This design comes from an exercise in tuning for small area on the open sky130 flow, not from production work. In this exercise RTL edits were held to simulation tests only and were not proved equivalent to the original. The series may have gaps, and a smaller design here may also do less where the tests do not look.

Run 1, layout detail:
Window x 217 to 237, y 126 to 146 um. Cells in grey, sequential cells in the stronger grey; small squares are vias.
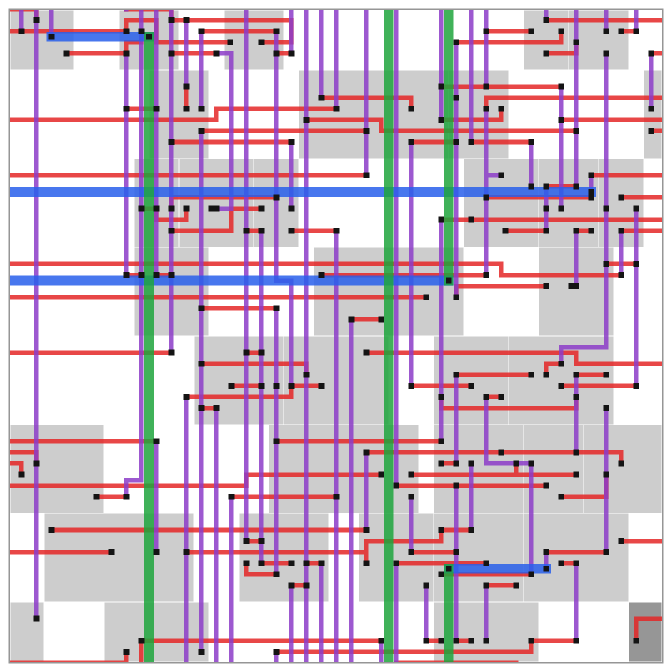
Run 1, the routed nets:
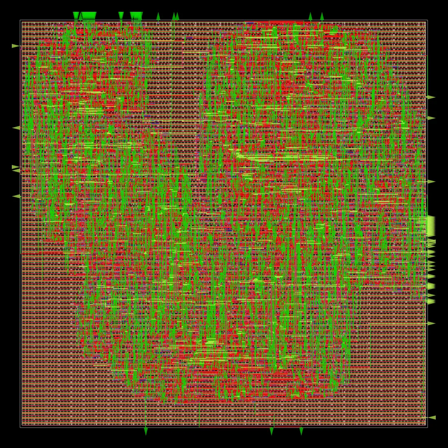
Run 1, top view of the die:
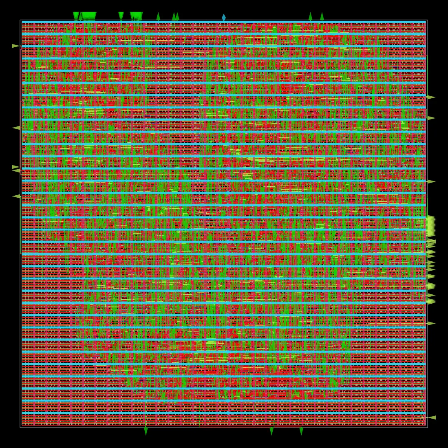
===== flow/config.mk =====
export PLATFORM = sky130hd
export DESIGN_NAME = CORDIC_Vectoring_top1
export DESIGN_NICKNAME = CORDIC_Vectoring_top1
export VERILOG_FILES = /design/flow/design.v
export SDC_FILE = /design/flow/constraint.sdc
export NUM_CORES = 4
export LEC_CHECK = 0
export CAP_MARGIN = 20
export CORE_MARGIN = 2
export CORE_UTILIZATION = 40
export PLACE_DENSITY = 0.6
export SLEW_MARGIN = 20

===== flow/constraint.sdc =====
create_clock -name core_clock -period 10.0 [get_ports {clk}]
set_input_delay 2.0000 -clock core_clock [delete_from_list [all_inputs] [get_ports {clk}]]
set_output_delay 2.0000 -clock core_clock [all_outputs]
set_load 0.01 [all_outputs]

===== flow/design.v =====
module vec_quad_check(
        input clk,
        input nreset,
        input enable,
        input x_in_MSB,
        input y_in_MSB,
        output [1:0] quad_out
    );
    reg [1:0] quad;    
    always @(posedge clk or negedge nreset) begin
        if (~nreset)
            quad <= 2'b00;
        else if (enable)
            quad <= {y_in_MSB,x_in_MSB};
    end
    assign quad_out = enable ? {y_in_MSB,x_in_MSB} : quad;
endmodule
module absolute_value #(
        parameter DATA_WIDTH = 16
    ) (
        input signed [DATA_WIDTH-1:0] x_in,
        input signed [DATA_WIDTH-1:0] y_in,
        output reg [DATA_WIDTH-1:0] x_out,
        output reg [DATA_WIDTH-1:0] y_out
    );
    always @* begin
        x_out = x_in[DATA_WIDTH-1] ? {1'b0,~x_in[DATA_WIDTH-2:0]+1'b1} : x_in;
        y_out = y_in[DATA_WIDTH-1] ? {1'b0,~y_in[DATA_WIDTH-2:0]+1'b1} : y_in;
    end
endmodule
module ip_upscale #(
        parameter DATA_WIDTH = 16,
        parameter CORDIC_WIDTH = 22
    ) (
	    input [DATA_WIDTH-1:0] x_in,
        input [DATA_WIDTH-1:0] y_in,
        output [CORDIC_WIDTH-1:0] x_out,
        output [CORDIC_WIDTH-1:0] y_out
    );
    assign x_out = {x_in,{CORDIC_WIDTH-DATA_WIDTH{1'b0}}};
    assign y_out = {y_in,{CORDIC_WIDTH-DATA_WIDTH{1'b0}}};
endmodule
module vec_block_first_stage #(
        parameter CORDIC_WIDTH = 22
    ) (
        input clk,
        input nreset,
        input enable,
        input signed [CORDIC_WIDTH-1:0] x_in,
        input signed [CORDIC_WIDTH-1:0] y_in,
		output signed [CORDIC_WIDTH-1:0] x_out,
		output signed [CORDIC_WIDTH-1:0] y_out,
        output reg micro_rot_o,
        output reg enable_next_stage,
        output reg vec_microRot_out_start         
    );
    reg signed [CORDIC_WIDTH-1:0] x_temp_out;
    reg signed [CORDIC_WIDTH-1:0] y_temp_out;
    assign x_out = x_temp_out;
    assign y_out = y_temp_out;
    always @(posedge clk or negedge nreset) begin
        if (~nreset) begin
            x_temp_out <= {CORDIC_WIDTH{1'b0}};
            y_temp_out <= {CORDIC_WIDTH{1'b0}};
            micro_rot_o <= 1'b0;
            enable_next_stage <= 1'b0;
            vec_microRot_out_start <= 1'b0;
        end
        else begin
            if (enable) begin
                x_temp_out <= x_in + y_in;   
                y_temp_out <= y_in - x_in;   
                micro_rot_o <= 1'b0;
                enable_next_stage <= 1'b1;
                vec_microRot_out_start <= 1'b1;
            end
            else begin
                enable_next_stage <= 1'b0;
                vec_microRot_out_start <= 1'b0;
            end
        end
    end    
endmodule
module vec_block #(
        parameter CORDIC_WIDTH = 22,
        parameter MICRO_ROT_STAGE = 1
    ) (
        input clk,
        input nreset,
        input enable,
        input signed [CORDIC_WIDTH-1:0] x_in,
        input signed [CORDIC_WIDTH-1:0] y_in,
        output signed [CORDIC_WIDTH-1:0] x_out,
        output signed [CORDIC_WIDTH-1:0] y_out,
        output reg micro_rot_o,
        output reg enable_next_stage
    );
	reg signed [CORDIC_WIDTH-1:0]	x_temp_out;
	reg signed [CORDIC_WIDTH-1:0]	y_temp_out;
	assign x_out = x_temp_out;
	assign y_out = y_temp_out;
	always @(posedge clk or negedge nreset) begin
	    if (~nreset) begin
		    x_temp_out <= {CORDIC_WIDTH{1'b0}};
			y_temp_out <= {CORDIC_WIDTH{1'b0}};
			micro_rot_o <= 1'b0;
			enable_next_stage <= 1'b0;
		end
		else begin
			if (enable) begin
			    enable_next_stage <= 1'b1;
			    if (!(y_in[CORDIC_WIDTH-1])) begin
				    x_temp_out <= x_in + {{MICRO_ROT_STAGE{y_in[CORDIC_WIDTH-1]}}, y_in[CORDIC_WIDTH-1:MICRO_ROT_STAGE]};  
					y_temp_out <= y_in - {{MICRO_ROT_STAGE{x_in[CORDIC_WIDTH-1]}}, x_in[CORDIC_WIDTH-1:MICRO_ROT_STAGE]};  
					micro_rot_o <= 1'b0;
				end
				else begin
					x_temp_out <= x_in - {{MICRO_ROT_STAGE{y_in[CORDIC_WIDTH-1]}}, y_in[CORDIC_WIDTH-1:MICRO_ROT_STAGE]}; 
					y_temp_out <= y_in + {{MICRO_ROT_STAGE{x_in[CORDIC_WIDTH-1]}}, x_in[CORDIC_WIDTH-1:MICRO_ROT_STAGE]};  
					micro_rot_o <= 1'b1;
				end
			end
			else 
				enable_next_stage <= 1'b0;
		end
	end	
endmodule
module vec_block_last_stage #(
        parameter CORDIC_WIDTH = 22,
        parameter MICRO_ROT_STAGE = 15
    ) (
        input clk,
        input nreset,
        input enable,
        input signed [CORDIC_WIDTH-1:0] x_in,
        input signed [CORDIC_WIDTH-1:0] y_in,
        output signed [CORDIC_WIDTH-1:0] x_out,
        output reg micro_rot_o,
        output reg op_valid
    );
	reg signed [CORDIC_WIDTH-1:0]	x_temp_out;
    assign x_out = x_temp_out;
    always @(posedge clk or negedge nreset) begin
        if (~nreset) begin
            x_temp_out <= {CORDIC_WIDTH{1'b0}};
            micro_rot_o <= 1'b0;
            op_valid <= 1'b0;
        end
        else begin
            if (enable) begin
                op_valid <= 1'b1;
                if (!(y_in [CORDIC_WIDTH-1])) begin
                    x_temp_out <= x_in + {{MICRO_ROT_STAGE{y_in[CORDIC_WIDTH-1]}}, y_in [CORDIC_WIDTH-1:MICRO_ROT_STAGE]};   
                    micro_rot_o <= 1'b0;
                end
                else begin
                    x_temp_out <= x_in - {{MICRO_ROT_STAGE{y_in[CORDIC_WIDTH-1]}}, y_in [CORDIC_WIDTH-1:MICRO_ROT_STAGE]};   
                    micro_rot_o <= 1'b1;
                end
            end
            else 
                op_valid <= 1'b0;
        end
    end    
endmodule
module vec_scaling #(
        parameter CORDIC_WIDTH = 22
    ) (
		input signed [CORDIC_WIDTH-1:0] x_in,
		input en,
		output reg signed [CORDIC_WIDTH-1:0] scale_out
    );
    always @* begin
	    if (en)
            scale_out = {x_in[CORDIC_WIDTH-1],x_in[CORDIC_WIDTH-1:1]} + {{4{x_in[CORDIC_WIDTH-1]}},x_in[CORDIC_WIDTH-1:4]} +
                        {{5{x_in[CORDIC_WIDTH-1]}},x_in[CORDIC_WIDTH-1:5]} + {{7{x_in[CORDIC_WIDTH-1]}},x_in[CORDIC_WIDTH-1:7]} +
                        {{8{x_in[CORDIC_WIDTH-1]}},x_in[CORDIC_WIDTH-1:8]} + {{10{x_in[CORDIC_WIDTH-1]}},x_in[CORDIC_WIDTH-1:10]} +
                        {{11{x_in[CORDIC_WIDTH-1]}},x_in[CORDIC_WIDTH-1:11]} + {{12{x_in[CORDIC_WIDTH-1]}},x_in[CORDIC_WIDTH-1:12]} +
                        {{14{x_in[CORDIC_WIDTH-1]}},x_in[CORDIC_WIDTH-1:14]};                                 
        else
            scale_out = {CORDIC_WIDTH{1'b0}};
    end
endmodule
module vec_op_downscale #(
        parameter CORDIC_WIDTH = 22,
        parameter DATA_WIDTH = 16
   ) (  
        input clk,
        input nreset,
        input enable,
	    input signed [CORDIC_WIDTH-1:0] x_in,
        output signed [DATA_WIDTH-1:0] x_out,
        output op_vld
    );
	reg signed [DATA_WIDTH-1:0] x_downscaled;
	reg enable_r;
	always @(posedge clk or negedge nreset) begin
	    if (~nreset) begin
	        x_downscaled <= {DATA_WIDTH{1'b0}};
	        enable_r <= 1'b0;
	    end
	    else begin
	        if (enable) begin   
			    x_downscaled <= x_in [CORDIC_WIDTH-1:CORDIC_WIDTH-DATA_WIDTH];
                enable_r <= 1'b1;
            end
            else
                enable_r <= 1'b0;
        end
    end
    assign x_out = x_downscaled;
    assign op_vld = enable_r;
endmodule
module vec_angle_calc #(
        parameter ANGLE_WIDTH = 16,
        parameter CORDIC_STAGES = 16
    ) (
        input clk,
        input nreset,
        input [CORDIC_STAGES-1:0] enable_in,
        input [CORDIC_STAGES-1:0] micro_rot_dir_in,
        input [1:0] quad_in,
        input quad_vld_in,
        output reg signed [ANGLE_WIDTH-1:0] angle_out
    );
    reg [ANGLE_WIDTH-1:0] atan [CORDIC_STAGES-1:0];
    always @(posedge clk) begin
        atan[0] <= 16'h2000;
        atan[1] <= 16'h12E4;
        atan[2] <= 16'h09FB;
        atan[3] <= 16'h0511;
        atan[4] <= 16'h028B;
        atan[5] <= 16'h0145;
        atan[6] <= 16'h00A2;
        atan[7] <= 16'h0051;
        atan[8] <= 16'h0028;
        atan[9] <= 16'h0014;
        atan[10] <= 16'h000A;
        atan[11] <= 16'h0005;
        atan[12] <= 16'h0002;
        atan[13] <= 16'h0001;
        atan[14] <= 16'h0000;
        atan[15] <= 16'h0000;
    end
    genvar i;
    reg signed [ANGLE_WIDTH-1:0] angle_temp [CORDIC_STAGES-2:0];  
    always @(posedge clk or negedge nreset) begin
        if (~nreset)
            angle_temp[0] <= {ANGLE_WIDTH{1'b0}};
        else if (enable_in[0])
            angle_temp[0] <= micro_rot_dir_in[0] ? -atan[0] : atan[0];
    end
    generate 
        for (i=1;i<CORDIC_STAGES-1;i=i+1) begin: gen_CVM_angle_add
            always @(posedge clk or negedge nreset) begin
                if (~nreset)
                    angle_temp[i] <= {ANGLE_WIDTH{1'b0}};
                else if (enable_in[i])
                    angle_temp[i] <= micro_rot_dir_in[i] ? angle_temp[i-1]-atan[i] :
                                                                                angle_temp[i-1]+atan[i];
            end
        end
    endgenerate
    wire signed [ANGLE_WIDTH-1:0] angle_final; 
    assign angle_final = enable_in[CORDIC_STAGES-1] && micro_rot_dir_in[CORDIC_STAGES-1] ?
                                                  angle_temp[CORDIC_STAGES-2] - atan[CORDIC_STAGES-1] :
                                                  angle_temp[CORDIC_STAGES-2] + atan[CORDIC_STAGES-1];
    wire signed [ANGLE_WIDTH-1:0] angle_final_neg;  
    assign angle_final_neg = ~angle_final[ANGLE_WIDTH-1:0] + 1'b1;
    reg [1:0] quad_r [CORDIC_STAGES-1:0];
    integer k;
    always @(posedge clk or negedge nreset) begin
        if (~nreset) 
            for (k=0;k<CORDIC_STAGES;k=k+1)
                quad_r[k] <= 2'b00;
        else begin
            if (quad_vld_in) 
                quad_r[0] <= quad_in;
            for (k=1;k<CORDIC_STAGES;k=k+1)
                quad_r[k] <= enable_in[k-1] ? quad_r[k-1] : quad_r[k];
        end
    end
    always @(posedge clk or negedge nreset) begin
        if (~nreset)
            angle_out <= {ANGLE_WIDTH{1'b0}};
        else if (enable_in[CORDIC_STAGES-1]) begin
            case (quad_r[CORDIC_STAGES-1])
                2'b00: angle_out <= angle_final;
                2'b01: angle_out <= {1'b0,angle_final_neg[ANGLE_WIDTH-2:0]}; 
                2'b11: angle_out <= {1'b1,angle_final[ANGLE_WIDTH-2:0]};
                2'b10: angle_out <= {1'b1,angle_final_neg[ANGLE_WIDTH-2:0]};            
            endcase
        end
    end
endmodule
module CORDIC_Vectoring_top1 #(
        parameter DATA_WIDTH = 16,
        parameter CORDIC_WIDTH = 22,
        parameter CORDIC_STAGES = 16,
        parameter ANGLE_WIDTH = 16
    ) (        
        input clk,
        input nreset,
        input vec_en,
        input signed [DATA_WIDTH-1:0] x_vec_in,
        input signed [DATA_WIDTH-1:0] y_vec_in,
        input angle_calc_enable_in,    
        output signed [DATA_WIDTH-1:0] x_vec_out,
        output output_valid_o,
        output [CORDIC_STAGES-1:0] micro_angle_o,
        output [1:0] quad_out,
        output vec_microRot_out_start,
        output signed [ANGLE_WIDTH-1:0] angle_out
    );
    wire [DATA_WIDTH-1:0] x_abs;	
    wire [DATA_WIDTH-1:0] y_abs;    
	wire [CORDIC_WIDTH-1:0] x_upscaled;
    wire [CORDIC_WIDTH-1:0] y_upscaled;
	wire upscaled_opvld;
	wire [CORDIC_STAGES*CORDIC_WIDTH-1:0] vect_stage_xin;   
    wire [CORDIC_STAGES*CORDIC_WIDTH-1:0] vect_stage_yin;   
    wire [CORDIC_STAGES-1:0] vect_stage_enable;             
	wire signed [CORDIC_WIDTH-1:0] x_last_stage_out;      
	wire vec_op_vld;    
	wire signed [CORDIC_WIDTH-1:0] x_scaled_o;            
    wire signed [DATA_WIDTH-1:0] x_downscale; 
    wire downscale_vld;   
    wire [CORDIC_STAGES-1:0] angle_calc_enable;
    wire angle_calc_quad_vld;    
    vec_quad_check Vec_Quad_chk(
        .clk (clk),
        .nreset (nreset),
        .enable (vec_en),
        .x_in_MSB (x_vec_in[DATA_WIDTH-1]),            
        .y_in_MSB (y_vec_in[DATA_WIDTH-1]),            
	    .quad_out (quad_out)
	);
	absolute_value #(
	   .DATA_WIDTH (DATA_WIDTH)
    ) abs (
        .x_in (x_vec_in),
        .y_in (y_vec_in),
	    .x_out (x_abs),
	    .y_out (y_abs)
	);
	ip_upscale #(
        .DATA_WIDTH (DATA_WIDTH),
        .CORDIC_WIDTH (CORDIC_WIDTH)
    ) ip_up(
        .x_in (x_abs),
        .y_in (y_abs),
        .x_out (x_upscaled),
        .y_out (y_upscaled)
    );
    assign vect_stage_enable[0] = vec_en;
    assign vect_stage_xin[CORDIC_WIDTH-1:0] = x_upscaled;
    assign vect_stage_yin[CORDIC_WIDTH-1:0] = y_upscaled;
	vec_block_first_stage #(
	    .CORDIC_WIDTH (CORDIC_WIDTH)
    ) Vec_Stage_0(
		.clk (clk),
        .nreset (nreset),
        .enable (vect_stage_enable[0]),
        .x_in (vect_stage_xin[CORDIC_WIDTH-1:0]),
        .y_in (vect_stage_yin[CORDIC_WIDTH-1:0]),
        .x_out (vect_stage_xin[2*CORDIC_WIDTH-1:CORDIC_WIDTH]),
        .y_out (vect_stage_yin[2*CORDIC_WIDTH-1:CORDIC_WIDTH]),
        .micro_rot_o (micro_angle_o[0]),
        .enable_next_stage (vect_stage_enable[1]),
        .vec_microRot_out_start (vec_microRot_out_start)
    );    	   
	genvar i;
	generate
        for (i=1;i<CORDIC_STAGES-1;i=i+1) begin: genblk_Vec_Stage_inst
	        vec_block #(
	            .CORDIC_WIDTH (CORDIC_WIDTH),
	            .MICRO_ROT_STAGE (i)
	        ) Vect_Block (
		        .clk (clk),
                .nreset (nreset),
                .enable (vect_stage_enable[i]),
                .x_in (vect_stage_xin[CORDIC_WIDTH*(i+1)-1:CORDIC_WIDTH*i]),
                .y_in (vect_stage_yin[CORDIC_WIDTH*(i+1)-1:CORDIC_WIDTH*i]),
                .x_out (vect_stage_xin[CORDIC_WIDTH*(i+2)-1:CORDIC_WIDTH*(i+1)]),
                .y_out (vect_stage_yin[CORDIC_WIDTH*(i+2)-1:CORDIC_WIDTH*(i+1)]),
                .micro_rot_o (micro_angle_o[i]),
                .enable_next_stage (vect_stage_enable[i+1])
            );
	    end
    endgenerate    
	vec_block_last_stage #(
        .CORDIC_WIDTH (CORDIC_WIDTH),
        .MICRO_ROT_STAGE (CORDIC_STAGES-1)
    ) Vec_Stage_Last(
        .clk (clk),
        .nreset (nreset),
        .enable (vect_stage_enable[CORDIC_STAGES-1]),
        .x_in (vect_stage_xin[CORDIC_WIDTH*(CORDIC_STAGES)-1:CORDIC_WIDTH*(CORDIC_STAGES-1)]),
        .y_in (vect_stage_yin[CORDIC_WIDTH*(CORDIC_STAGES)-1:CORDIC_WIDTH*(CORDIC_STAGES-1)]),
        .x_out (x_last_stage_out),
        .micro_rot_o (micro_angle_o[CORDIC_STAGES-1]),
        .op_valid (vec_op_vld)
    );           
	vec_scaling #(
        .CORDIC_WIDTH (CORDIC_WIDTH)
    ) scaling (
		.en (vec_op_vld),
		.x_in (x_last_stage_out),
		.scale_out (x_scaled_o)
	);
	vec_op_downscale #(
        .DATA_WIDTH (DATA_WIDTH),
        .CORDIC_WIDTH (CORDIC_WIDTH)
    ) op_down(
        .clk (clk),
        .nreset (nreset),
        .enable (vec_op_vld),
        .x_in (x_scaled_o),
        .x_out (x_downscale),
        .op_vld (downscale_vld)
    );
	assign angle_calc_enable = angle_calc_enable_in ? 
	           {vec_op_vld,vect_stage_enable[CORDIC_STAGES-1:1]} : {CORDIC_STAGES{1'b0}};
	assign angle_calc_quad_vld = angle_calc_enable_in ? vect_stage_enable[0] : 2'b00;
	vec_angle_calc #(
	   .ANGLE_WIDTH (ANGLE_WIDTH),
	   .CORDIC_STAGES (CORDIC_STAGES)
	) angle_calculation (
	   .clk (clk),
	   .nreset (nreset),
       .enable_in (angle_calc_enable),
       .micro_rot_dir_in (micro_angle_o),
       .quad_in (quad_out),
       .quad_vld_in (angle_calc_quad_vld),
       .angle_out (angle_out)
	);
	assign x_vec_out = x_downscale;
	assign output_valid_o = downscale_vld;		
endmodule

===== flow/run.sh =====
#!/bin/bash
# synth_recipe.tcl (not shown) runs the flow's synth.tcl, then flattens the netlist and writes it again
# the make line also repeats each setting of config.mk as NAME=value (left out here)
make -C /OpenROAD-flow-scripts/flow DESIGN_CONFIG=/design/flow/config.mk WORK_HOME=/design/flow/orfs CLKGATE_MAP_FILE= SYNTH_SCRIPT=/design/flow/synth_recipe.tcl finish

==> flow_summary.ini, run 1 <==
[run_status]
status = complete, no violations

[detailed_routing]
dr.pass1.iters = 6
drt-vias-per-instance = 5.53
drtIter0Drc = 4470
ant_nets = 0
drc = 0
met3WireLength_um = 7470

[cts]
clockBufferDepth = 3
cts_setup_buffers = 0
ctsHoldBuffers = 0
clkTransAtPathRegs_ns = 0.06
clk_latency_ns = 0.78
cts_buffers = 116
cts_tree = done
htreeDepth = 3

[global_routing]
antenna_found_initial = 2
grt_pass1_vias = 64117
grt-ovfl-total = 0
grt_max_degree = 156
grt_pass1_wl_um = 342000
grt_util_all_layers_pct = 20.1

[placement]
dpl.hpwl_um = 165000
placed_cells = 11648
dp_slack_ns = 3.76
port-buffer-count = 86

[sta]
fin_skew_ns = 0.0436
hold_viol = 0
slew_headroom_pct = 30.4
fin_crit_sh_pct = 56.3
worst_pin_slew_ns = 1.03
slew_viol_final = 0
tns_ns = 0
final.min_clock_period_ns = 5.63

[worst_setup_path]
cp_common_cell = clkdlybuf4s50_1
cp_slowest_cell = clkdlybuf4s50_1
max_stage_delay_ns = 0.81
startpoint = y_vec_in[15]
cp_cell_sequence = clkdlybuf4s50_1 > mux2_2 > clkdlybuf4s50_1
ff2ff_path_depth = 17
cp_num_cells = 3
worstReg2RegEnd = op_down.x_downscaled[6]$_DFFE_PN0P_
endpoint_kind = output pin
rrSetupSlack_ns = 4.85
cp.arrival_ns = 3.63
r2r_start = Vec_Stage_Last.x_temp_out[14]$_DFFE_PN0P_

[floorplanning]
start_util_pct = 40.1
rows = 165
design.core.area_um2 = 201000

[cells_and_area]
largest_reg_flops = 297
final_cell_mix = 932 x dfrtp_1, 845 x ha_1, 734 x a21oi_1, 703 x nor2_1, 679 x nand2_1
drive_gt1_share_pct = 8.64
final_common_cell = dfrtp_1
reg_top3 = genblk_Vec_Stage_inst.Vect_Block.x_temp_out (297), genblk_Vec_Stage_inst.Vect_Block.y_temp_out (285), angle_calculation.angle_temp (214)
nets = 10090

[synthesis]
yosys.area_share.simple_pct = 14.8
yosys.area.top_type_share_pct = 29.3
synthArstFlopShare_pct = 100
syn-num-nets = 10105
synth_top_flop_cell = dfrtp_1
synth.area.mux_share_pct = 7.13
synth_edf_count = 0
synth.area.top_cells = dfrtp_1 29%, ha_1 13%, xnor2_1 7.0%

[flow_run]
cap_violations = 0
Back to the opening pictures, 'layout detail':
metal 2: in purple. metal 3: in blue. metal 1: in red. metal 4: in green.
Most frequent: ha_1 (4). Sequential cells in the window: 0. 32 logic cells have their middle in the window.

Back to the opening pictures, 'the routed nets':
WL per Instance: 17.7 um
Routed WL: 210000 um
uppermost layer routed: met4
Metal-1 WL: 96700 um
met2 WL: 99400 um

Back to the opening pictures, 'top view of the die':
fin cells: 11862
io pins: 88
post-route design area: 88300 um^2
Die Width: 454 um
Final Util: 43.8%

[run 1: Yosys cell counts, types with 111 or more instances]
cell,instances
fa_1,115
mux2_2,452
xor2_1,333
clkbuf_1,210
xnor2_1,649
a21o_1,266
a21oi_1,734
dfrtp_1,946
o21ai_0,596
inv_1,517
nor3_1,297
nand3_1,149
nand2_1,681
ha_1,845
nor2b_1,111
nor2_1,703
[run 1: final cells by class]
| class | count | area (um^2) |
|---|---|---|
| tap | 2672 | 3340 |
| timing repair buffer | 131 | 1240 |
| clock buffer | 157 | 3280 |
| sequential | 946 | 23700 |
| inverter | 520 | 1950 |
| multi-input combinational | 7379 | 54200 |
| antenna | 1 | 2.50 |
| fill | 19777 | 113000 |
| clock inverter | 56 | 589 |
[run 1: layer usage]
layer  GRT usage (%)  up-vias
li1                -    32581
met1            26.8    31506
met2            34.2     1171
met3            2.32      301
met4            5.95        0
met5               0        -
[run 1: through the flow]
step	cell area, um^2	hold slack (ns)
floorplan	80800	0.352
global placement	84400	0.391
detailed placement	84400	0.386
CTS	88200	0.403
global route	88300	0.416
finish	88300	0.404
Run 1, where the registers sit:
Scale: 1 px per um.
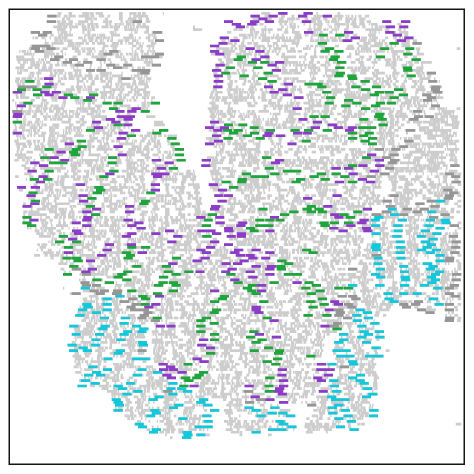

## Run 2: files that changed since run 1, shown whole
==> flow/design.v <==
module CORDIC_Vectoring_top1 #(
        parameter DATA_WIDTH = 16,
        parameter CORDIC_WIDTH = 22,
        parameter CORDIC_STAGES = 16,
        parameter ANGLE_WIDTH = 16
    ) (
        input clk,
        input nreset,
        input vec_en,
        input signed [DATA_WIDTH-1:0] x_vec_in,
        input signed [DATA_WIDTH-1:0] y_vec_in,
        input angle_calc_enable_in,
        output signed [DATA_WIDTH-1:0] x_vec_out,
        output output_valid_o,
        output [CORDIC_STAGES-1:0] micro_angle_o,
        output [1:0] quad_out,
        output vec_microRot_out_start,
        output signed [ANGLE_WIDTH-1:0] angle_out
    );
    reg [17:1] vld;
    always @(posedge clk or negedge nreset)
        if (~nreset) vld <= 17'd0;
        else         vld <= {vld[16:1], vec_en};
    assign vec_microRot_out_start = vld[1];
    assign output_valid_o = vld[17];
    reg [1:0] quad;
    wire [1:0] quad_in = {y_vec_in[15], x_vec_in[15]};
    always @(posedge clk or negedge nreset)
        if (~nreset)     quad <= 2'b00;
        else if (vec_en) quad <= quad_in;
    assign quad_out = vec_en ? quad_in : quad;
    wire [14:0] xa = x_vec_in[15] ? (~x_vec_in[14:0] + 15'd1) : x_vec_in[14:0];
    wire [14:0] ya = y_vec_in[15] ? (~y_vec_in[14:0] + 15'd1) : y_vec_in[14:0];
    reg [15:0] x1h, z1h;    
    always @(posedge clk) begin
        x1h <= {1'b0, xa} + {1'b0, ya};
        z1h <= {1'b0, ya} - {1'b0, xa};
    end
    reg  [15:1] mr;                  
    wire [15:0] dprev = {mr, 1'b0};  
    wire [21:0] xs [1:16];
    wire [21:0] zs [1:15];
    assign xs[1] = {x1h, 6'd0};
    assign zs[1] = {z1h, 6'd0};
    wire [15:1] d;
    genvar k;
    generate
        for (k = 1; k <= 14; k = k + 1) begin : g_stage
            wire        dk = zs[k][21] ^ dprev[k-1];
            wire [21:0] v  = zs[k] ^ {22{zs[k][21]}};    
            wire [21:0] xsh = {{k{xs[k][21]}}, xs[k][21:k]};
            reg  [21:0] xr, zr;
            assign d[k] = dk;
            always @(posedge clk) begin
                xr <= xs[k] + (v >> k) + {21'd0, dk};
                zr <= v - xsh;
            end
            assign xs[k+1] = xr;
            assign zs[k+1] = zr;
        end
    endgenerate
    wire        d15 = zs[15][21] ^ mr[14];
    wire [21:0] v15 = zs[15] ^ {22{zs[15][21]}};
    assign d[15] = d15;
    reg [21:0] x16;
    always @(posedge clk)
        x16 <= xs[15] + (v15 >> 15) + {21'd0, d15};
    assign xs[16] = x16;
    always @(posedge clk or negedge nreset)
        if (~nreset) mr <= 15'd0;
        else begin : upd_mr
            integer i;
            for (i = 1; i <= 15; i = i + 1)
                if (vld[i]) mr[i] <= d[i];
        end
    assign micro_angle_o = {mr, 1'b0};
    wire [21:0] sc = (x16 >> 1) + (x16 >> 4) + (x16 >> 5) + (x16 >> 7) + (x16 >> 8) +
                     (x16 >> 10) + (x16 >> 11) + (x16 >> 12) + (x16 >> 14) +
                     (x16[21] ? 22'h192300 : 22'd0);
    reg [15:0] xo;
    always @(posedge clk or negedge nreset)
        if (~nreset)       xo <= 16'd0;
        else if (vld[16])  xo <= sc[21:6];
    assign x_vec_out = xo;
    wire ace = angle_calc_enable_in;
    wire [15:0] ei = ace ? vld[16:1] : 16'd0;    
    reg [1:0] qr [0:15];
    always @(posedge clk or negedge nreset)
        if (~nreset) qr[0] <= 2'b00;
        else if (ace & vec_en) qr[0] <= quad_in;
    generate
        for (k = 1; k <= 15; k = k + 1) begin : g_qr
            always @(posedge clk or negedge nreset)
                if (~nreset) qr[k] <= 2'b00;
                else if (ei[k-1]) qr[k] <= qr[k-1];
        end
    endgenerate
    reg [1:0] w0;
    always @(posedge clk or negedge nreset)
        if (~nreset) w0 <= 2'b01;
        else if (ei[0]) w0 <= {1'b1, qr[0][1] ^ qr[0][0]};
    wire [15:0] wq [0:14];
    assign wq[0] = {14'd0, w0};
    generate
        for (k = 1; k <= 13; k = k + 1) begin : g_w
            reg [k+1:0] w;
            always @(posedge clk or negedge nreset)
                if (~nreset) w <= 1;
                else if (ei[k]) w <= {wq[k-1][k:0], mr[k] ^ qr[k][1] ^ qr[k][0]};
            assign wq[k] = w;
        end
    endgenerate
    reg [14:0] w14;
    always @(posedge clk or negedge nreset)
        if (~nreset) w14 <= 15'd1;
        else if (ei[14]) w14 <= wq[13][14:0];
    localparam [16*14-1:0] ATAN = {16'h0001, 16'h0002, 16'h0005, 16'h000A, 16'h0014, 16'h0028,
                                   16'h0051, 16'h00A2, 16'h0145, 16'h028B, 16'h0511, 16'h09FB,
                                   16'h12E4, 16'h2000};
    reg [15:0] phi;
    always @* begin : dec
        integer j;
        reg p;
        phi = 16'd0;
        p = 1'b0;
        for (j = 0; j <= 13; j = j + 1) begin
            p = p | w14[14-j];
            if (p)
                phi = w14[13-j] ? phi - ATAN[16*j +: 16] : phi + ATAN[16*j +: 16];
        end
    end
    wire [1:0] qf = qr[15];
    reg [15:0] ao;
    always @(posedge clk or negedge nreset)
        if (~nreset) ao <= 16'd0;
        else if (ei[15]) ao <= {(qf == 2'b00) ? phi[15] : qf[1], phi[14:0]};
    assign angle_out = ao;
endmodule
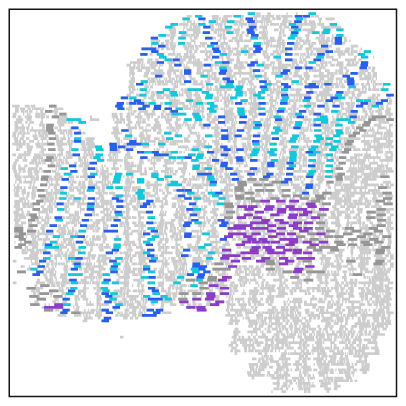
Run 2: where the registers sit
Scale: 1 px per um.
g_stage.zr: in blue, placed flops 287. g_stage.xr: in cyan, placed flops 302. g_w.w: in purple, placed flops 117.
Another 167 sequential cells are not coloured.

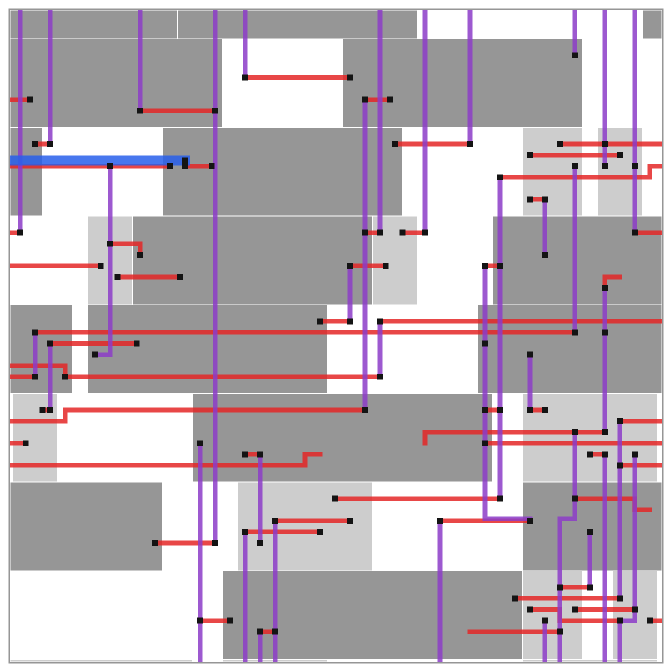
Run 2: layout detail
Window x 183 to 203, y 106 to 126 um. Cells in grey, sequential cells in the stronger grey; small squares are vias.
metal 2: in purple. metal 1: in red. metal 3: in blue.
19 logic cells have their middle in the window. Most frequent: dfxtp_1 (6), dfrtp_1 (4), inv_1 (3). Netlist names of flops here include g_stage.xr (3), g_stage.zr (3), qr (2). Sequential cells in the window: 10.

==> run 2 against run 1 <==
- the layout now fails its checks (negative setup slack)
- worst setup slack worse by 6.1 ns
- highest routed layer is now met5
- core utilization up 3.0 points
- first-iteration DRC count down 65%
- synthesized cell count down 30%
- cell count down 26%
- routed wire length down 40%
- via count down 34%
==> flow_summary.ini, run 2 <==
[global_routing]
grt_pass1_wl_um = 207000
use_met2_pct = 31.4
met1_usage_pct = 19.7
grt_pass1_vias = 43219
antenna_found_initial = 1
grt_util_met3_pct = 2.67
grt_util_all_layers_pct = 16.7
grt-busiest-layer = met2
grt-ovfl-total = 0
grt_max_degree = 129

[synthesis]
synthArstFlopShare_pct = 26.6
yosys.area.top_type_share_pct = 22.0
synthMostInstantiatedCell = ha_1
synth_top_flop_cell = dfxtp_1
yosys.area_share.simple_pct = 11.9
synth-compound-area-share_pct = 14.7
synth.area.top_cells = dfxtp_1 22%, ha_1 15%, dfrtp_1 9.3%
synthTopCellsByCount = 693 x ha_1, 684 x inv_1, 641 x dfxtp_1, 550 x nor2_1, 476 x xnor2_1
syn_area_um2 = 58300
synth_seq_cells = 873
syn_inst = 6382
yosysSeqAreaShare_pct = 32.0
synth.area.mux_share_pct = 3.39
synth.avg_cell_area_um2 = 9.13
synth_edf_count = 0
synthXorXnorAreaFrac_pct = 13.9
syn-num-nets = 7236
synth_adder_area_share_pct = 19.2

[detailed_routing]
drc = 0
drtIter0Drc = 1561
dr.pass1.iters = 5
highest_layer = met5
wl_per_cell_um = 14.2
drt-vias-per-instance = 4.93
ant_nets = 0

[placement]
dp_slack_ns = -1.86
placed_area_um2 = 63700
dpl.hpwl_um = 103000
placed_cells = 8610
port-buffer-count = 86

[cells_and_area]
multi_input_area_share_pct = 55.5
clock_buffers = 137
buf_share_pct = 5.15
seq_cells = 873
inv_count = 686
stdcell_area_um2 = 68000
nets = 7680
n_antenna_cell = 0
postLayoutCoreUtil_pct = 46.8
stdcell_count = 8817
fill_cells = 13736
final_cell_mix = 678 x ha_1, 671 x inv_1, 641 x dfxtp_1, 541 x nor2_1, 458 x xnor2_1
nMultiInputCombCells = 4743
largest_reg_flops = 302
dominant_cells = multi-input combinational cells
final_common_cell = ha_1
buffers_excl_clock = 430
seqCellArea_um2 = 18700
drive_gt1_share_pct = 13.0
seq_share_pct = 27.4
multi_input_area_um2 = 37700
clk_share_pct = 4.65
reg_top3 = g_stage.xr (302), g_stage.zr (287), g_w.w (117)
top_register = g_stage.xr

[sta]
final.min_clock_period_ns = 11.74
tns_ns = -4.56
slew_headroom_pct = 35.1
finalSetupViolations = 6
slew_viol_final = 0
fin_skew_ns = 0.0388
worst_pin_slew_ns = 0.974
grt_setup_unrepaired = yes
fin_crit_sh_pct = 117
finalWorstSetupSlack_ns = -1.74
hold_viol = 0
hold_ws_ns = 0.420

[cts]
cts_buffers = 92
cts_tree = done
clk_latency_ns = 0.70
cts.sinks = 873
cts-root-buf = clkbuf_16
clkTransAtPathRegs_ns = 0.07
htreeDepth = 3
clockBufferDepth = 3

[worst_setup_path]
cp_slowest_cell = or4_4
r2r_start = w14[14]$_DFFE_PN0P_
worstPathRequired_ns = 10.56
cp_num_cells = 65
endpoint_kind = flop
cp_max_fo = 5
worst-path-buf-inv = 9
ff2ff_path_depth = 65
startpoint = w14[14]$_DFFE_PN0P_
cp.arrival_ns = 12.29
worstReg2RegEnd = ao[15]$_DFFE_PN0P_
crit_path_end = ao[15]$_DFFE_PN0P_
rrSetupSlack_ns = -1.74
max_stage_delay_ns = 0.49

[floorplanning]
rows = 140
num_tap_cells = 1917
die_x_um = 386
ios = 88
start_util_pct = 40.1
die_h_um = 386
design.core.area_um2 = 145000

[run_status]
status = finished with violations
check.faults = negative setup slack

[flow_run]
cap_violations = 0

[min_path]
holdPathStages = 0
min-delay-path-class = flop to flop
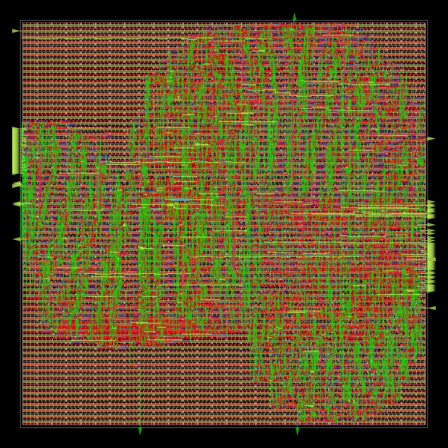
Run 2: the routed nets
routed vias: 43435
Routed met3 length: 3840 um
Metal-1 WL: 54800 um
Routed WL: 126000 um
met2 WL: 64200 um

run 2: changes by cell type in the layout (fill, tap and decap cells not counted), sizes merged, moves of 106 or more:
| cell | change |
|---|---|
| nand2 | -339 |
| inv | +169 |
| buf | +297 |
| dfrtp | -729 |
| nor3 | -170 |
| mux2 | -284 |
| nor2 | -153 |
| xor2 | +106 |
| a21o | -118 |
| dfxtp | +641 |
| o21ai | -262 |
| a21oi | -397 |
| xnor2 | -172 |
| ha | -152 |
run 2: repair_timing:
item | in CTS | in global routing
pin swaps | 84 | 103
resized for setup | 90 | 124
buffers inserted | 26 | 14
hold buffers | 0 | 0
endpoints found under the setup margin | 7 | 10
run 2: logic make-up (layout without fill, tap and decap cells):
kind of cell               after synthesis  count (layout)
DFF                                    873             873
muxes                                  176             176
xor gates and xnor gates               918             918
other                                    1               1
buffers and inverters                  766            1284
and+or+nand+nor                       1497            1497
adders and majority gates              818             818
AOI/OAI and AO/OA                     1333            1333
Run 2, top view of the die:
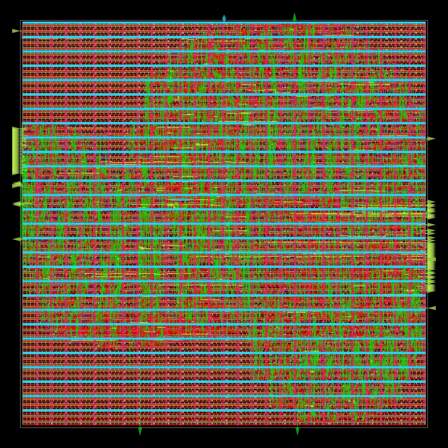

==> run 3: a larger rewrite; changed files in full <==
==> flow/design.v <==
module absolute_value (
        input [15:0] x,
        input [15:0] y,
        output [15:0] xh,
        output [15:0] zh
    );
    wire sx = x[15], sy = y[15];
    wire [14:0] ax = x[14:0] ^ {15{sx}};
    wire [14:0] ay = y[14:0] ^ {15{sy}};
    wire fix = (x == 16'h8000) ^ (y == 16'h8000);
    wire s0x_s0 = ax[0] ^ ay[0];
    wire s0x_c0 = ax[0] & ay[0];
    wire s0x_s1 = s0x_s0 ^ sx;
    wire s0x_c1 = s0x_s0 & sx;
    wire s0x_s2 = ax[1] ^ ay[1] ^ s0x_c0;
    wire s0x_c2 = (ax[1] & ay[1]) | (ax[1] & s0x_c0) | (ay[1] & s0x_c0);
    wire s0x_s3 = ax[2] ^ ay[2];
    wire s0x_c3 = ax[2] & ay[2];
    wire s0x_s4 = ax[3] ^ ay[3];
    wire s0x_c4 = ax[3] & ay[3];
    wire s0x_s5 = ax[4] ^ ay[4];
    wire s0x_c5 = ax[4] & ay[4];
    wire s0x_s6 = ax[5] ^ ay[5];
    wire s0x_c6 = ax[5] & ay[5];
    wire s0x_s7 = ax[6] ^ ay[6];
    wire s0x_c7 = ax[6] & ay[6];
    wire s0x_s8 = ax[7] ^ ay[7];
    wire s0x_c8 = ax[7] & ay[7];
    wire s0x_s9 = ax[8] ^ ay[8];
    wire s0x_c9 = ax[8] & ay[8];
    wire s0x_s10 = ax[9] ^ ay[9];
    wire s0x_c10 = ax[9] & ay[9];
    wire s0x_s11 = ax[10] ^ ay[10];
    wire s0x_c11 = ax[10] & ay[10];
    wire s0x_s12 = ax[11] ^ ay[11];
    wire s0x_c12 = ax[11] & ay[11];
    wire s0x_s13 = ax[12] ^ ay[12];
    wire s0x_c13 = ax[12] & ay[12];
    wire s0x_s14 = ax[13] ^ ay[13];
    wire s0x_c14 = ax[13] & ay[13];
    wire s0x_s15 = ax[14] ^ ay[14];
    wire s0x_c15 = ax[14] & ay[14];
    wire [15:0] xra = {s0x_c15, s0x_s15, s0x_s14, s0x_s13, s0x_s12, s0x_s11, s0x_s10, s0x_s9, s0x_s8, s0x_s7, s0x_s6, s0x_s5, s0x_s4, s0x_s3, s0x_s2, s0x_s1};
    wire [15:0] xrb = {1'b0, s0x_c14, s0x_c13, s0x_c12, s0x_c11, s0x_c10, s0x_c9, s0x_c8, s0x_c7, s0x_c6, s0x_c5, s0x_c4, s0x_c3, s0x_c2, s0x_c1, sy};
    wire [15:0] xsum = xra + xrb;
    assign xh = xsum ^ {fix, 15'd0};
    wire s0z_s0 = ay[0] ^ ~ax[0];
    wire s0z_c0 = ay[0] & ~ax[0];
    wire s0z_s1 = s0z_s0 ^ sy;
    wire s0z_c1 = s0z_s0 & sy;
    wire s0z_s2 = ay[1] ^ ~ax[1] ^ s0z_c0;
    wire s0z_c2 = (ay[1] & ~ax[1]) | (ay[1] & s0z_c0) | (~ax[1] & s0z_c0);
    wire s0z_s3 = ay[2] ^ ~ax[2];
    wire s0z_c3 = ay[2] & ~ax[2];
    wire s0z_s4 = ay[3] ^ ~ax[3];
    wire s0z_c4 = ay[3] & ~ax[3];
    wire s0z_s5 = ay[4] ^ ~ax[4];
    wire s0z_c5 = ay[4] & ~ax[4];
    wire s0z_s6 = ay[5] ^ ~ax[5];
    wire s0z_c6 = ay[5] & ~ax[5];
    wire s0z_s7 = ay[6] ^ ~ax[6];
    wire s0z_c7 = ay[6] & ~ax[6];
    wire s0z_s8 = ay[7] ^ ~ax[7];
    wire s0z_c8 = ay[7] & ~ax[7];
    wire s0z_s9 = ay[8] ^ ~ax[8];
    wire s0z_c9 = ay[8] & ~ax[8];
    wire s0z_s10 = ay[9] ^ ~ax[9];
    wire s0z_c10 = ay[9] & ~ax[9];
    wire s0z_s11 = ay[10] ^ ~ax[10];
    wire s0z_c11 = ay[10] & ~ax[10];
    wire s0z_s12 = ay[11] ^ ~ax[11];
    wire s0z_c12 = ay[11] & ~ax[11];
    wire s0z_s13 = ay[12] ^ ~ax[12];
    wire s0z_c13 = ay[12] & ~ax[12];
    wire s0z_s14 = ay[13] ^ ~ax[13];
    wire s0z_c14 = ay[13] & ~ax[13];
    wire s0z_s15 = ay[14] ^ ~ax[14];
    wire s0z_c15 = ay[14] & ~ax[14];
    wire [15:0] zra = {1'b1, s0z_s15, s0z_s14, s0z_s13, s0z_s12, s0z_s11, s0z_s10, s0z_s9, s0z_s8, s0z_s7, s0z_s6, s0z_s5, s0z_s4, s0z_s3, s0z_s2, s0z_s1};
    wire [15:0] zrb = {s0z_c15, s0z_c14, s0z_c13, s0z_c12, s0z_c11, s0z_c10, s0z_c9, s0z_c8, s0z_c7, s0z_c6, s0z_c5, s0z_c4, s0z_c3, s0z_c2, s0z_c1, ~sx};
    wire [15:0] zsum = zra + zrb;
    assign zh = zsum ^ {fix, 15'd0};
endmodule
module vec_block #(
        parameter K = 1
    ) (
        input clk,
        input [21:0] x_in,
        input [21:0] z_in,
        input dprev,
        output d,
        output reg [21:0] x_out,
        output reg [21:0] z_out
    );
    function [21:0] radd(input [21:0] a, input [21:0] b, input cin);
        integer i;
        reg c;
        begin
            c = cin;
            for (i = 0; i < 22; i = i + 1) begin
                radd[i] = a[i] ^ b[i] ^ c;
                c = (a[i] & b[i]) | (c & (a[i] ^ b[i]));
            end
        end
    endfunction
    assign d = z_in[21] ^ dprev;
    wire [21:0] v   = z_in ^ {22{z_in[21]}};
    wire [21:0] xsh = {{K{x_in[21]}}, x_in[21:K]};
    always @(posedge clk) begin
        x_out <= radd(x_in, v >> K, d);
        z_out <= radd(v, ~xsh, 1'b1);
    end
endmodule
module vec_scaling (
        input [21:0] x,
        output [15:0] y
    );
    wire sc_s0 = x[1] ^ x[4] ^ x[5];
    wire sc_c0 = (x[1] & x[4]) | (x[1] & x[5]) | (x[4] & x[5]);
    wire sc_s1 = x[7] ^ x[8];
    wire sc_c1 = x[7] & x[8];
    wire sc_s2 = x[2] ^ x[5] ^ x[6];
    wire sc_c2 = (x[2] & x[5]) | (x[2] & x[6]) | (x[5] & x[6]);
    wire sc_s3 = x[8] ^ x[9] ^ x[11];
    wire sc_c3 = (x[8] & x[9]) | (x[8] & x[11]) | (x[9] & x[11]);
    wire sc_s4 = x[12] ^ x[13];
    wire sc_c4 = x[12] & x[13];
    wire sc_s5 = x[3] ^ x[6] ^ x[7];
    wire sc_c5 = (x[3] & x[6]) | (x[3] & x[7]) | (x[6] & x[7]);
    wire sc_s6 = x[9] ^ x[10] ^ x[12];
    wire sc_c6 = (x[9] & x[10]) | (x[9] & x[12]) | (x[10] & x[12]);
    wire sc_s7 = x[13] ^ x[14] ^ x[16];
    wire sc_c7 = (x[13] & x[14]) | (x[13] & x[16]) | (x[14] & x[16]);
    wire sc_s8 = x[4] ^ x[7] ^ x[8];
    wire sc_c8 = (x[4] & x[7]) | (x[4] & x[8]) | (x[7] & x[8]);
    wire sc_s9 = x[10] ^ x[11] ^ x[13];
    wire sc_c9 = (x[10] & x[11]) | (x[10] & x[13]) | (x[11] & x[13]);
    wire sc_s10 = x[14] ^ x[15] ^ x[17];
    wire sc_c10 = (x[14] & x[15]) | (x[14] & x[17]) | (x[15] & x[17]);
    wire sc_s11 = x[5] ^ x[8] ^ x[9];
    wire sc_c11 = (x[5] & x[8]) | (x[5] & x[9]) | (x[8] & x[9]);
    wire sc_s12 = x[11] ^ x[12] ^ x[14];
    wire sc_c12 = (x[11] & x[12]) | (x[11] & x[14]) | (x[12] & x[14]);
    wire sc_s13 = x[15] ^ x[16] ^ x[18];
    wire sc_c13 = (x[15] & x[16]) | (x[15] & x[18]) | (x[16] & x[18]);
    wire sc_s14 = x[6] ^ x[9] ^ x[10];
    wire sc_c14 = (x[6] & x[9]) | (x[6] & x[10]) | (x[9] & x[10]);
    wire sc_s15 = x[12] ^ x[13] ^ x[15];
    wire sc_c15 = (x[12] & x[13]) | (x[12] & x[15]) | (x[13] & x[15]);
    wire sc_s16 = x[16] ^ x[17] ^ x[19];
    wire sc_c16 = (x[16] & x[17]) | (x[16] & x[19]) | (x[17] & x[19]);
    wire sc_s17 = x[7] ^ x[10] ^ x[11];
    wire sc_c17 = (x[7] & x[10]) | (x[7] & x[11]) | (x[10] & x[11]);
    wire sc_s18 = x[13] ^ x[14] ^ x[16];
    wire sc_c18 = (x[13] & x[14]) | (x[13] & x[16]) | (x[14] & x[16]);
    wire sc_s19 = x[17] ^ x[18] ^ x[20];
    wire sc_c19 = (x[17] & x[18]) | (x[17] & x[20]) | (x[18] & x[20]);
    wire sc_s20 = x[8] ^ x[11] ^ x[12];
    wire sc_c20 = (x[8] & x[11]) | (x[8] & x[12]) | (x[11] & x[12]);
    wire sc_s21 = x[14] ^ x[15] ^ x[17];
    wire sc_c21 = (x[14] & x[15]) | (x[14] & x[17]) | (x[15] & x[17]);
    wire sc_s22 = x[18] ^ x[19] ^ x[21];
    wire sc_c22 = (x[18] & x[19]) | (x[18] & x[21]) | (x[19] & x[21]);
    wire sc_s23 = x[9] ^ x[12] ^ x[13];
    wire sc_c23 = (x[9] & x[12]) | (x[9] & x[13]) | (x[12] & x[13]);
    wire sc_s24 = x[15] ^ x[16] ^ x[18];
    wire sc_c24 = (x[15] & x[16]) | (x[15] & x[18]) | (x[16] & x[18]);
    wire sc_s25 = x[19] ^ x[20] ^ x[21];
    wire sc_c25 = (x[19] & x[20]) | (x[19] & x[21]) | (x[20] & x[21]);
    wire sc_s26 = x[10] ^ x[13] ^ x[14];
    wire sc_c26 = (x[10] & x[13]) | (x[10] & x[14]) | (x[13] & x[14]);
    wire sc_s27 = x[16] ^ x[17] ^ x[19];
    wire sc_c27 = (x[16] & x[17]) | (x[16] & x[19]) | (x[17] & x[19]);
    wire sc_s28 = x[20] ^ x[21] ^ x[21];
    wire sc_c28 = (x[20] & x[21]) | (x[20] & x[21]) | (x[21] & x[21]);
    wire sc_s29 = x[11] ^ x[14] ^ x[15];
    wire sc_c29 = (x[11] & x[14]) | (x[11] & x[15]) | (x[14] & x[15]);
    wire sc_s30 = x[17] ^ x[18] ^ x[20];
    wire sc_c30 = (x[17] & x[18]) | (x[17] & x[20]) | (x[18] & x[20]);
    wire sc_s31 = x[12] ^ x[15] ^ x[16];
    wire sc_c31 = (x[12] & x[15]) | (x[12] & x[16]) | (x[15] & x[16]);
    wire sc_s32 = sc_s0 ^ sc_s1 ^ x[10];
    wire sc_c32 = (sc_s0 & sc_s1) | (sc_s0 & x[10]) | (sc_s1 & x[10]);
    wire sc_s33 = sc_s2 ^ sc_s3 ^ sc_s4;
    wire sc_c33 = (sc_s2 & sc_s3) | (sc_s2 & sc_s4) | (sc_s3 & sc_s4);
    wire sc_s34 = x[15] ^ sc_c0;
    wire sc_c34 = x[15] & sc_c0;
    wire sc_s35 = sc_s5 ^ sc_s6 ^ sc_s7;
    wire sc_c35 = (sc_s5 & sc_s6) | (sc_s5 & sc_s7) | (sc_s6 & sc_s7);
    wire sc_s36 = sc_c2 ^ sc_c3 ^ sc_c4;
    wire sc_c36 = (sc_c2 & sc_c3) | (sc_c2 & sc_c4) | (sc_c3 & sc_c4);
    wire sc_s37 = sc_s8 ^ sc_s9 ^ sc_s10;
    wire sc_c37 = (sc_s8 & sc_s9) | (sc_s8 & sc_s10) | (sc_s9 & sc_s10);
    wire sc_s38 = sc_c5 ^ sc_c6 ^ sc_c7;
    wire sc_c38 = (sc_c5 & sc_c6) | (sc_c5 & sc_c7) | (sc_c6 & sc_c7);
    wire sc_s39 = sc_s11 ^ sc_s12 ^ sc_s13;
    wire sc_c39 = (sc_s11 & sc_s12) | (sc_s11 & sc_s13) | (sc_s12 & sc_s13);
    wire sc_s40 = sc_c8 ^ sc_c9 ^ sc_c10;
    wire sc_c40 = (sc_c8 & sc_c9) | (sc_c8 & sc_c10) | (sc_c9 & sc_c10);
    wire sc_s41 = sc_s14 ^ sc_s15 ^ sc_s16;
    wire sc_c41 = (sc_s14 & sc_s15) | (sc_s14 & sc_s16) | (sc_s15 & sc_s16);
    wire sc_s42 = sc_c11 ^ sc_c12 ^ sc_c13;
    wire sc_c42 = (sc_c11 & sc_c12) | (sc_c11 & sc_c13) | (sc_c12 & sc_c13);
    wire sc_s43 = sc_s17 ^ sc_s18 ^ sc_s19;
    wire sc_c43 = (sc_s17 & sc_s18) | (sc_s17 & sc_s19) | (sc_s18 & sc_s19);
    wire sc_s44 = sc_c14 ^ sc_c15 ^ sc_c16;
    wire sc_c44 = (sc_c14 & sc_c15) | (sc_c14 & sc_c16) | (sc_c15 & sc_c16);
    wire sc_s45 = sc_s20 ^ sc_s21 ^ sc_s22;
    wire sc_c45 = (sc_s20 & sc_s21) | (sc_s20 & sc_s22) | (sc_s21 & sc_s22);
    wire sc_s46 = sc_c17 ^ sc_c18 ^ sc_c19;
    wire sc_c46 = (sc_c17 & sc_c18) | (sc_c17 & sc_c19) | (sc_c18 & sc_c19);
    wire sc_s47 = sc_s23 ^ sc_s24 ^ sc_s25;
    wire sc_c47 = (sc_s23 & sc_s24) | (sc_s23 & sc_s25) | (sc_s24 & sc_s25);
    wire sc_s48 = sc_c20 ^ sc_c21 ^ sc_c22;
    wire sc_c48 = (sc_c20 & sc_c21) | (sc_c20 & sc_c22) | (sc_c21 & sc_c22);
    wire sc_s49 = sc_s26 ^ sc_s27 ^ sc_s28;
    wire sc_c49 = (sc_s26 & sc_s27) | (sc_s26 & sc_s28) | (sc_s27 & sc_s28);
    wire sc_s50 = sc_c23 ^ sc_c24 ^ sc_c25;
    wire sc_c50 = (sc_c23 & sc_c24) | (sc_c23 & sc_c25) | (sc_c24 & sc_c25);
    wire sc_s51 = sc_s29 ^ sc_s30 ^ x[21];
    wire sc_c51 = (sc_s29 & sc_s30) | (sc_s29 & x[21]) | (sc_s30 & x[21]);
    wire sc_s52 = sc_c26 ^ sc_c27 ^ sc_c28;
    wire sc_c52 = (sc_c26 & sc_c27) | (sc_c26 & sc_c28) | (sc_c27 & sc_c28);
    wire sc_s53 = sc_s31 ^ x[18] ^ x[19];
    wire sc_c53 = (sc_s31 & x[18]) | (sc_s31 & x[19]) | (x[18] & x[19]);
    wire sc_s54 = x[21] ^ sc_c29 ^ sc_c30;
    wire sc_c54 = (x[21] & sc_c29) | (x[21] & sc_c30) | (sc_c29 & sc_c30);
    wire sc_s55 = x[13] ^ x[16] ^ x[17];
    wire sc_c55 = (x[13] & x[16]) | (x[13] & x[17]) | (x[16] & x[17]);
    wire sc_s56 = x[19] ^ x[20] ^ sc_c31;
    wire sc_c56 = (x[19] & x[20]) | (x[19] & sc_c31) | (x[20] & sc_c31);
    wire sc_s57 = x[14] ^ x[17] ^ x[18];
    wire sc_c57 = (x[14] & x[17]) | (x[14] & x[18]) | (x[17] & x[18]);
    wire sc_s58 = x[20] ^ x[21] ^ x[21];
    wire sc_c58 = (x[20] & x[21]) | (x[20] & x[21]) | (x[21] & x[21]);
    wire sc_s59 = x[15] ^ x[18] ^ x[19];
    wire sc_c59 = (x[15] & x[18]) | (x[15] & x[19]) | (x[18] & x[19]);
    wire sc_s60 = sc_s32 ^ x[11];
    wire sc_c60 = sc_s32 & x[11];
    wire sc_s61 = sc_s33 ^ sc_s34 ^ sc_c1;
    wire sc_c61 = (sc_s33 & sc_s34) | (sc_s33 & sc_c1) | (sc_s34 & sc_c1);
    wire sc_s62 = sc_s35 ^ sc_s36 ^ sc_c33;
    wire sc_c62 = (sc_s35 & sc_s36) | (sc_s35 & sc_c33) | (sc_s36 & sc_c33);
    wire sc_s63 = sc_s37 ^ sc_s38 ^ sc_c35;
    wire sc_c63 = (sc_s37 & sc_s38) | (sc_s37 & sc_c35) | (sc_s38 & sc_c35);
    wire sc_s64 = sc_s39 ^ sc_s40 ^ sc_c37;
    wire sc_c64 = (sc_s39 & sc_s40) | (sc_s39 & sc_c37) | (sc_s40 & sc_c37);
    wire sc_s65 = sc_s41 ^ sc_s42 ^ sc_c39;
    wire sc_c65 = (sc_s41 & sc_s42) | (sc_s41 & sc_c39) | (sc_s42 & sc_c39);
    wire sc_s66 = sc_s43 ^ sc_s44 ^ sc_c41;
    wire sc_c66 = (sc_s43 & sc_s44) | (sc_s43 & sc_c41) | (sc_s44 & sc_c41);
    wire sc_s67 = sc_s45 ^ sc_s46 ^ sc_c43;
    wire sc_c67 = (sc_s45 & sc_s46) | (sc_s45 & sc_c43) | (sc_s46 & sc_c43);
    wire sc_s68 = sc_s47 ^ sc_s48 ^ sc_c45;
    wire sc_c68 = (sc_s47 & sc_s48) | (sc_s47 & sc_c45) | (sc_s48 & sc_c45);
    wire sc_s69 = sc_s49 ^ sc_s50 ^ sc_c47;
    wire sc_c69 = (sc_s49 & sc_s50) | (sc_s49 & sc_c47) | (sc_s50 & sc_c47);
    wire sc_s70 = sc_s51 ^ sc_s52 ^ sc_c49;
    wire sc_c70 = (sc_s51 & sc_s52) | (sc_s51 & sc_c49) | (sc_s52 & sc_c49);
    wire sc_s71 = sc_s53 ^ sc_s54 ^ sc_c51;
    wire sc_c71 = (sc_s53 & sc_s54) | (sc_s53 & sc_c51) | (sc_s54 & sc_c51);
    wire sc_s72 = sc_s55 ^ sc_s56 ^ sc_c53;
    wire sc_c72 = (sc_s55 & sc_s56) | (sc_s55 & sc_c53) | (sc_s56 & sc_c53);
    wire sc_s73 = sc_s57 ^ sc_s58 ^ sc_c55;
    wire sc_c73 = (sc_s57 & sc_s58) | (sc_s57 & sc_c55) | (sc_s58 & sc_c55);
    wire sc_s74 = sc_s59 ^ x[21] ^ sc_c57;
    wire sc_c74 = (sc_s59 & x[21]) | (sc_s59 & sc_c57) | (x[21] & sc_c57);
    wire sc_s75 = x[16] ^ x[19] ^ x[20];
    wire sc_c75 = (x[16] & x[19]) | (x[16] & x[20]) | (x[19] & x[20]);
    wire sc_s76 = x[17] ^ x[20] ^ x[21];
    wire sc_c76 = (x[17] & x[20]) | (x[17] & x[21]) | (x[20] & x[21]);
    wire sc_s77 = sc_s60 ^ x[12];
    wire sc_c77 = sc_s60 & x[12];
    wire sc_s78 = sc_s61 ^ sc_c32 ^ sc_c60;
    wire sc_c78 = (sc_s61 & sc_c32) | (sc_s61 & sc_c60) | (sc_c32 & sc_c60);
    wire sc_s79 = sc_s62 ^ sc_c34 ^ sc_c61;
    wire sc_c79 = (sc_s62 & sc_c34) | (sc_s62 & sc_c61) | (sc_c34 & sc_c61);
    wire sc_s80 = sc_s63 ^ sc_c36 ^ sc_c62;
    wire sc_c80 = (sc_s63 & sc_c36) | (sc_s63 & sc_c62) | (sc_c36 & sc_c62);
    wire sc_s81 = sc_s64 ^ sc_c38 ^ sc_c63;
    wire sc_c81 = (sc_s64 & sc_c38) | (sc_s64 & sc_c63) | (sc_c38 & sc_c63);
    wire sc_s82 = sc_s65 ^ sc_c40 ^ sc_c64;
    wire sc_c82 = (sc_s65 & sc_c40) | (sc_s65 & sc_c64) | (sc_c40 & sc_c64);
    wire sc_s83 = sc_s66 ^ sc_c42 ^ sc_c65;
    wire sc_c83 = (sc_s66 & sc_c42) | (sc_s66 & sc_c65) | (sc_c42 & sc_c65);
    wire sc_s84 = sc_s67 ^ sc_c44 ^ sc_c66;
    wire sc_c84 = (sc_s67 & sc_c44) | (sc_s67 & sc_c66) | (sc_c44 & sc_c66);
    wire sc_s85 = sc_s68 ^ sc_c46 ^ sc_c67;
    wire sc_c85 = (sc_s68 & sc_c46) | (sc_s68 & sc_c67) | (sc_c46 & sc_c67);
    wire sc_s86 = sc_s69 ^ sc_c48 ^ sc_c68;
    wire sc_c86 = (sc_s69 & sc_c48) | (sc_s69 & sc_c68) | (sc_c48 & sc_c68);
    wire sc_s87 = sc_s70 ^ sc_c50 ^ sc_c69;
    wire sc_c87 = (sc_s70 & sc_c50) | (sc_s70 & sc_c69) | (sc_c50 & sc_c69);
    wire sc_s88 = sc_s71 ^ sc_c52 ^ sc_c70;
    wire sc_c88 = (sc_s71 & sc_c52) | (sc_s71 & sc_c70) | (sc_c52 & sc_c70);
    wire sc_s89 = sc_s72 ^ sc_c54 ^ sc_c71;
    wire sc_c89 = (sc_s72 & sc_c54) | (sc_s72 & sc_c71) | (sc_c54 & sc_c71);
    wire sc_s90 = sc_s73 ^ sc_c56 ^ sc_c72;
    wire sc_c90 = (sc_s73 & sc_c56) | (sc_s73 & sc_c72) | (sc_c56 & sc_c72);
    wire sc_s91 = sc_s74 ^ sc_c58 ^ sc_c73;
    wire sc_c91 = (sc_s74 & sc_c58) | (sc_s74 & sc_c73) | (sc_c58 & sc_c73);
    wire sc_s92 = sc_s75 ^ sc_c59 ^ sc_c74;
    wire sc_c92 = (sc_s75 & sc_c59) | (sc_s75 & sc_c74) | (sc_c59 & sc_c74);
    wire sc_s93 = sc_s76 ^ x[21] ^ sc_c75;
    wire sc_c93 = (sc_s76 & x[21]) | (sc_s76 & sc_c75) | (x[21] & sc_c75);
    wire sc_s94 = x[18] ^ x[21] ^ sc_c76;
    wire sc_c94 = (x[18] & x[21]) | (x[18] & sc_c76) | (x[21] & sc_c76);
    wire [21:0] ra = {1'b0, x[21], x[20], x[19], sc_s94, sc_s93, sc_s92, sc_s91, sc_s90, sc_s89, sc_s88, sc_s87, sc_s86, sc_s85, sc_s84, sc_s83, sc_s82, sc_s81, sc_s80, sc_s79, sc_s78, sc_s77};
    wire [21:0] rb = {1'b0, x[21], x[21], sc_c94, sc_c93, sc_c92, sc_c91, sc_c90, sc_c89, sc_c88, sc_c87, sc_c86, sc_c85, sc_c84, sc_c83, sc_c82, sc_c81, sc_c80, sc_c79, sc_c78, sc_c77, x[14]};
    wire [21:0] sum = ra + rb;
    assign y = sum[21:6];
endmodule
module vec_angle_calc (
        input clk,
        input nreset,
        input [15:0] ei,           
        input qvld,                
        input [1:0] quad_in,
        input [15:1] dir,          
        output reg [15:0] angle_out
    );
    genvar k;
    reg [1:0] qr [0:15];
    always @(posedge clk or negedge nreset)
        if (~nreset) qr[0] <= 2'b00;
        else if (qvld) qr[0] <= quad_in;
    generate
        for (k = 1; k <= 15; k = k + 1) begin : g_qr
            always @(posedge clk or negedge nreset)
                if (~nreset) qr[k] <= 2'b00;
                else if (ei[k-1]) qr[k] <= qr[k-1];
        end
    endgenerate
    reg [1:0] w0;
    always @(posedge clk or negedge nreset)
        if (~nreset) w0 <= 2'b01;
        else if (ei[0]) w0 <= {1'b1, qr[0][1] ^ qr[0][0]};
    wire [15:0] wq [0:13];
    assign wq[0] = {14'd0, w0};
    generate
        for (k = 1; k <= 13; k = k + 1) begin : g_w
            reg [k+1:0] w;
            always @(posedge clk or negedge nreset)
                if (~nreset) w <= 1;
                else if (ei[k]) w <= {wq[k-1][k:0], dir[k] ^ qr[k][1] ^ qr[k][0]};
            assign wq[k] = w;
        end
    endgenerate
    reg [14:0] w14;
    always @(posedge clk or negedge nreset)
        if (~nreset) w14 <= 15'd1;
        else if (ei[14]) w14 <= wq[13][14:0];
    wire [15:0] phi;
    vec_angle_decode dec (.w(w14), .phi(phi));
    wire [1:0] qf = qr[15];
    always @(posedge clk or negedge nreset)
        if (~nreset) angle_out <= 16'd0;
        else if (ei[15]) angle_out <= {(qf == 2'b00) ? phi[15] : qf[1], phi[14:0]};
endmodule
module vec_angle_decode (
        input [14:0] w,
        output [15:0] phi
    );
    wire [13:0] p, e, f;
    assign p[0] = w[14];
    assign f[0] = w[14];
    assign e[0] = p[0] & w[13];
    assign p[1] = p[0] | w[13];
    assign f[1] = ~p[0] & w[13];
    assign e[1] = p[1] & w[12];
    assign p[2] = p[1] | w[12];
    assign f[2] = ~p[1] & w[12];
    assign e[2] = p[2] & w[11];
    assign p[3] = p[2] | w[11];
    assign f[3] = ~p[2] & w[11];
    assign e[3] = p[3] & w[10];
    assign p[4] = p[3] | w[10];
    assign f[4] = ~p[3] & w[10];
    assign e[4] = p[4] & w[9];
    assign p[5] = p[4] | w[9];
    assign f[5] = ~p[4] & w[9];
    assign e[5] = p[5] & w[8];
    assign p[6] = p[5] | w[8];
    assign f[6] = ~p[5] & w[8];
    assign e[6] = p[6] & w[7];
    assign p[7] = p[6] | w[7];
    assign f[7] = ~p[6] & w[7];
    assign e[7] = p[7] & w[6];
    assign p[8] = p[7] | w[6];
    assign f[8] = ~p[7] & w[6];
    assign e[8] = p[8] & w[5];
    assign p[9] = p[8] | w[5];
    assign f[9] = ~p[8] & w[5];
    assign e[9] = p[9] & w[4];
    assign p[10] = p[9] | w[4];
    assign f[10] = ~p[9] & w[4];
    assign e[10] = p[10] & w[3];
    assign p[11] = p[10] | w[3];
    assign f[11] = ~p[10] & w[3];
    assign e[11] = p[11] & w[2];
    assign p[12] = p[11] | w[2];
    assign f[12] = ~p[11] & w[2];
    assign e[12] = p[12] & w[1];
    assign p[13] = p[12] | w[1];
    assign f[13] = ~p[12] & w[1];
    assign e[13] = p[13] & w[0];
    wire cb0 = f[0] | f[1] | f[2] | f[4] | f[6] | f[7] | f[12] | f[13];
    wire cb1 = f[3] | f[5] | f[7] | f[8] | f[9] | f[10] | f[12];
    wire cb2 = f[2] | f[5] | f[7] | f[8] | f[9];
    wire cb3 = f[2] | f[7] | f[8] | f[11];
    wire cb4 = f[2] | f[4] | f[7] | f[10];
    wire cb5 = f[3] | f[9];
    wire cb6 = f[6] | f[8];
    wire cb7 = f[5] | f[7];
    wire cb8 = f[0] | f[1] | f[4] | f[6];
    wire cb9 = f[0] | f[1] | f[3] | f[5];
    wire cb10 = f[0] | f[1] | f[2] | f[4];
    wire cb11 = f[3];
    wire cb12 = f[2];
    wire cb13 = f[1];
    wire cb14 = f[0];
    wire dc_s0 = cb1 ^ ~e[2] ^ ~e[3];
    wire dc_c0 = (cb1 & ~e[2]) | (cb1 & ~e[3]) | (~e[2] & ~e[3]);
    wire dc_s1 = ~e[4] ^ ~e[5];
    wire dc_c1 = ~e[4] & ~e[5];
    wire dc_s2 = cb2 ^ ~e[2] ^ ~e[4];
    wire dc_c2 = (cb2 & ~e[2]) | (cb2 & ~e[4]) | (~e[2] & ~e[4]);
    wire dc_s3 = ~e[6] ^ ~e[10];
    wire dc_c3 = ~e[6] & ~e[10];
    wire dc_s4 = cb3 ^ ~e[1] ^ ~e[5];
    wire dc_c4 = (cb3 & ~e[1]) | (cb3 & ~e[5]) | (~e[1] & ~e[5]);
    wire dc_s5 = cb4 ^ ~e[2];
    wire dc_c5 = cb4 & ~e[2];
    wire dc_s6 = cb5 ^ ~e[2];
    wire dc_c6 = cb5 & ~e[2];
    wire dc_s7 = cb6 ^ ~e[1];
    wire dc_c7 = cb6 & ~e[1];
    wire dc_s8 = cb7 ^ ~e[1];
    wire dc_c8 = cb7 & ~e[1];
    wire dc_s9 = cb8 ^ ~e[1];
    wire dc_c9 = cb8 & ~e[1];
    wire dc_s10 = dc_s0 ^ dc_s1 ^ ~e[7];
    wire dc_c10 = (dc_s0 & dc_s1) | (dc_s0 & ~e[7]) | (dc_s1 & ~e[7]);
    wire dc_s11 = dc_s2 ^ dc_s3 ^ ~e[12];
    wire dc_c11 = (dc_s2 & dc_s3) | (dc_s2 & ~e[12]) | (dc_s3 & ~e[12]);
    wire dc_s12 = 1'b1 ^ dc_c0;
    wire dc_c12 = 1'b1 & dc_c0;
    wire dc_s13 = dc_s4 ^ ~e[9] ^ ~e[11];
    wire dc_c13 = (dc_s4 & ~e[9]) | (dc_s4 & ~e[11]) | (~e[9] & ~e[11]);
    wire dc_s14 = 1'b1 ^ dc_c2 ^ dc_c3;
    wire dc_c14 = (1'b1 & dc_c2) | (1'b1 & dc_c3) | (dc_c2 & dc_c3);
    wire dc_s15 = dc_s5 ^ ~e[4] ^ ~e[8];
    wire dc_c15 = (dc_s5 & ~e[4]) | (dc_s5 & ~e[8]) | (~e[4] & ~e[8]);
    wire dc_s16 = ~e[10] ^ 1'b1 ^ dc_c4;
    wire dc_c16 = (~e[10] & 1'b1) | (~e[10] & dc_c4) | (1'b1 & dc_c4);
    wire dc_s17 = dc_s6 ^ ~e[3] ^ ~e[7];
    wire dc_c17 = (dc_s6 & ~e[3]) | (dc_s6 & ~e[7]) | (~e[3] & ~e[7]);
    wire dc_s18 = ~e[9] ^ 1'b1 ^ dc_c5;
    wire dc_c18 = (~e[9] & 1'b1) | (~e[9] & dc_c5) | (1'b1 & dc_c5);
    wire dc_s19 = dc_s7 ^ ~e[2] ^ ~e[6];
    wire dc_c19 = (dc_s7 & ~e[2]) | (dc_s7 & ~e[6]) | (~e[2] & ~e[6]);
    wire dc_s20 = ~e[8] ^ 1'b1 ^ dc_c6;
    wire dc_c20 = (~e[8] & 1'b1) | (~e[8] & dc_c6) | (1'b1 & dc_c6);
    wire dc_s21 = dc_s8 ^ ~e[2] ^ ~e[5];
    wire dc_c21 = (dc_s8 & ~e[2]) | (dc_s8 & ~e[5]) | (~e[2] & ~e[5]);
    wire dc_s22 = ~e[7] ^ 1'b1 ^ dc_c7;
    wire dc_c22 = (~e[7] & 1'b1) | (~e[7] & dc_c7) | (1'b1 & dc_c7);
    wire dc_s23 = dc_s9 ^ ~e[2] ^ ~e[4];
    wire dc_c23 = (dc_s9 & ~e[2]) | (dc_s9 & ~e[4]) | (~e[2] & ~e[4]);
    wire dc_s24 = ~e[6] ^ 1'b1 ^ dc_c8;
    wire dc_c24 = (~e[6] & 1'b1) | (~e[6] & dc_c8) | (1'b1 & dc_c8);
    wire dc_s25 = cb9 ^ ~e[2] ^ ~e[3];
    wire dc_c25 = (cb9 & ~e[2]) | (cb9 & ~e[3]) | (~e[2] & ~e[3]);
    wire dc_s26 = ~e[5] ^ dc_c9;
    wire dc_c26 = ~e[5] & dc_c9;
    wire dc_s27 = cb10 ^ ~e[1];
    wire dc_c27 = cb10 & ~e[1];
    wire dc_s28 = dc_s10 ^ ~e[11];
    wire dc_c28 = dc_s10 & ~e[11];
    wire dc_s29 = dc_s11 ^ dc_s12 ^ dc_c1;
    wire dc_c29 = (dc_s11 & dc_s12) | (dc_s11 & dc_c1) | (dc_s12 & dc_c1);
    wire dc_s30 = dc_s13 ^ dc_s14 ^ dc_c11;
    wire dc_c30 = (dc_s13 & dc_s14) | (dc_s13 & dc_c11) | (dc_s14 & dc_c11);
    wire dc_s31 = dc_s15 ^ dc_s16 ^ dc_c13;
    wire dc_c31 = (dc_s15 & dc_s16) | (dc_s15 & dc_c13) | (dc_s16 & dc_c13);
    wire dc_s32 = dc_s17 ^ dc_s18 ^ dc_c15;
    wire dc_c32 = (dc_s17 & dc_s18) | (dc_s17 & dc_c15) | (dc_s18 & dc_c15);
    wire dc_s33 = dc_s19 ^ dc_s20 ^ dc_c17;
    wire dc_c33 = (dc_s19 & dc_s20) | (dc_s19 & dc_c17) | (dc_s20 & dc_c17);
    wire dc_s34 = dc_s21 ^ dc_s22 ^ dc_c19;
    wire dc_c34 = (dc_s21 & dc_s22) | (dc_s21 & dc_c19) | (dc_s22 & dc_c19);
    wire dc_s35 = dc_s23 ^ dc_s24 ^ dc_c21;
    wire dc_c35 = (dc_s23 & dc_s24) | (dc_s23 & dc_c21) | (dc_s24 & dc_c21);
    wire dc_s36 = dc_s25 ^ dc_s26 ^ dc_c23;
    wire dc_c36 = (dc_s25 & dc_s26) | (dc_s25 & dc_c23) | (dc_s26 & dc_c23);
    wire dc_s37 = dc_s27 ^ ~e[4] ^ dc_c25;
    wire dc_c37 = (dc_s27 & ~e[4]) | (dc_s27 & dc_c25) | (~e[4] & dc_c25);
    wire dc_s38 = cb11 ^ ~e[3];
    wire dc_c38 = cb11 & ~e[3];
    wire dc_s39 = cb12 ^ ~e[2];
    wire dc_c39 = cb12 & ~e[2];
    wire dc_s40 = cb13 ^ ~e[1];
    wire dc_c40 = cb13 & ~e[1];
    wire dc_s41 = cb14 ^ ~e[0];
    wire dc_c41 = cb14 & ~e[0];
    wire dc_s42 = dc_s28 ^ ~e[13];
    wire dc_c42 = dc_s28 & ~e[13];
    wire dc_s43 = dc_s29 ^ dc_c10 ^ dc_c28;
    wire dc_c43 = (dc_s29 & dc_c10) | (dc_s29 & dc_c28) | (dc_c10 & dc_c28);
    wire dc_s44 = dc_s30 ^ dc_c12 ^ dc_c29;
    wire dc_c44 = (dc_s30 & dc_c12) | (dc_s30 & dc_c29) | (dc_c12 & dc_c29);
    wire dc_s45 = dc_s31 ^ dc_c14 ^ dc_c30;
    wire dc_c45 = (dc_s31 & dc_c14) | (dc_s31 & dc_c30) | (dc_c14 & dc_c30);
    wire dc_s46 = dc_s32 ^ dc_c16 ^ dc_c31;
    wire dc_c46 = (dc_s32 & dc_c16) | (dc_s32 & dc_c31) | (dc_c16 & dc_c31);
    wire dc_s47 = dc_s33 ^ dc_c18 ^ dc_c32;
    wire dc_c47 = (dc_s33 & dc_c18) | (dc_s33 & dc_c32) | (dc_c18 & dc_c32);
    wire dc_s48 = dc_s34 ^ dc_c20 ^ dc_c33;
    wire dc_c48 = (dc_s34 & dc_c20) | (dc_s34 & dc_c33) | (dc_c20 & dc_c33);
    wire dc_s49 = dc_s35 ^ dc_c22 ^ dc_c34;
    wire dc_c49 = (dc_s35 & dc_c22) | (dc_s35 & dc_c34) | (dc_c22 & dc_c34);
    wire dc_s50 = dc_s36 ^ dc_c24 ^ dc_c35;
    wire dc_c50 = (dc_s36 & dc_c24) | (dc_s36 & dc_c35) | (dc_c24 & dc_c35);
    wire dc_s51 = dc_s37 ^ dc_c26 ^ dc_c36;
    wire dc_c51 = (dc_s37 & dc_c26) | (dc_s37 & dc_c36) | (dc_c26 & dc_c36);
    wire dc_s52 = dc_s38 ^ dc_c27 ^ dc_c37;
    wire dc_c52 = (dc_s38 & dc_c27) | (dc_s38 & dc_c37) | (dc_c27 & dc_c37);
    wire dc_s53 = dc_s39 ^ 1'b1 ^ dc_c38;
    wire dc_c53 = (dc_s39 & 1'b1) | (dc_s39 & dc_c38) | (1'b1 & dc_c38);
    wire dc_s54 = dc_s40 ^ 1'b1 ^ dc_c39;
    wire dc_c54 = (dc_s40 & 1'b1) | (dc_s40 & dc_c39) | (1'b1 & dc_c39);
    wire dc_s55 = dc_s41 ^ 1'b1 ^ dc_c40;
    wire dc_c55 = (dc_s41 & 1'b1) | (dc_s41 & dc_c40) | (1'b1 & dc_c40);
    wire [15:0] ra = {dc_c41, dc_s55, dc_s54, dc_s53, dc_s52, dc_s51, dc_s50, dc_s49, dc_s48, dc_s47, dc_s46, dc_s45, dc_s44, dc_s43, dc_s42, cb0};
    wire [15:0] rb = {dc_c55, dc_c54, dc_c53, dc_c52, dc_c51, dc_c50, dc_c49, dc_c48, dc_c47, dc_c46, dc_c45, dc_c44, dc_c43, dc_c42, 1'b1, 1'b0};
    assign phi = ra + rb;
endmodule
module CORDIC_Vectoring_top1 #(
        parameter DATA_WIDTH = 16,
        parameter CORDIC_WIDTH = 22,
        parameter CORDIC_STAGES = 16,
        parameter ANGLE_WIDTH = 16
    ) (
        input clk,
        input nreset,
        input vec_en,
        input signed [DATA_WIDTH-1:0] x_vec_in,
        input signed [DATA_WIDTH-1:0] y_vec_in,
        input angle_calc_enable_in,
        output signed [DATA_WIDTH-1:0] x_vec_out,
        output output_valid_o,
        output [CORDIC_STAGES-1:0] micro_angle_o,
        output [1:0] quad_out,
        output vec_microRot_out_start,
        output signed [ANGLE_WIDTH-1:0] angle_out
    );
    function [21:0] radd(input [21:0] a, input [21:0] b, input cin);
        integer i;
        reg c;
        begin
            c = cin;
            for (i = 0; i < 22; i = i + 1) begin
                radd[i] = a[i] ^ b[i] ^ c;
                c = (a[i] & b[i]) | (c & (a[i] ^ b[i]));
            end
        end
    endfunction
    reg [17:1] vld;
    always @(posedge clk or negedge nreset)
        if (~nreset) vld <= 17'd0;
        else         vld <= {vld[16:1], vec_en};
    assign vec_microRot_out_start = vld[1];
    assign output_valid_o = vld[17];
    reg [1:0] quad;
    wire [1:0] quad_in = {y_vec_in[15], x_vec_in[15]};
    always @(posedge clk or negedge nreset)
        if (~nreset)     quad <= 2'b00;
        else if (vec_en) quad <= quad_in;
    assign quad_out = vec_en ? quad_in : quad;
    wire [15:0] x1n, z1n;
    absolute_value stage0 (.x(x_vec_in), .y(y_vec_in), .xh(x1n), .zh(z1n));
    reg [15:0] x1h, z1h;
    always @(posedge clk) begin
        x1h <= x1n;
        z1h <= z1n;
    end
    reg  [15:1] mr;                  
    wire [15:0] dprev = {mr, 1'b0};  
    wire [21:0] xs [1:15];
    wire [21:0] zs [1:15];
    wire [15:1] d;
    assign xs[1] = {x1h, 6'd0};
    assign zs[1] = {z1h, 6'd0};
    genvar k;
    generate
        for (k = 1; k <= 14; k = k + 1) begin : g_stage
            vec_block #(.K(k)) stage (
                .clk(clk), .x_in(xs[k]), .z_in(zs[k]), .dprev(dprev[k-1]),
                .d(d[k]), .x_out(xs[k+1]), .z_out(zs[k+1]));
        end
    endgenerate
    wire [21:0] v15 = zs[15] ^ {22{zs[15][21]}};
    assign d[15] = zs[15][21] ^ mr[14];
    reg [21:0] x16;
    always @(posedge clk)
        x16 <= radd(xs[15], v15 >> 15, d[15]);
    always @(posedge clk or negedge nreset)
        if (~nreset) mr <= 15'd0;
        else begin : upd_mr
            integer i;
            for (i = 1; i <= 15; i = i + 1)
                if (vld[i]) mr[i] <= d[i];
        end
    assign micro_angle_o = {mr, 1'b0};
    wire [15:0] xsc;
    vec_scaling scale (.x(x16), .y(xsc));
    reg [15:0] xo;
    always @(posedge clk or negedge nreset)
        if (~nreset)      xo <= 16'd0;
        else if (vld[16]) xo <= xsc;
    assign x_vec_out = xo;
    wire ace = angle_calc_enable_in;
    vec_angle_calc angle (
        .clk(clk), .nreset(nreset), .ei(ace ? vld[16:1] : 16'd0), .qvld(ace & vec_en),
        .quad_in(quad_in), .dir(mr), .angle_out(angle_out));
endmodule
==> flow/config.mk <==
export PLATFORM = sky130hd
export DESIGN_NAME = CORDIC_Vectoring_top1
export DESIGN_NICKNAME = CORDIC_Vectoring_top1
export VERILOG_FILES = /design/flow/design.v
export SDC_FILE = /design/flow/constraint.sdc
export NUM_CORES = 4
export LEC_CHECK = 0
export ABC_AREA = 1
export CAP_MARGIN = 20
export CORE_MARGIN = 2
export CORE_UTILIZATION = 40
export CTS_BUF_LIST = sky130_fd_sc_hd__clkbuf_8 sky130_fd_sc_hd__clkbuf_4
export PLACE_DENSITY = 0.6
export SLEW_MARGIN = 20
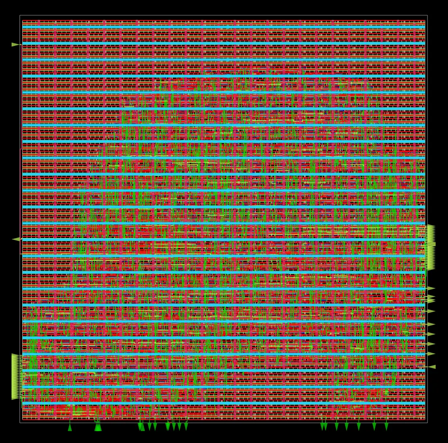
Run 3: top view of the die
post-route design area: 50600 um^2
Final Util: 45.6%

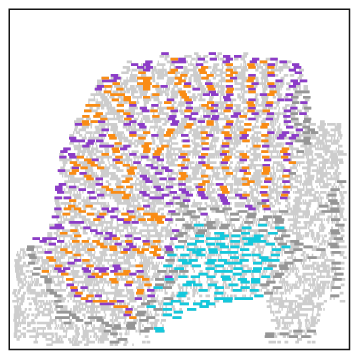
Run 3: where the registers sit
Scale: 1 px per um.
g_stage.stage.x_out: in purple, placed flops 302. angle.g_w.w: in cyan, placed flops 117. g_stage.stage.z_out: in orange, placed flops 287.
Another 168 sequential cells are not coloured.
Seq/total area: 36.9%
Reg area: 18700 um^2

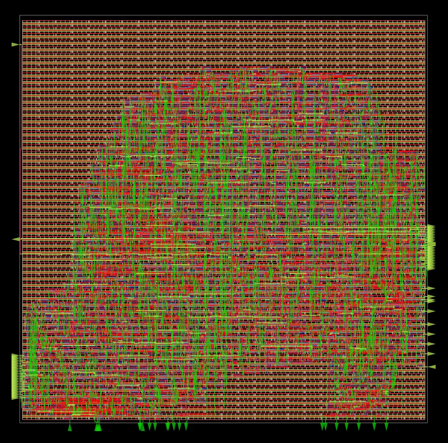
Run 3: the routed nets
Routed met3 length: 3030 um
Routed WL: 73500 um
GRT Util Overall: 13.7%

==> run 3 against run 2 <==
- now clean on timing, DRC and antenna
- die area shrank 23%
- routed wire length shrank 41%
- sequential cell count grew 1
- cell count shrank 34%
- critical path depth shrank 41
- register-to-register slack gained 2.0 ns
- fmax grew 21%
- synthesized area shrank 23%
- sequential share of layout area grew 9.5 points
- critical path type unchanged
- largest cell class unchanged
- highest routed layer is now met4
==> flow_summary.ini, run 3 <==
[min_path]
holdPathStages = 0
min-delay-path-class = flop to flop

[placement]
dp_slack_ns = -0.0735
port-buffer-count = 86
placed_area_um2 = 47400
dpl.hpwl_um = 59100
placed_cells = 5518

[cts]
cts-root-buf = clkbuf_8
ctsHoldBuffers = 0
clockBufferDepth = 3
cts_tree = done
clk_latency_ns = 0.78
cts.sinks = 874
clkTransAtPathRegs_ns = 0.06
cts_buffers = 147
cts_setup_buffers = 0
cts_resized = 2

[cells_and_area]
largest_reg_flops = 302
drive_gt1_share_pct = 8.47
final_common_cell = inv_1
final_cell_mix = 1028 x inv_1, 639 x dfxtp_1, 551 x fa_1, 310 x nand2_1, 275 x ha_1
nets = 5051
fill_cells = 10348
reg_top3 = g_stage.stage.x_out (302), g_stage.stage.z_out (287), angle.g_w.w (117)
top_register = g_stage.stage.x_out
multi_input_area_um2 = 21900

[synthesis]
synthMostInstantiatedCell = inv_1
yosys.area.top_type_share_pct = 28.7
synthArstFlopShare_pct = 26.5
synth.area.top_cells = dfxtp_1 29%, fa_1 25%, dfrtp_1 12%
syn-num-nets = 4870
synth_seq_cells = 874
synth_edf_count = 0
syn_inst = 4000
yosysSeqAreaShare_pct = 41.6
synth.avg_cell_area_um2 = 11.2
syn_area_um2 = 44800
synthTopCellsByCount = 1028 x inv_1, 642 x dfxtp_1, 559 x fa_1, 310 x nand2_1, 275 x ha_1

[global_routing]
grt_max_degree = 87
grt-ovfl-total = 0
antenna_found_initial = 2
grt_pass1_vias = 26695
grt_pass1_wl_um = 127000

[sta]
fin_crit_sh_pct = 96.9
grt_setup_unrepaired = no
slew_viol_final = 0
fin_skew_ns = 0.0403
finalSetupViolations = 0
worst_pin_slew_ns = 0.958
tns_ns = 0
hold_ws_ns = 0.416
slew_headroom_pct = 35.9
hold_viol = 0
finalWorstSetupSlack_ns = 0.310

[detailed_routing]
num_vias = 24125
dr_wl_met2_um = 37500
highest_layer = met4
m1WireLength_um = 31300
wl_per_cell_um = 12.7
drtIter0Drc = 726
ant_nets = 0
dr.pass1.iters = 5
drt-vias-per-instance = 4.17

[floorplanning]
rows = 122
design.core.area_um2 = 111000
die_x_um = 339
die_h_um = 339
start_util_pct = 40.4

[worst_setup_path]
endpoint_kind = flop
cp.arrival_ns = 10.34
worst-path-buf-inv = 1
worstPathRequired_ns = 10.65
cp_cell_sequence = xnor2_1 > ha_1 > inv_1 > fa_1 > fa_1 > fa_1 > fa_1 > fa_1 > fa_2 > fa_2 > fa_2 > fa_1 > fa_1 > fa_1 > fa_1 > fa_2 > fa_1 > fa_1 > fa_1 > fa_2 > fa_1 > fa_1 > fa_1 > xnor2_1
max_stage_delay_ns = 0.48
worstReg2RegEnd = g_stage[8].stage.z_out[21]$_DFF_P_
r2r_start = g_stage[7].stage.z_out[21]$_DFF_P_
cp_common_cell = fa_1
cp_slowest_cell = fa_1
rrSetupSlack_ns = 0.31
crit_path_end = g_stage[8].stage.z_out[21]$_DFF_P_
cp_max_fo = 2
startpoint = g_stage[7].stage.z_out[21]$_DFF_P_
cp_num_cells = 24

[run_status]
status = complete, no violations

[flow_run]
cap_violations = 0
-- run 3: changes by cell type after synthesis, sizes merged, moves of 156 or more --
cell   before   now
inv       685  1038
ha        693   275
nor2      550    78
o21ai     337   156
fa        125   559
mux2      169    13
xnor2     477   242
a21oi     337    86
xor2      439   182
-- run 3: routing by layer --
layer  track usage [%]  vias up
li1                  -    12092
met1              15.9    11596
met2              24.6      308
met3              3.21      129
met4              4.55        0
met5                 0        -
-- run 3: cell type report --
type	count	area share [%]
clock buffer	245	5.86
clock inverter	22	0.302
inverter	1043	7.74
timing repair buffer	111	2.18
tap	1488	3.68
multi-input combinational	2004	43.3
sequential	874	36.9
antenna	2	0.00989
-- run 3: logic make-up after synthesis --
family | share of synthesized area [%]
other | 0.00836
multiplexers | 0.326
AND/OR/NAND/NOR | 4.11
XOR/XNOR | 8.28
AO/OA/AOI/OAI | 3.50
adder cells (fa/ha/maj) | 32.6
buffers and inverters | 9.51
flip-flops | 41.6
Run 3, flops by top-level scope:
Scale: 2 px per um.
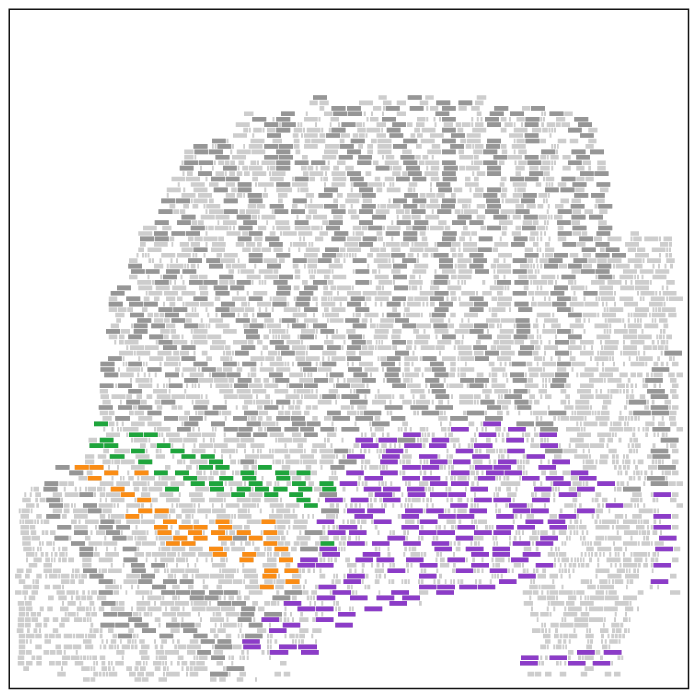

## Run 4: what changed since run 3
--- a/flow/config.mk
+++ b/flow/config.mk
@@ -9,6 +9,8 @@
 export CAP_MARGIN = 20
 export CORE_MARGIN = 2
 export CORE_UTILIZATION = 40
-export CTS_BUF_LIST = sky130_fd_sc_hd__clkbuf_8 sky130_fd_sc_hd__clkbuf_4
+export CTS_BUF_LIST = sky130_fd_sc_hd__clkbuf_4
+export CTS_CLUSTER_DIAMETER = 40
+export CTS_CLUSTER_SIZE = 10
 export PLACE_DENSITY = 0.6
 export SLEW_MARGIN = 20
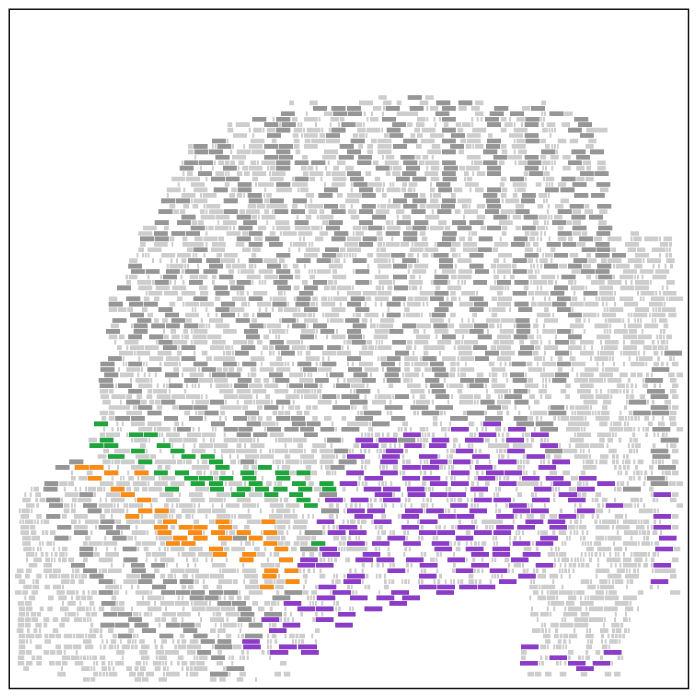
Run 4: flops by top-level scope
Scale: 2 px per um.
g_stage[3]: in green, placed flops 44. g_stage[2]: in orange, placed flops 41, where bottom left. angle: in purple, placed flops 182.
Another 607 sequential cells are not coloured.
Final Util: 44.6%
fin cells: 5755

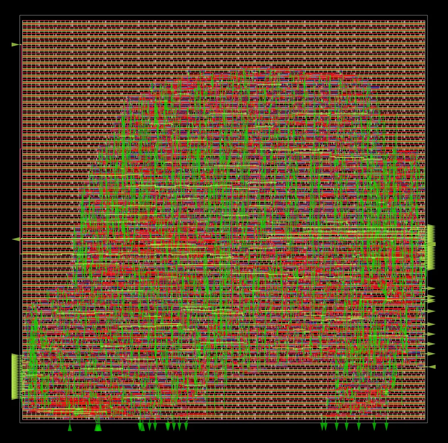
Run 4: the routed nets
routed vias: 24035
WL per Instance: 12.7 um
met2 WL: 37400 um
Metal-1 WL: 30800 um
Routed met3 length: 3090 um

==> run 4 against run 3 <==
- clock-buffer cell count down 90
- non-clock buffer count unchanged
- via count down 0.37%
- die area unchanged
- core utilization down 1.0 points
- sequential cell count unchanged
- sequential share of layout area up 0.85 points
==> flow_summary.ini, run 4 <==
[synthesis]
synthTopCellsByCount = 1028 x inv_1, 642 x dfxtp_1, 559 x fa_1, 310 x nand2_1, 275 x ha_1
synth_edf_count = 0
synth-compound-area-share_pct = 3.50
yosysSeqAreaShare_pct = 41.6
synth.avg_cell_area_um2 = 11.2
yosys.area.top_type_share_pct = 28.7
yosys_warnings = 17
synth_adder_area_share_pct = 32.6
synth.area.mux_share_pct = 0.326
synth_cell_types = 42
syn-num-nets = 4870
synthXorXnorAreaFrac_pct = 8.28
synth_top_flop_cell = dfxtp_1
syn_inst = 4000
yosys.area_share.simple_pct = 4.11
synth_top_family_by_area = adder cells
synth_top_area_cell = dfxtp_1
synth.area.top_cells = dfxtp_1 29%, fa_1 25%, dfrtp_1 12%
synthMostInstantiatedCell = inv_1
synthArstFlopShare_pct = 26.5
syn_area_um2 = 44800
synth_seq_cells = 874

[cts]
cts_buffers = 130
cts.sinks = 874
clk_latency_ns = 1.04
htreeDepth = 4
clkTransAtPathRegs_ns = 0.12
cts_tree = done
ctsHoldBuffers = 0
cts_resized = 1
clockBufferDepth = 3
cts_setup_buffers = 0
cts-root-buf = clkbuf_4

[worst_setup_path]
cp_cell_sequence = xnor2_1 > ha_1 > inv_1 > fa_1 > fa_1 > fa_1 > fa_1 > fa_1 > fa_2 > fa_2 > fa_2 > fa_1 > fa_1 > fa_1 > fa_1 > fa_2 > fa_1 > fa_1 > fa_1 > fa_2 > fa_1 > fa_1 > fa_1 > xnor2_1
rrSetupSlack_ns = 0.32
crit_path_end = g_stage[8].stage.z_out[21]$_DFF_P_
cp_slowest_cell = fa_1
cp_num_cells = 24
cp_common_cell = fa_1
path_class = flop to flop
endpoint_kind = flop
worst-path-buf-inv = 1
worstPathRequired_ns = 10.90
cp.arrival_ns = 10.58
max_stage_delay_ns = 0.48
cp_max_fo = 1
worstReg2RegEnd = g_stage[8].stage.z_out[21]$_DFF_P_
cp_top_family = adder cells
r2r_start = g_stage[7].stage.z_out[0]$_DFF_P_
startpoint = g_stage[7].stage.z_out[0]$_DFF_P_
startpoint_type = flop
ff2ff_path_depth = 24

[cells_and_area]
top_register = g_stage.stage.x_out
largest_reg_flops = 302
drive_gt1_share_pct = 7.14
stdcell_area_um2 = 49500
reg_top3 = g_stage.stage.x_out (302), g_stage.stage.z_out (287), angle.g_w.w (117)
nets = 5034
final_cell_mix = 1028 x inv_1, 638 x dfxtp_1, 552 x fa_1, 310 x nand2_1, 275 x ha_1
final_common_cell = inv_1
area_delta_synth_final_pct = 10.3

[detailed_routing]
drt-vias-per-instance = 4.18
dr.pass1.iters = 5
drc = 0
finalWirelength_um = 72800
ant_nets = 0
drtIter0Drc = 754

[flow_run]
cap_violations = 0

[sta]
slew_headroom_pct = 34.3
tns_ns = 0
slew_viol_final = 0
fin_skew_ns = 0.0745
final.min_clock_period_ns = 9.68
hold_ws_ns = 0.379
finalSetupViolations = 0
hold_viol = 0
finalWorstSetupSlack_ns = 0.324
max_freq_mhz = 103
worst_pin_slew_ns = 0.982
fin_crit_sh_pct = 96.8

[floorplanning]
ios = 88
rows = 122
design.core.area_um2 = 111000
die_x_um = 339
die_area_um2 = 115000
start_util_pct = 40.4
die_h_um = 339

[global_routing]
grt-ovfl-total = 0
grt_max_degree = 87
grt_pass1_wl_um = 126000
antenna_found_initial = 3
grt_util_all_layers_pct = 13.6
grt_pass1_vias = 26376

[placement]
dp_slack_ns = -0.0735
dpl.hpwl_um = 59100
placed_area_um2 = 47400
placed_cells = 5518
port-buffer-count = 86
gp_congestion = 0.828

[run_status]
status = complete, no violations

[min_path]
min_to = vld[5]$_DFF_PN0_
min-delay-path-class = flop to flop
hp-start = vld[4]$_DFF_PN0_
holdPathStages = 0
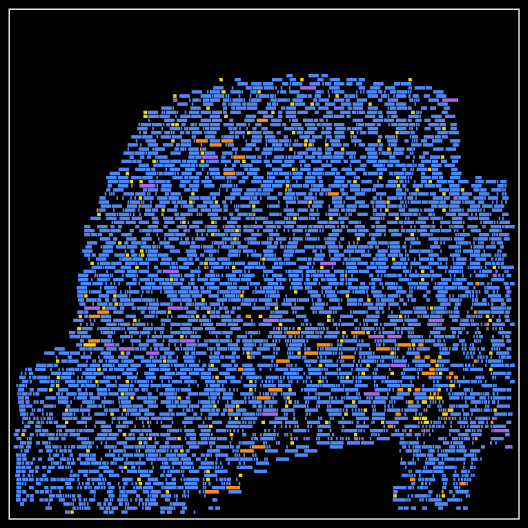
Run 4: cells by drive strength
Scale: 1.5 px per um.
_2 cells: in orange, cells 79, share 1.9%. _0 and _1 cells: in blue, cells 3955, share 93%. _3 and _4 cells: in yellow, cells 199, share 4.7%. _6 and larger: in purple, cells 26, share 0.61%.

-- run 4: cell count changes in the layout (fill, tap and decap cells not counted), moves of 5 or more --
cell,delta
bufinv_16,+17
clkbuf_4,+90
clkbuf_8,-180
clkinv_1,+20
diode_2,+6
inv_2,+5
-- run 4: routing by layer --
| layer | vias to the layer above | global-route usage [%] | routed length (um) |
|---|---|---|---|
| met1 | 11562 | 15.8 | 30800 |
| li1 | 12083 | - | - |
| met5 | - | 0 | 0 |
| met2 | 273 | 24.5 | 37400 |
| met4 | 0 | 4.47 | 1510 |
| met3 | 117 | 3.36 | 3090 |
-- run 4: cell type report --
cell class / instances / area (um^2)
fill: 10494 / 61500
multi-input combinational: 2004 / 21900
sequential: 874 / 18700
inverter: 1043 / 3920
tap: 1488 / 1860
clock buffer: 155 / 1160
timing repair buffer: 111 / 1100
clock inverter: 72 / 807
antenna: 8 / 20.0
-- run 4: logic make-up (layout without fill, tap and decap cells) --
logic type / after synthesis / in the layout
flops: 874 / 874
mux: 13 / 13
simple gates: 445 / 445
other cells: 1 / 9
xor+xnor: 424 / 424
buf+inv: 1122 / 1381
fa+ha+maj: 834 / 834
compound gates: 287 / 287
Run 4, top view of the die:
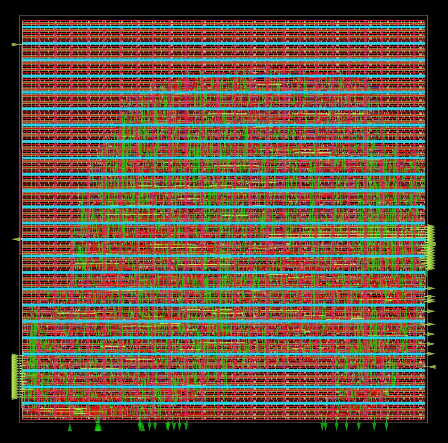

## Run 5: what changed since run 4
--- a/flow/config.mk
+++ b/flow/config.mk
@@ -6,11 +6,11 @@
 export NUM_CORES = 4
 export LEC_CHECK = 0
 export ABC_AREA = 1
-export CAP_MARGIN = 20
+export CAP_MARGIN = 0
 export CORE_MARGIN = 2
 export CORE_UTILIZATION = 40
 export CTS_BUF_LIST = sky130_fd_sc_hd__clkbuf_4
 export CTS_CLUSTER_DIAMETER = 40
 export CTS_CLUSTER_SIZE = 10
 export PLACE_DENSITY = 0.6
-export SLEW_MARGIN = 20
+export SLEW_MARGIN = 0
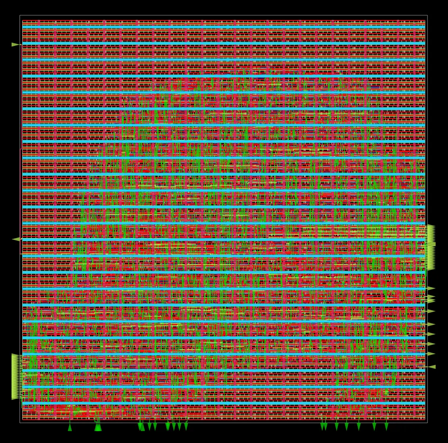
Run 5: top view of the die
Die ar.: 115000 um^2
post-route design area: 49500 um^2
Routed WL: 72800 um
fin cells: 5754

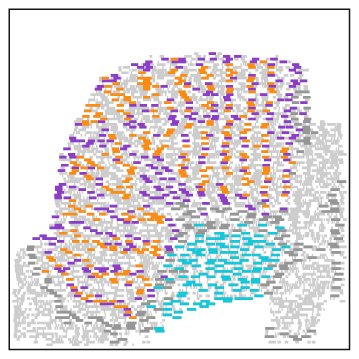
Run 5: where the registers sit
Scale: 1 px per um.
g_stage.stage.x_out: in purple, placed flops 302. angle.g_w.w: in cyan, placed flops 117. g_stage.stage.z_out: in orange, placed flops 287.
Another 168 sequential cells are not coloured.

==> run 5 against run 4 <==
- critical endpoint unchanged
- die area stayed put
- register-to-register slack barely moved
- first-iteration DRC count grew 1.2%
- still clean on timing, DRC and antenna
- global-route usage stayed put
- critical path type unchanged
- clock skew decreased by 0.0022 ns
==> flow_summary.ini, run 5 <==
[cells_and_area]
postLayoutCoreUtil_pct = 44.6
fill_cells = 10498
drive_gt1_share_pct = 7.12
largest_reg_flops = 302
final_cell_mix = 1028 x inv_1, 638 x dfxtp_1, 552 x fa_1, 310 x nand2_1, 275 x ha_1
area_delta_synth_final_pct = 10.3
multi_input_area_um2 = 21900
final_common_cell = inv_1
top_register = g_stage.stage.x_out
seqCellArea_um2 = 18700
reg_top3 = g_stage.stage.x_out (302), g_stage.stage.z_out (287), angle.g_w.w (117)
nets = 5033

[worst_setup_path]
max_stage_delay_ns = 0.47
r2r_start = g_stage[7].stage.z_out[0]$_DFF_P_
rrSetupSlack_ns = 0.33
startpoint = g_stage[7].stage.z_out[0]$_DFF_P_
startpoint_type = flop
cp_top_family = adder cells
ff2ff_path_depth = 24
crit_path_end = g_stage[8].stage.z_out[21]$_DFF_P_
worstReg2RegEnd = g_stage[8].stage.z_out[21]$_DFF_P_
path_class = flop to flop
worst-path-buf-inv = 1
cp_common_cell = fa_1
endpoint_kind = flop
worstPathRequired_ns = 10.90
cp_max_fo = 1
cp_num_cells = 24
cp.arrival_ns = 10.58
cp_slowest_cell = fa_1
cp_cell_sequence = xnor2_1 > ha_1 > inv_1 > fa_1 > fa_1 > fa_1 > fa_1 > fa_1 > fa_2 > fa_2 > fa_2 > fa_1 > fa_1 > fa_1 > fa_1 > fa_2 > fa_1 > fa_1 > fa_1 > fa_2 > fa_1 > fa_1 > fa_1 > xnor2_1

[synthesis]
synth_top_flop_cell = dfxtp_1
synth_edf_count = 0
synth_top_area_cell = dfxtp_1
synth.avg_cell_area_um2 = 11.2
yosys.area.top_type_share_pct = 28.7
synthMostInstantiatedCell = inv_1
yosysSeqAreaShare_pct = 41.6
synthArstFlopShare_pct = 26.5
synth.area.top_cells = dfxtp_1 29%, fa_1 25%, dfrtp_1 12%
synth_cell_types = 42
syn_area_um2 = 44800
syn-num-nets = 4870
synth_seq_cells = 874
synthTopCellsByCount = 1028 x inv_1, 642 x dfxtp_1, 559 x fa_1, 310 x nand2_1, 275 x ha_1
yosys_warnings = 17
syn_inst = 4000

[global_routing]
grt_pass1_vias = 26376
antenna_found_initial = 3
grt-ovfl-total = 0
grt_max_degree = 87
grt_util_all_layers_pct = 13.6
grt_pass1_wl_um = 126000

[floorplanning]
die_h_um = 339
design.core.area_um2 = 111000
ios = 88
rows = 122
die_x_um = 339
start_util_pct = 40.4

[cts]
clkTransAtPathRegs_ns = 0.11
cts-root-buf = clkbuf_4
htreeDepth = 4
cts_resized = 1
clockBufferDepth = 3
cts_setup_buffers = 0
clk_latency_ns = 1.04
cts_buffers = 130
cts.sinks = 874
cts_tree = done
ctsHoldBuffers = 0

[detailed_routing]
dr.pass1.iters = 7
m1WireLength_um = 30900
drt-vias-per-instance = 4.18
drc = 0
ant_nets = 0
highest_layer = met4
dr_wl_met2_um = 37300
num_vias = 24040
drtIter0Drc = 763
wl_per_cell_um = 12.7
met3WireLength_um = 3110

[placement]
dp_slack_ns = -0.0735
port-buffer-count = 86
gp_congestion = 0.828
dpl.hpwl_um = 59100

[flow_run]
cap_violations = 0

[sta]
max_freq_mhz = 103
slew_viol_final = 0
finalWorstSetupSlack_ns = 0.326
final.min_clock_period_ns = 9.67
worst_pin_slew_ns = 0.976
fin_skew_ns = 0.0723
tns_ns = 0
slew_headroom_pct = 34.7
finalSetupViolations = 0
fin_crit_sh_pct = 96.7
hold_viol = 0

[min_path]
holdPathStages = 0
min-delay-path-class = flop to flop
min_to = vld[5]$_DFF_PN0_
hp-start = vld[4]$_DFF_PN0_

[run_status]
status = complete, no violations
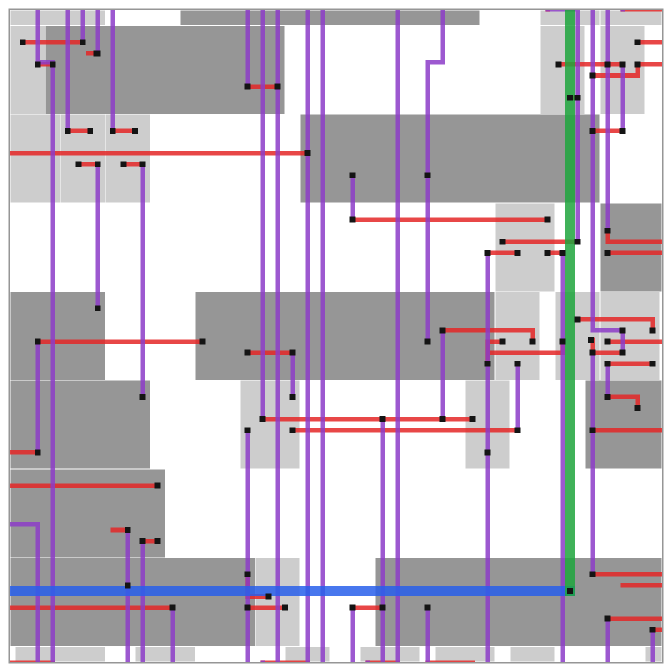
Run 5: layout detail
Window x 159 to 179, y 92 to 112 um. Cells in grey, sequential cells in the stronger grey; small squares are vias.
metal 1: in red. metal 2: in purple. metal 4: in green. metal 3: in blue.
19 logic cells have their middle in the window. Most frequent: dfrtp_1 (5), inv_1 (4). Sequential cells in the window: 7. Netlist names of flops here include angle.g_w.w (3), g_stage.stage.x_out (2).

-- run 5: cell counts after synthesis --
No cell type changed its count.
-- run 5: layout make-up --
cell class	instances	area share [%]
well taps	1488	3.76
repair buffers	110	2.18
flip-flops and latches	874	37.8
inverters	1043	7.92
clock buffers	155	2.35
clock inverters	72	1.63
multi-input cells	2004	44.3
diodes	8	0.0405
-- run 5: cells by family (layout without fill, tap and decap cells) --
group / count (synthesis) / count (layout) / share of synthesized area [%]
XOR/XNOR: 424 / 424 / 8.28
AO/OA/AOI/OAI: 287 / 287 / 3.50
buffers and inverters: 1122 / 1380 / 9.51
AND/OR/NAND/NOR: 445 / 445 / 4.11
adder cells (fa/ha/maj): 834 / 834 / 32.6
multiplexers: 13 / 13 / 0.326
other: 1 / 9 / 0.00836
flip-flops: 874 / 874 / 41.6
-- run 5: routing by layer --
metal  vias up  track usage (%)
met2       266             24.5
met1     11573             15.8
met5         -                0
li1      12084                -
met3       117             3.36
met4         0             4.47
-- run 5: stage by stage --
step                hold slack [ns]  std cells  cell area, um^2
floorplan                     0.352       4000            44900
global placement              0.409       5518            47400
detailed placement            0.411       5518            47400
CTS                           0.374       5745            49400
global route                  0.407       5753            49400
finish                        0.382       5754            49500
Run 5, cells by drive strength:
Scale: 1.5 px per um.
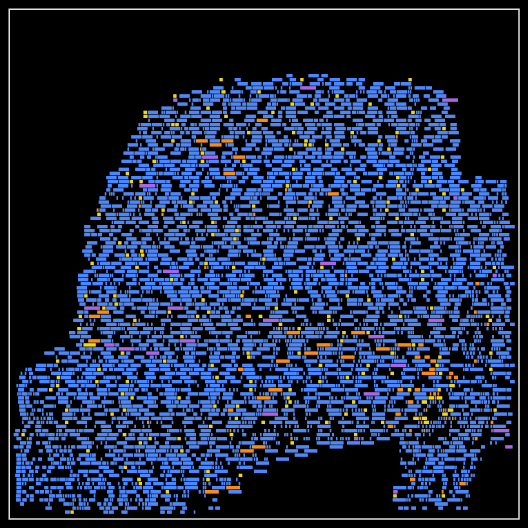

## Run 6: what changed since run 5
==> flow/config.mk (replaced) <==
export PLATFORM = sky130hd
export DESIGN_NAME = CORDIC_Vectoring_top1
export DESIGN_NICKNAME = CORDIC_Vectoring_top1
export VERILOG_FILES = /design/flow/design.v
export SDC_FILE = /design/flow/constraint.sdc
export NUM_CORES = 4
export LEC_CHECK = 0
export CAP_MARGIN = 20
export CORE_MARGIN = 2
export CORE_UTILIZATION = 40
export PLACE_DENSITY = 0.6
export SLEW_MARGIN = 20
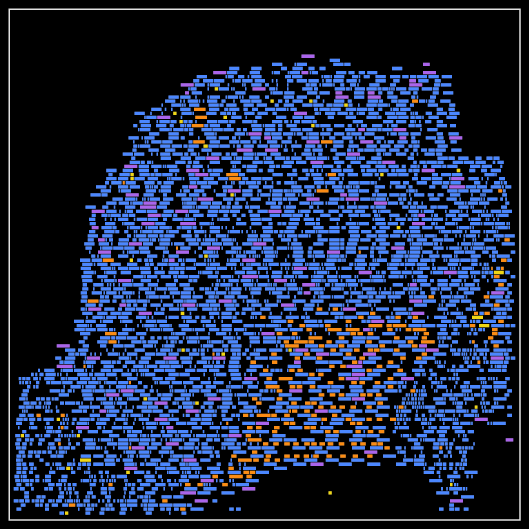
Run 6: cells by drive strength
Scale: 1.5 px per um.
_3 and _4 cells: in yellow, cells 36, share 0.92%. _0 and _1 cells: in blue, cells 3504, share 90%. _2 cells: in orange, cells 224, share 5.7%. _6 and larger: in purple, cells 132, share 3.4%.
Area Growth Syn to Fin: 13.0%
setup ws final: 0.353 ns

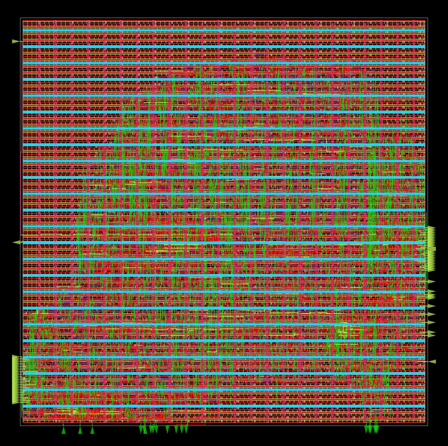
Run 6: top view of the die
Final Util: 45.4%
Routed WL: 73200 um
die span in y: 340 um
cell row count: 123

==> run 6 against run 5 <==
- critical path type unchanged
- register-to-register slack gained 0.03 ns
- largest cell class unchanged
- clock-buffer cell count shrank 14
- critical path depth shrank 1
- sequential share of layout area shrank 1.1 points
==> flow_summary.ini, run 6 <==
[run_status]
status = complete, no violations

[cells_and_area]
buf_share_pct = 2.05
reg_top3 = g_stage.stage.x_out (302), g_stage.stage.z_out (287), angle.g_w.w (117)
stdcell_count = 5396
nMultiInputCombCells = 1847
nets = 4691
dominant_cells = multi-input combinational cells
final_cell_mix = 893 x inv_1, 640 x dfxtp_1, 550 x fa_1, 348 x xor2_1, 275 x ha_1
multi_input_area_um2 = 22700
inv_count = 894
seqCellArea_um2 = 18700
top_register = g_stage.stage.x_out
seq_share_pct = 36.7
n_antenna_cell = 0
stdcell_area_um2 = 50900
fill_cells = 10456
final_common_cell = inv_1
seq_cells = 874
clk_share_pct = 6.36
buffers_excl_clock = 109
largest_reg_flops = 302
clock_buffers = 141
multi_input_area_share_pct = 44.6
drive_gt1_share_pct = 10.1

[worst_setup_path]
cp.arrival_ns = 10.17
cp_top_family = adder cells
ff2ff_path_depth = 23
max_stage_delay_ns = 0.45
worstPathRequired_ns = 10.52
startpoint_type = flop
cp_common_cell = fa_1
worst-path-buf-inv = 1
crit_path_end = g_stage[11].stage.z_out[21]$_DFF_P_
path_class = flop to flop
cp_cell_sequence = buf_4 > xor2_1 > fa_1 > fa_1 > fa_1 > fa_1 > fa_1 > fa_1 > fa_1 > fa_2 > fa_1 > fa_1 > fa_1 > fa_1 > fa_1 > fa_1 > fa_1 > fa_1 > fa_1 > fa_1 > fa_2 > fa_1 > xnor2_2
endpoint_kind = flop
cp_slowest_cell = fa_1
r2r_start = g_stage[10].stage.z_out[21]$_DFF_P_
worstReg2RegEnd = g_stage[11].stage.z_out[21]$_DFF_P_
cp_num_cells = 23
startpoint = g_stage[10].stage.z_out[21]$_DFF_P_
cp_max_fo = 8

[synthesis]
synth_seq_cells = 874
synth_top_flop_cell = dfxtp_1
yosysSeqAreaShare_pct = 41.5
synthXorXnorAreaFrac_pct = 8.44
synthTopCellsByCount = 893 x inv_1, 642 x dfxtp_1, 559 x fa_1, 348 x xor2_1, 275 x ha_1
synth.area.top_cells = dfxtp_1 29%, fa_1 25%, dfrtp_1 12%
synthArstFlopShare_pct = 26.5
yosys.area.top_type_share_pct = 28.5
yosys_warnings = 17
synthMostInstantiatedCell = inv_1
synth_top_area_cell = dfxtp_1
synth.avg_cell_area_um2 = 12.2
syn_area_um2 = 45000
synth_top_family_by_area = adder cells
synth_edf_count = 0
synth_cell_types = 72
yosys.area_share.simple_pct = 2.43
syn-num-nets = 4560
synth_adder_area_share_pct = 32.5
synth-compound-area-share_pct = 2.74
syn_inst = 3690
synth.area.mux_share_pct = 4.23

[global_routing]
grt_pass1_wl_um = 127000
grt_util_met3_pct = 2.58
use_met2_pct = 24.6
grt_max_degree = 110
met1_usage_pct = 16.1
grt-ovfl-total = 0
grt_pass1_vias = 25709
antenna_found_initial = 0
grt-busiest-layer = met2

[placement]
placed_cells = 5224
gp_congestion = 0.827
port-buffer-count = 86
dp_slack_ns = -0.0452
placed_area_um2 = 47600
dpl.hpwl_um = 59700

[cts]
cts_setup_buffers = 0
cts_tree = done
cts.sinks = 874
cts_buffers = 95
clkTransAtPathRegs_ns = 0.06
cts-root-buf = clkbuf_16
clockBufferDepth = 3
ctsHoldBuffers = 0
cts_resized = 2
clk_latency_ns = 0.65
htreeDepth = 3

[floorplanning]
num_tap_cells = 1500
die_x_um = 340
die_area_um2 = 115000
start_util_pct = 40.2
ios = 88
design.core.area_um2 = 112000

[detailed_routing]
highest_layer = met4
met3WireLength_um = 2770
drt-vias-per-instance = 4.25
drtIter0Drc = 791
drc = 0
dr.pass1.iters = 5
num_vias = 22920

[sta]
hold_ws_ns = 0.409
fin_skew_ns = 0.0213
max_freq_mhz = 104
finalSetupViolations = 0
slew_viol_final = 0
final.min_clock_period_ns = 9.65
grt_setup_unrepaired = no
worst_pin_slew_ns = 0.972
slew_headroom_pct = 34.5
fin_crit_sh_pct = 96.5
tns_ns = 0
hold_viol = 0

[min_path]
hp-start = vld[13]$_DFF_PN0_
min_to = vld[14]$_DFF_PN0_
min-delay-path-class = flop to flop

[flow_run]
cap_violations = 0
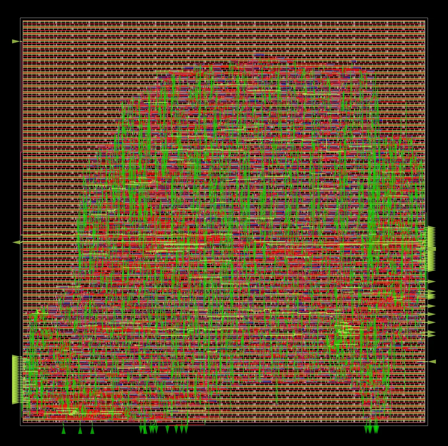
Run 6: the routed nets
WL per Instance: 13.6 um
met2 WL: 37800 um
GRT Util Overall: 13.5%
Metal-1 WL: 30900 um

[run 6: cell count changes in the layout (fill, tap and decap cells not counted), sizes merged, moves of 10 or more]
| cell | delta |
|---|---|
| nand2 | -236 |
| nor3 | +12 |
| o21bai | -10 |
| xor2 | +166 |
| clkinv | -29 |
| nor2 | -23 |
| xnor2 | -156 |
| inv | -150 |
| o21ai | -107 |
| nand3 | -17 |
| o21a | +11 |
| a21oi | -28 |
| clkbuf | -15 |
| mux2 | +156 |
[run 6: cell families after synthesis]
logic type / after synthesis
AND/OR/NAND/NOR: 223
adder cells (fa/ha/maj): 834
flip-flops: 874
AO/OA/AOI/OAI: 186
other: 1
buffers and inverters: 969
XOR/XNOR: 434
multiplexers: 169
Run 6, flops by top-level scope:
Scale: 2 px per um.
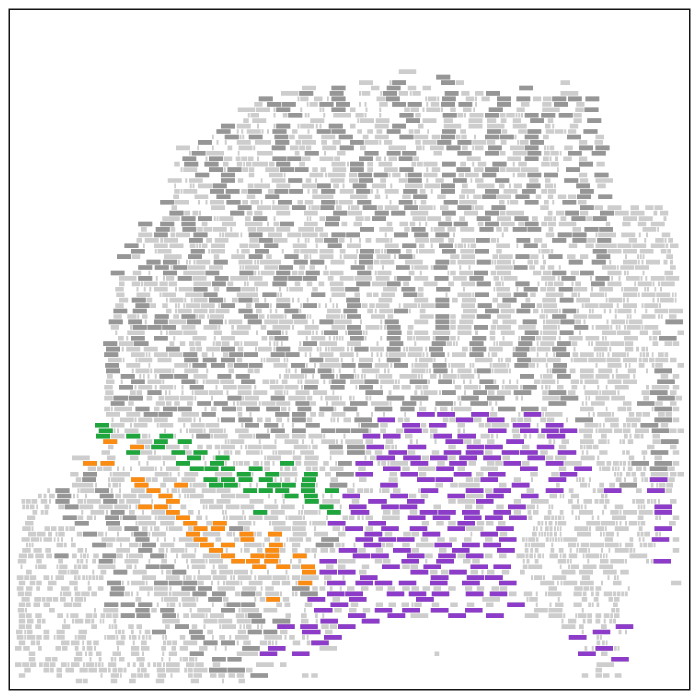

## Run 7: what changed since run 6
--- a/flow/config.mk
+++ b/flow/config.mk
@@ -5,8 +5,12 @@
 export SDC_FILE = /design/flow/constraint.sdc
 export NUM_CORES = 4
 export LEC_CHECK = 0
+export ABC_AREA = 1
 export CAP_MARGIN = 20
 export CORE_MARGIN = 2
 export CORE_UTILIZATION = 40
+export CTS_BUF_LIST = sky130_fd_sc_hd__clkbuf_8
+export CTS_CLUSTER_DIAMETER = 50
+export CTS_CLUSTER_SIZE = 18
 export PLACE_DENSITY = 0.6
 export SLEW_MARGIN = 20
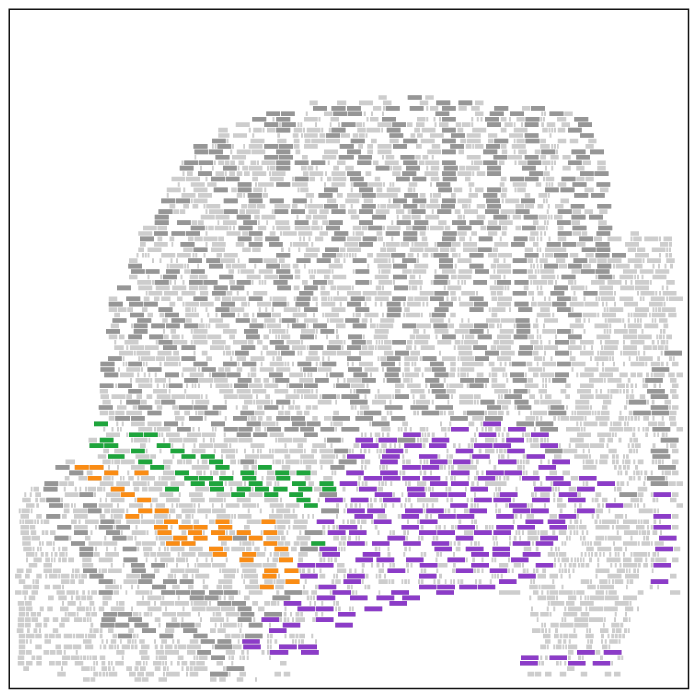
Run 7: flops by top-level scope
Scale: 2 px per um.
g_stage[3]: in green, placed flops 44. g_stage[2]: in orange, placed flops 41, where bottom left. angle: in purple, placed flops 182.
Another 607 sequential cells are not coloured.

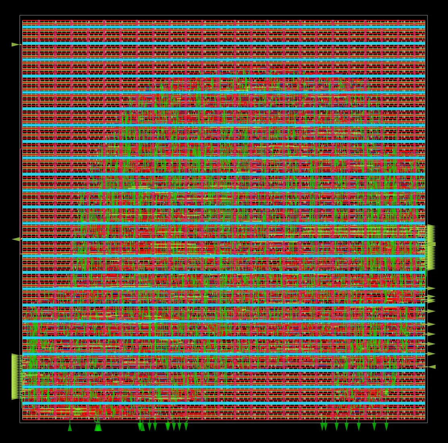
Run 7: top view of the die
post-route design area: 49700 um^2
Final Util: 44.8%
die span in y: 339 um
fin cells: 5692

==> run 7 against run 6 <==
- fmax decreased by 0.50%
- highest routed layer unchanged
- largest cell class unchanged
- still clean
- critical path type unchanged
- clock-buffer cell count decreased by 45
- first-iteration DRC count decreased by 1.3%
==> flow_summary.ini, run 7 <==
[cells_and_area]
top_register = g_stage.stage.x_out
clk_share_pct = 4.48
dominant_cells = multi-input combinational cells
seq_cells = 874

[sta]
finalSetupViolations = 0
fin_skew_ns = 0.0402
final.min_clock_period_ns = 9.70
max_freq_mhz = 103
hold_ws_ns = 0.413
tns_ns = 0
hold_viol = 0

[synthesis]
syn_area_um2 = 44800
synth_adder_area_share_pct = 32.6
synth-compound-area-share_pct = 3.50
syn_inst = 4000
yosys.area_share.simple_pct = 4.11
synthTopCellsByCount = 1028 x inv_1, 642 x dfxtp_1, 559 x fa_1, 310 x nand2_1, 275 x ha_1
yosys_warnings = 17
synth.area.top_cells = dfxtp_1 29%, fa_1 25%, dfrtp_1 12%
synthXorXnorAreaFrac_pct = 8.28
synth_edf_count = 0

[detailed_routing]
num_vias = 23762
wl_per_cell_um = 12.7
drc = 0
dr.pass1.iters = 5
ant_nets = 0

[worst_setup_path]
cp_top_family = adder cells
worstPathRequired_ns = 10.60
endpoint_kind = flop
cp_common_cell = fa_1
cp_num_cells = 24
rrSetupSlack_ns = 0.30
cp.arrival_ns = 10.30
cp_cell_sequence = xnor2_1 > ha_1 > inv_1 > fa_1 > fa_1 > fa_1 > fa_1 > fa_1 > fa_2 > fa_2 > fa_2 > fa_1 > fa_1 > fa_1 > fa_2 > fa_2 > fa_1 > fa_1 > fa_1 > fa_2 > fa_1 > fa_1 > fa_1 > xnor2_1
startpoint_type = flop

[cts]
clkTransAtPathRegs_ns = 0.11
clk_latency_ns = 0.73
cts_setup_buffers = 0
cts.sinks = 874
ctsHoldBuffers = 0
htreeDepth = 3

[global_routing]
grt_pass1_wl_um = 126000
use_met2_pct = 24.5
grt-busiest-layer = met2
met1_usage_pct = 15.9
grt_util_met3_pct = 2.59
grt_pass1_vias = 26092

[flow_run]
cap_violations = 0

[min_path]
min_to = vld[14]$_DFF_PN0_
holdPathStages = 0

[floorplanning]
ios = 88
rows = 122

[run_status]
status = complete, no violations
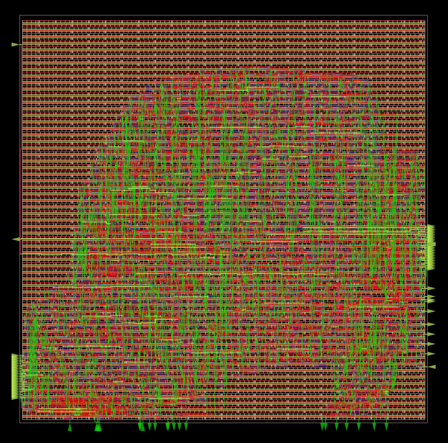
Run 7: the routed nets
met2 WL: 37200 um
Routed WL: 72300 um
Metal-1 WL: 31000 um

==> run 7: worst max path at each step <==
stage	endpoint	startpoint	slack, ns
after global routing	g_stage[4].stage.z_out[21]$_DFF_P_	g_stage[3].stage.z_out[21]$_DFF_P_	0.007
final	g_stage[8].stage.z_out[21]$_DFF_P_	g_stage[7].stage.z_out[21]$_DFF_P_	0.30
after global placement	g_stage[8].stage.z_out[21]$_DFF_P_	g_stage[7].stage.z_out[21]$_DFF_P_	-0.002
after CTS	g_stage[8].stage.z_out[21]$_DFF_P_	g_stage[7].stage.z_out[21]$_DFF_P_	0.05
after floorplan	g_stage[8].stage.z_out[21]$_DFF_P_	g_stage[7].stage.z_out[21]$_DFF_P_	0.05
after detailed placement	g_stage[8].stage.z_out[21]$_DFF_P_	g_stage[7].stage.z_out[21]$_DFF_P_	-0.07
==> run 7: metrics by stage <==
step | cells | worst slack (ns)
CTS | 5689 | 0.0516
finish | 5692 | 0.304
global route | 5692 | 0.00655
global placement | 5518 | -0.00185
floorplan | 4000 | 0.0542
detailed placement | 5518 | -0.0735
==> run 7: layer usage <==
metal	vias up	part of all wire [%]
li1	11949	-
met1	11487	43
met2	216	51
met3	110	3.4
met4	0	2.3
met5	-	0

==> separate check: timing with driven ports <==
In the flow no input, the clock included, has a driving cell. The finished layouts below were timed again as built, in two steps.
Step 1 sets driving cells, clkbuf_16 on the clock port and buf_2 on the other inputs (assumed; they add their load-dependent delay and slew).
Step 2 moves the port delays by t, midway between the first and last clock arrival at a register: inputs arrive t later, outputs are due t later. That takes back most of the time a late clock gives input paths.
a / b / c = ideal / step 1 / step 2; a / b = the first two.
run | t (ns) | setup WS [ns] | worst setup path after step 2 | latest minus earliest clock arrival (ns) | worst slew at a driven data input, ns
run 1 | 0.841 | 4.374 / 4.348 / 3.691 | input to register | 0.045 / 0.045 | 0.06
run 2 | 0.754 | -1.737 / -1.737 / -1.737 | register to register | 0.039 / 0.040 | 0.06
run 3 | 0.832 | 0.310 / 0.310 / 0.310 | register to register | 0.044 / 0.044 | 0.05
run 4 | 1.067 | 0.324 / 0.324 / 0.324 | register to register | 0.077 / 0.077 | 0.05
run 5 | 1.069 | 0.326 / 0.326 / 0.326 | register to register | 0.076 / 0.075 | 0.05
run 6 | 0.706 | 0.353 / 0.353 / 0.353 | register to register | 0.028 / 0.027 | 0.05
run 7 | 0.780 | 0.304 / 0.304 / 0.304 | register to register | 0.054 / 0.054 | 0.05
The setup slack of run 1, which loses most, moves by -0.026 ns with the drivers and by -0.683 ns with both steps.
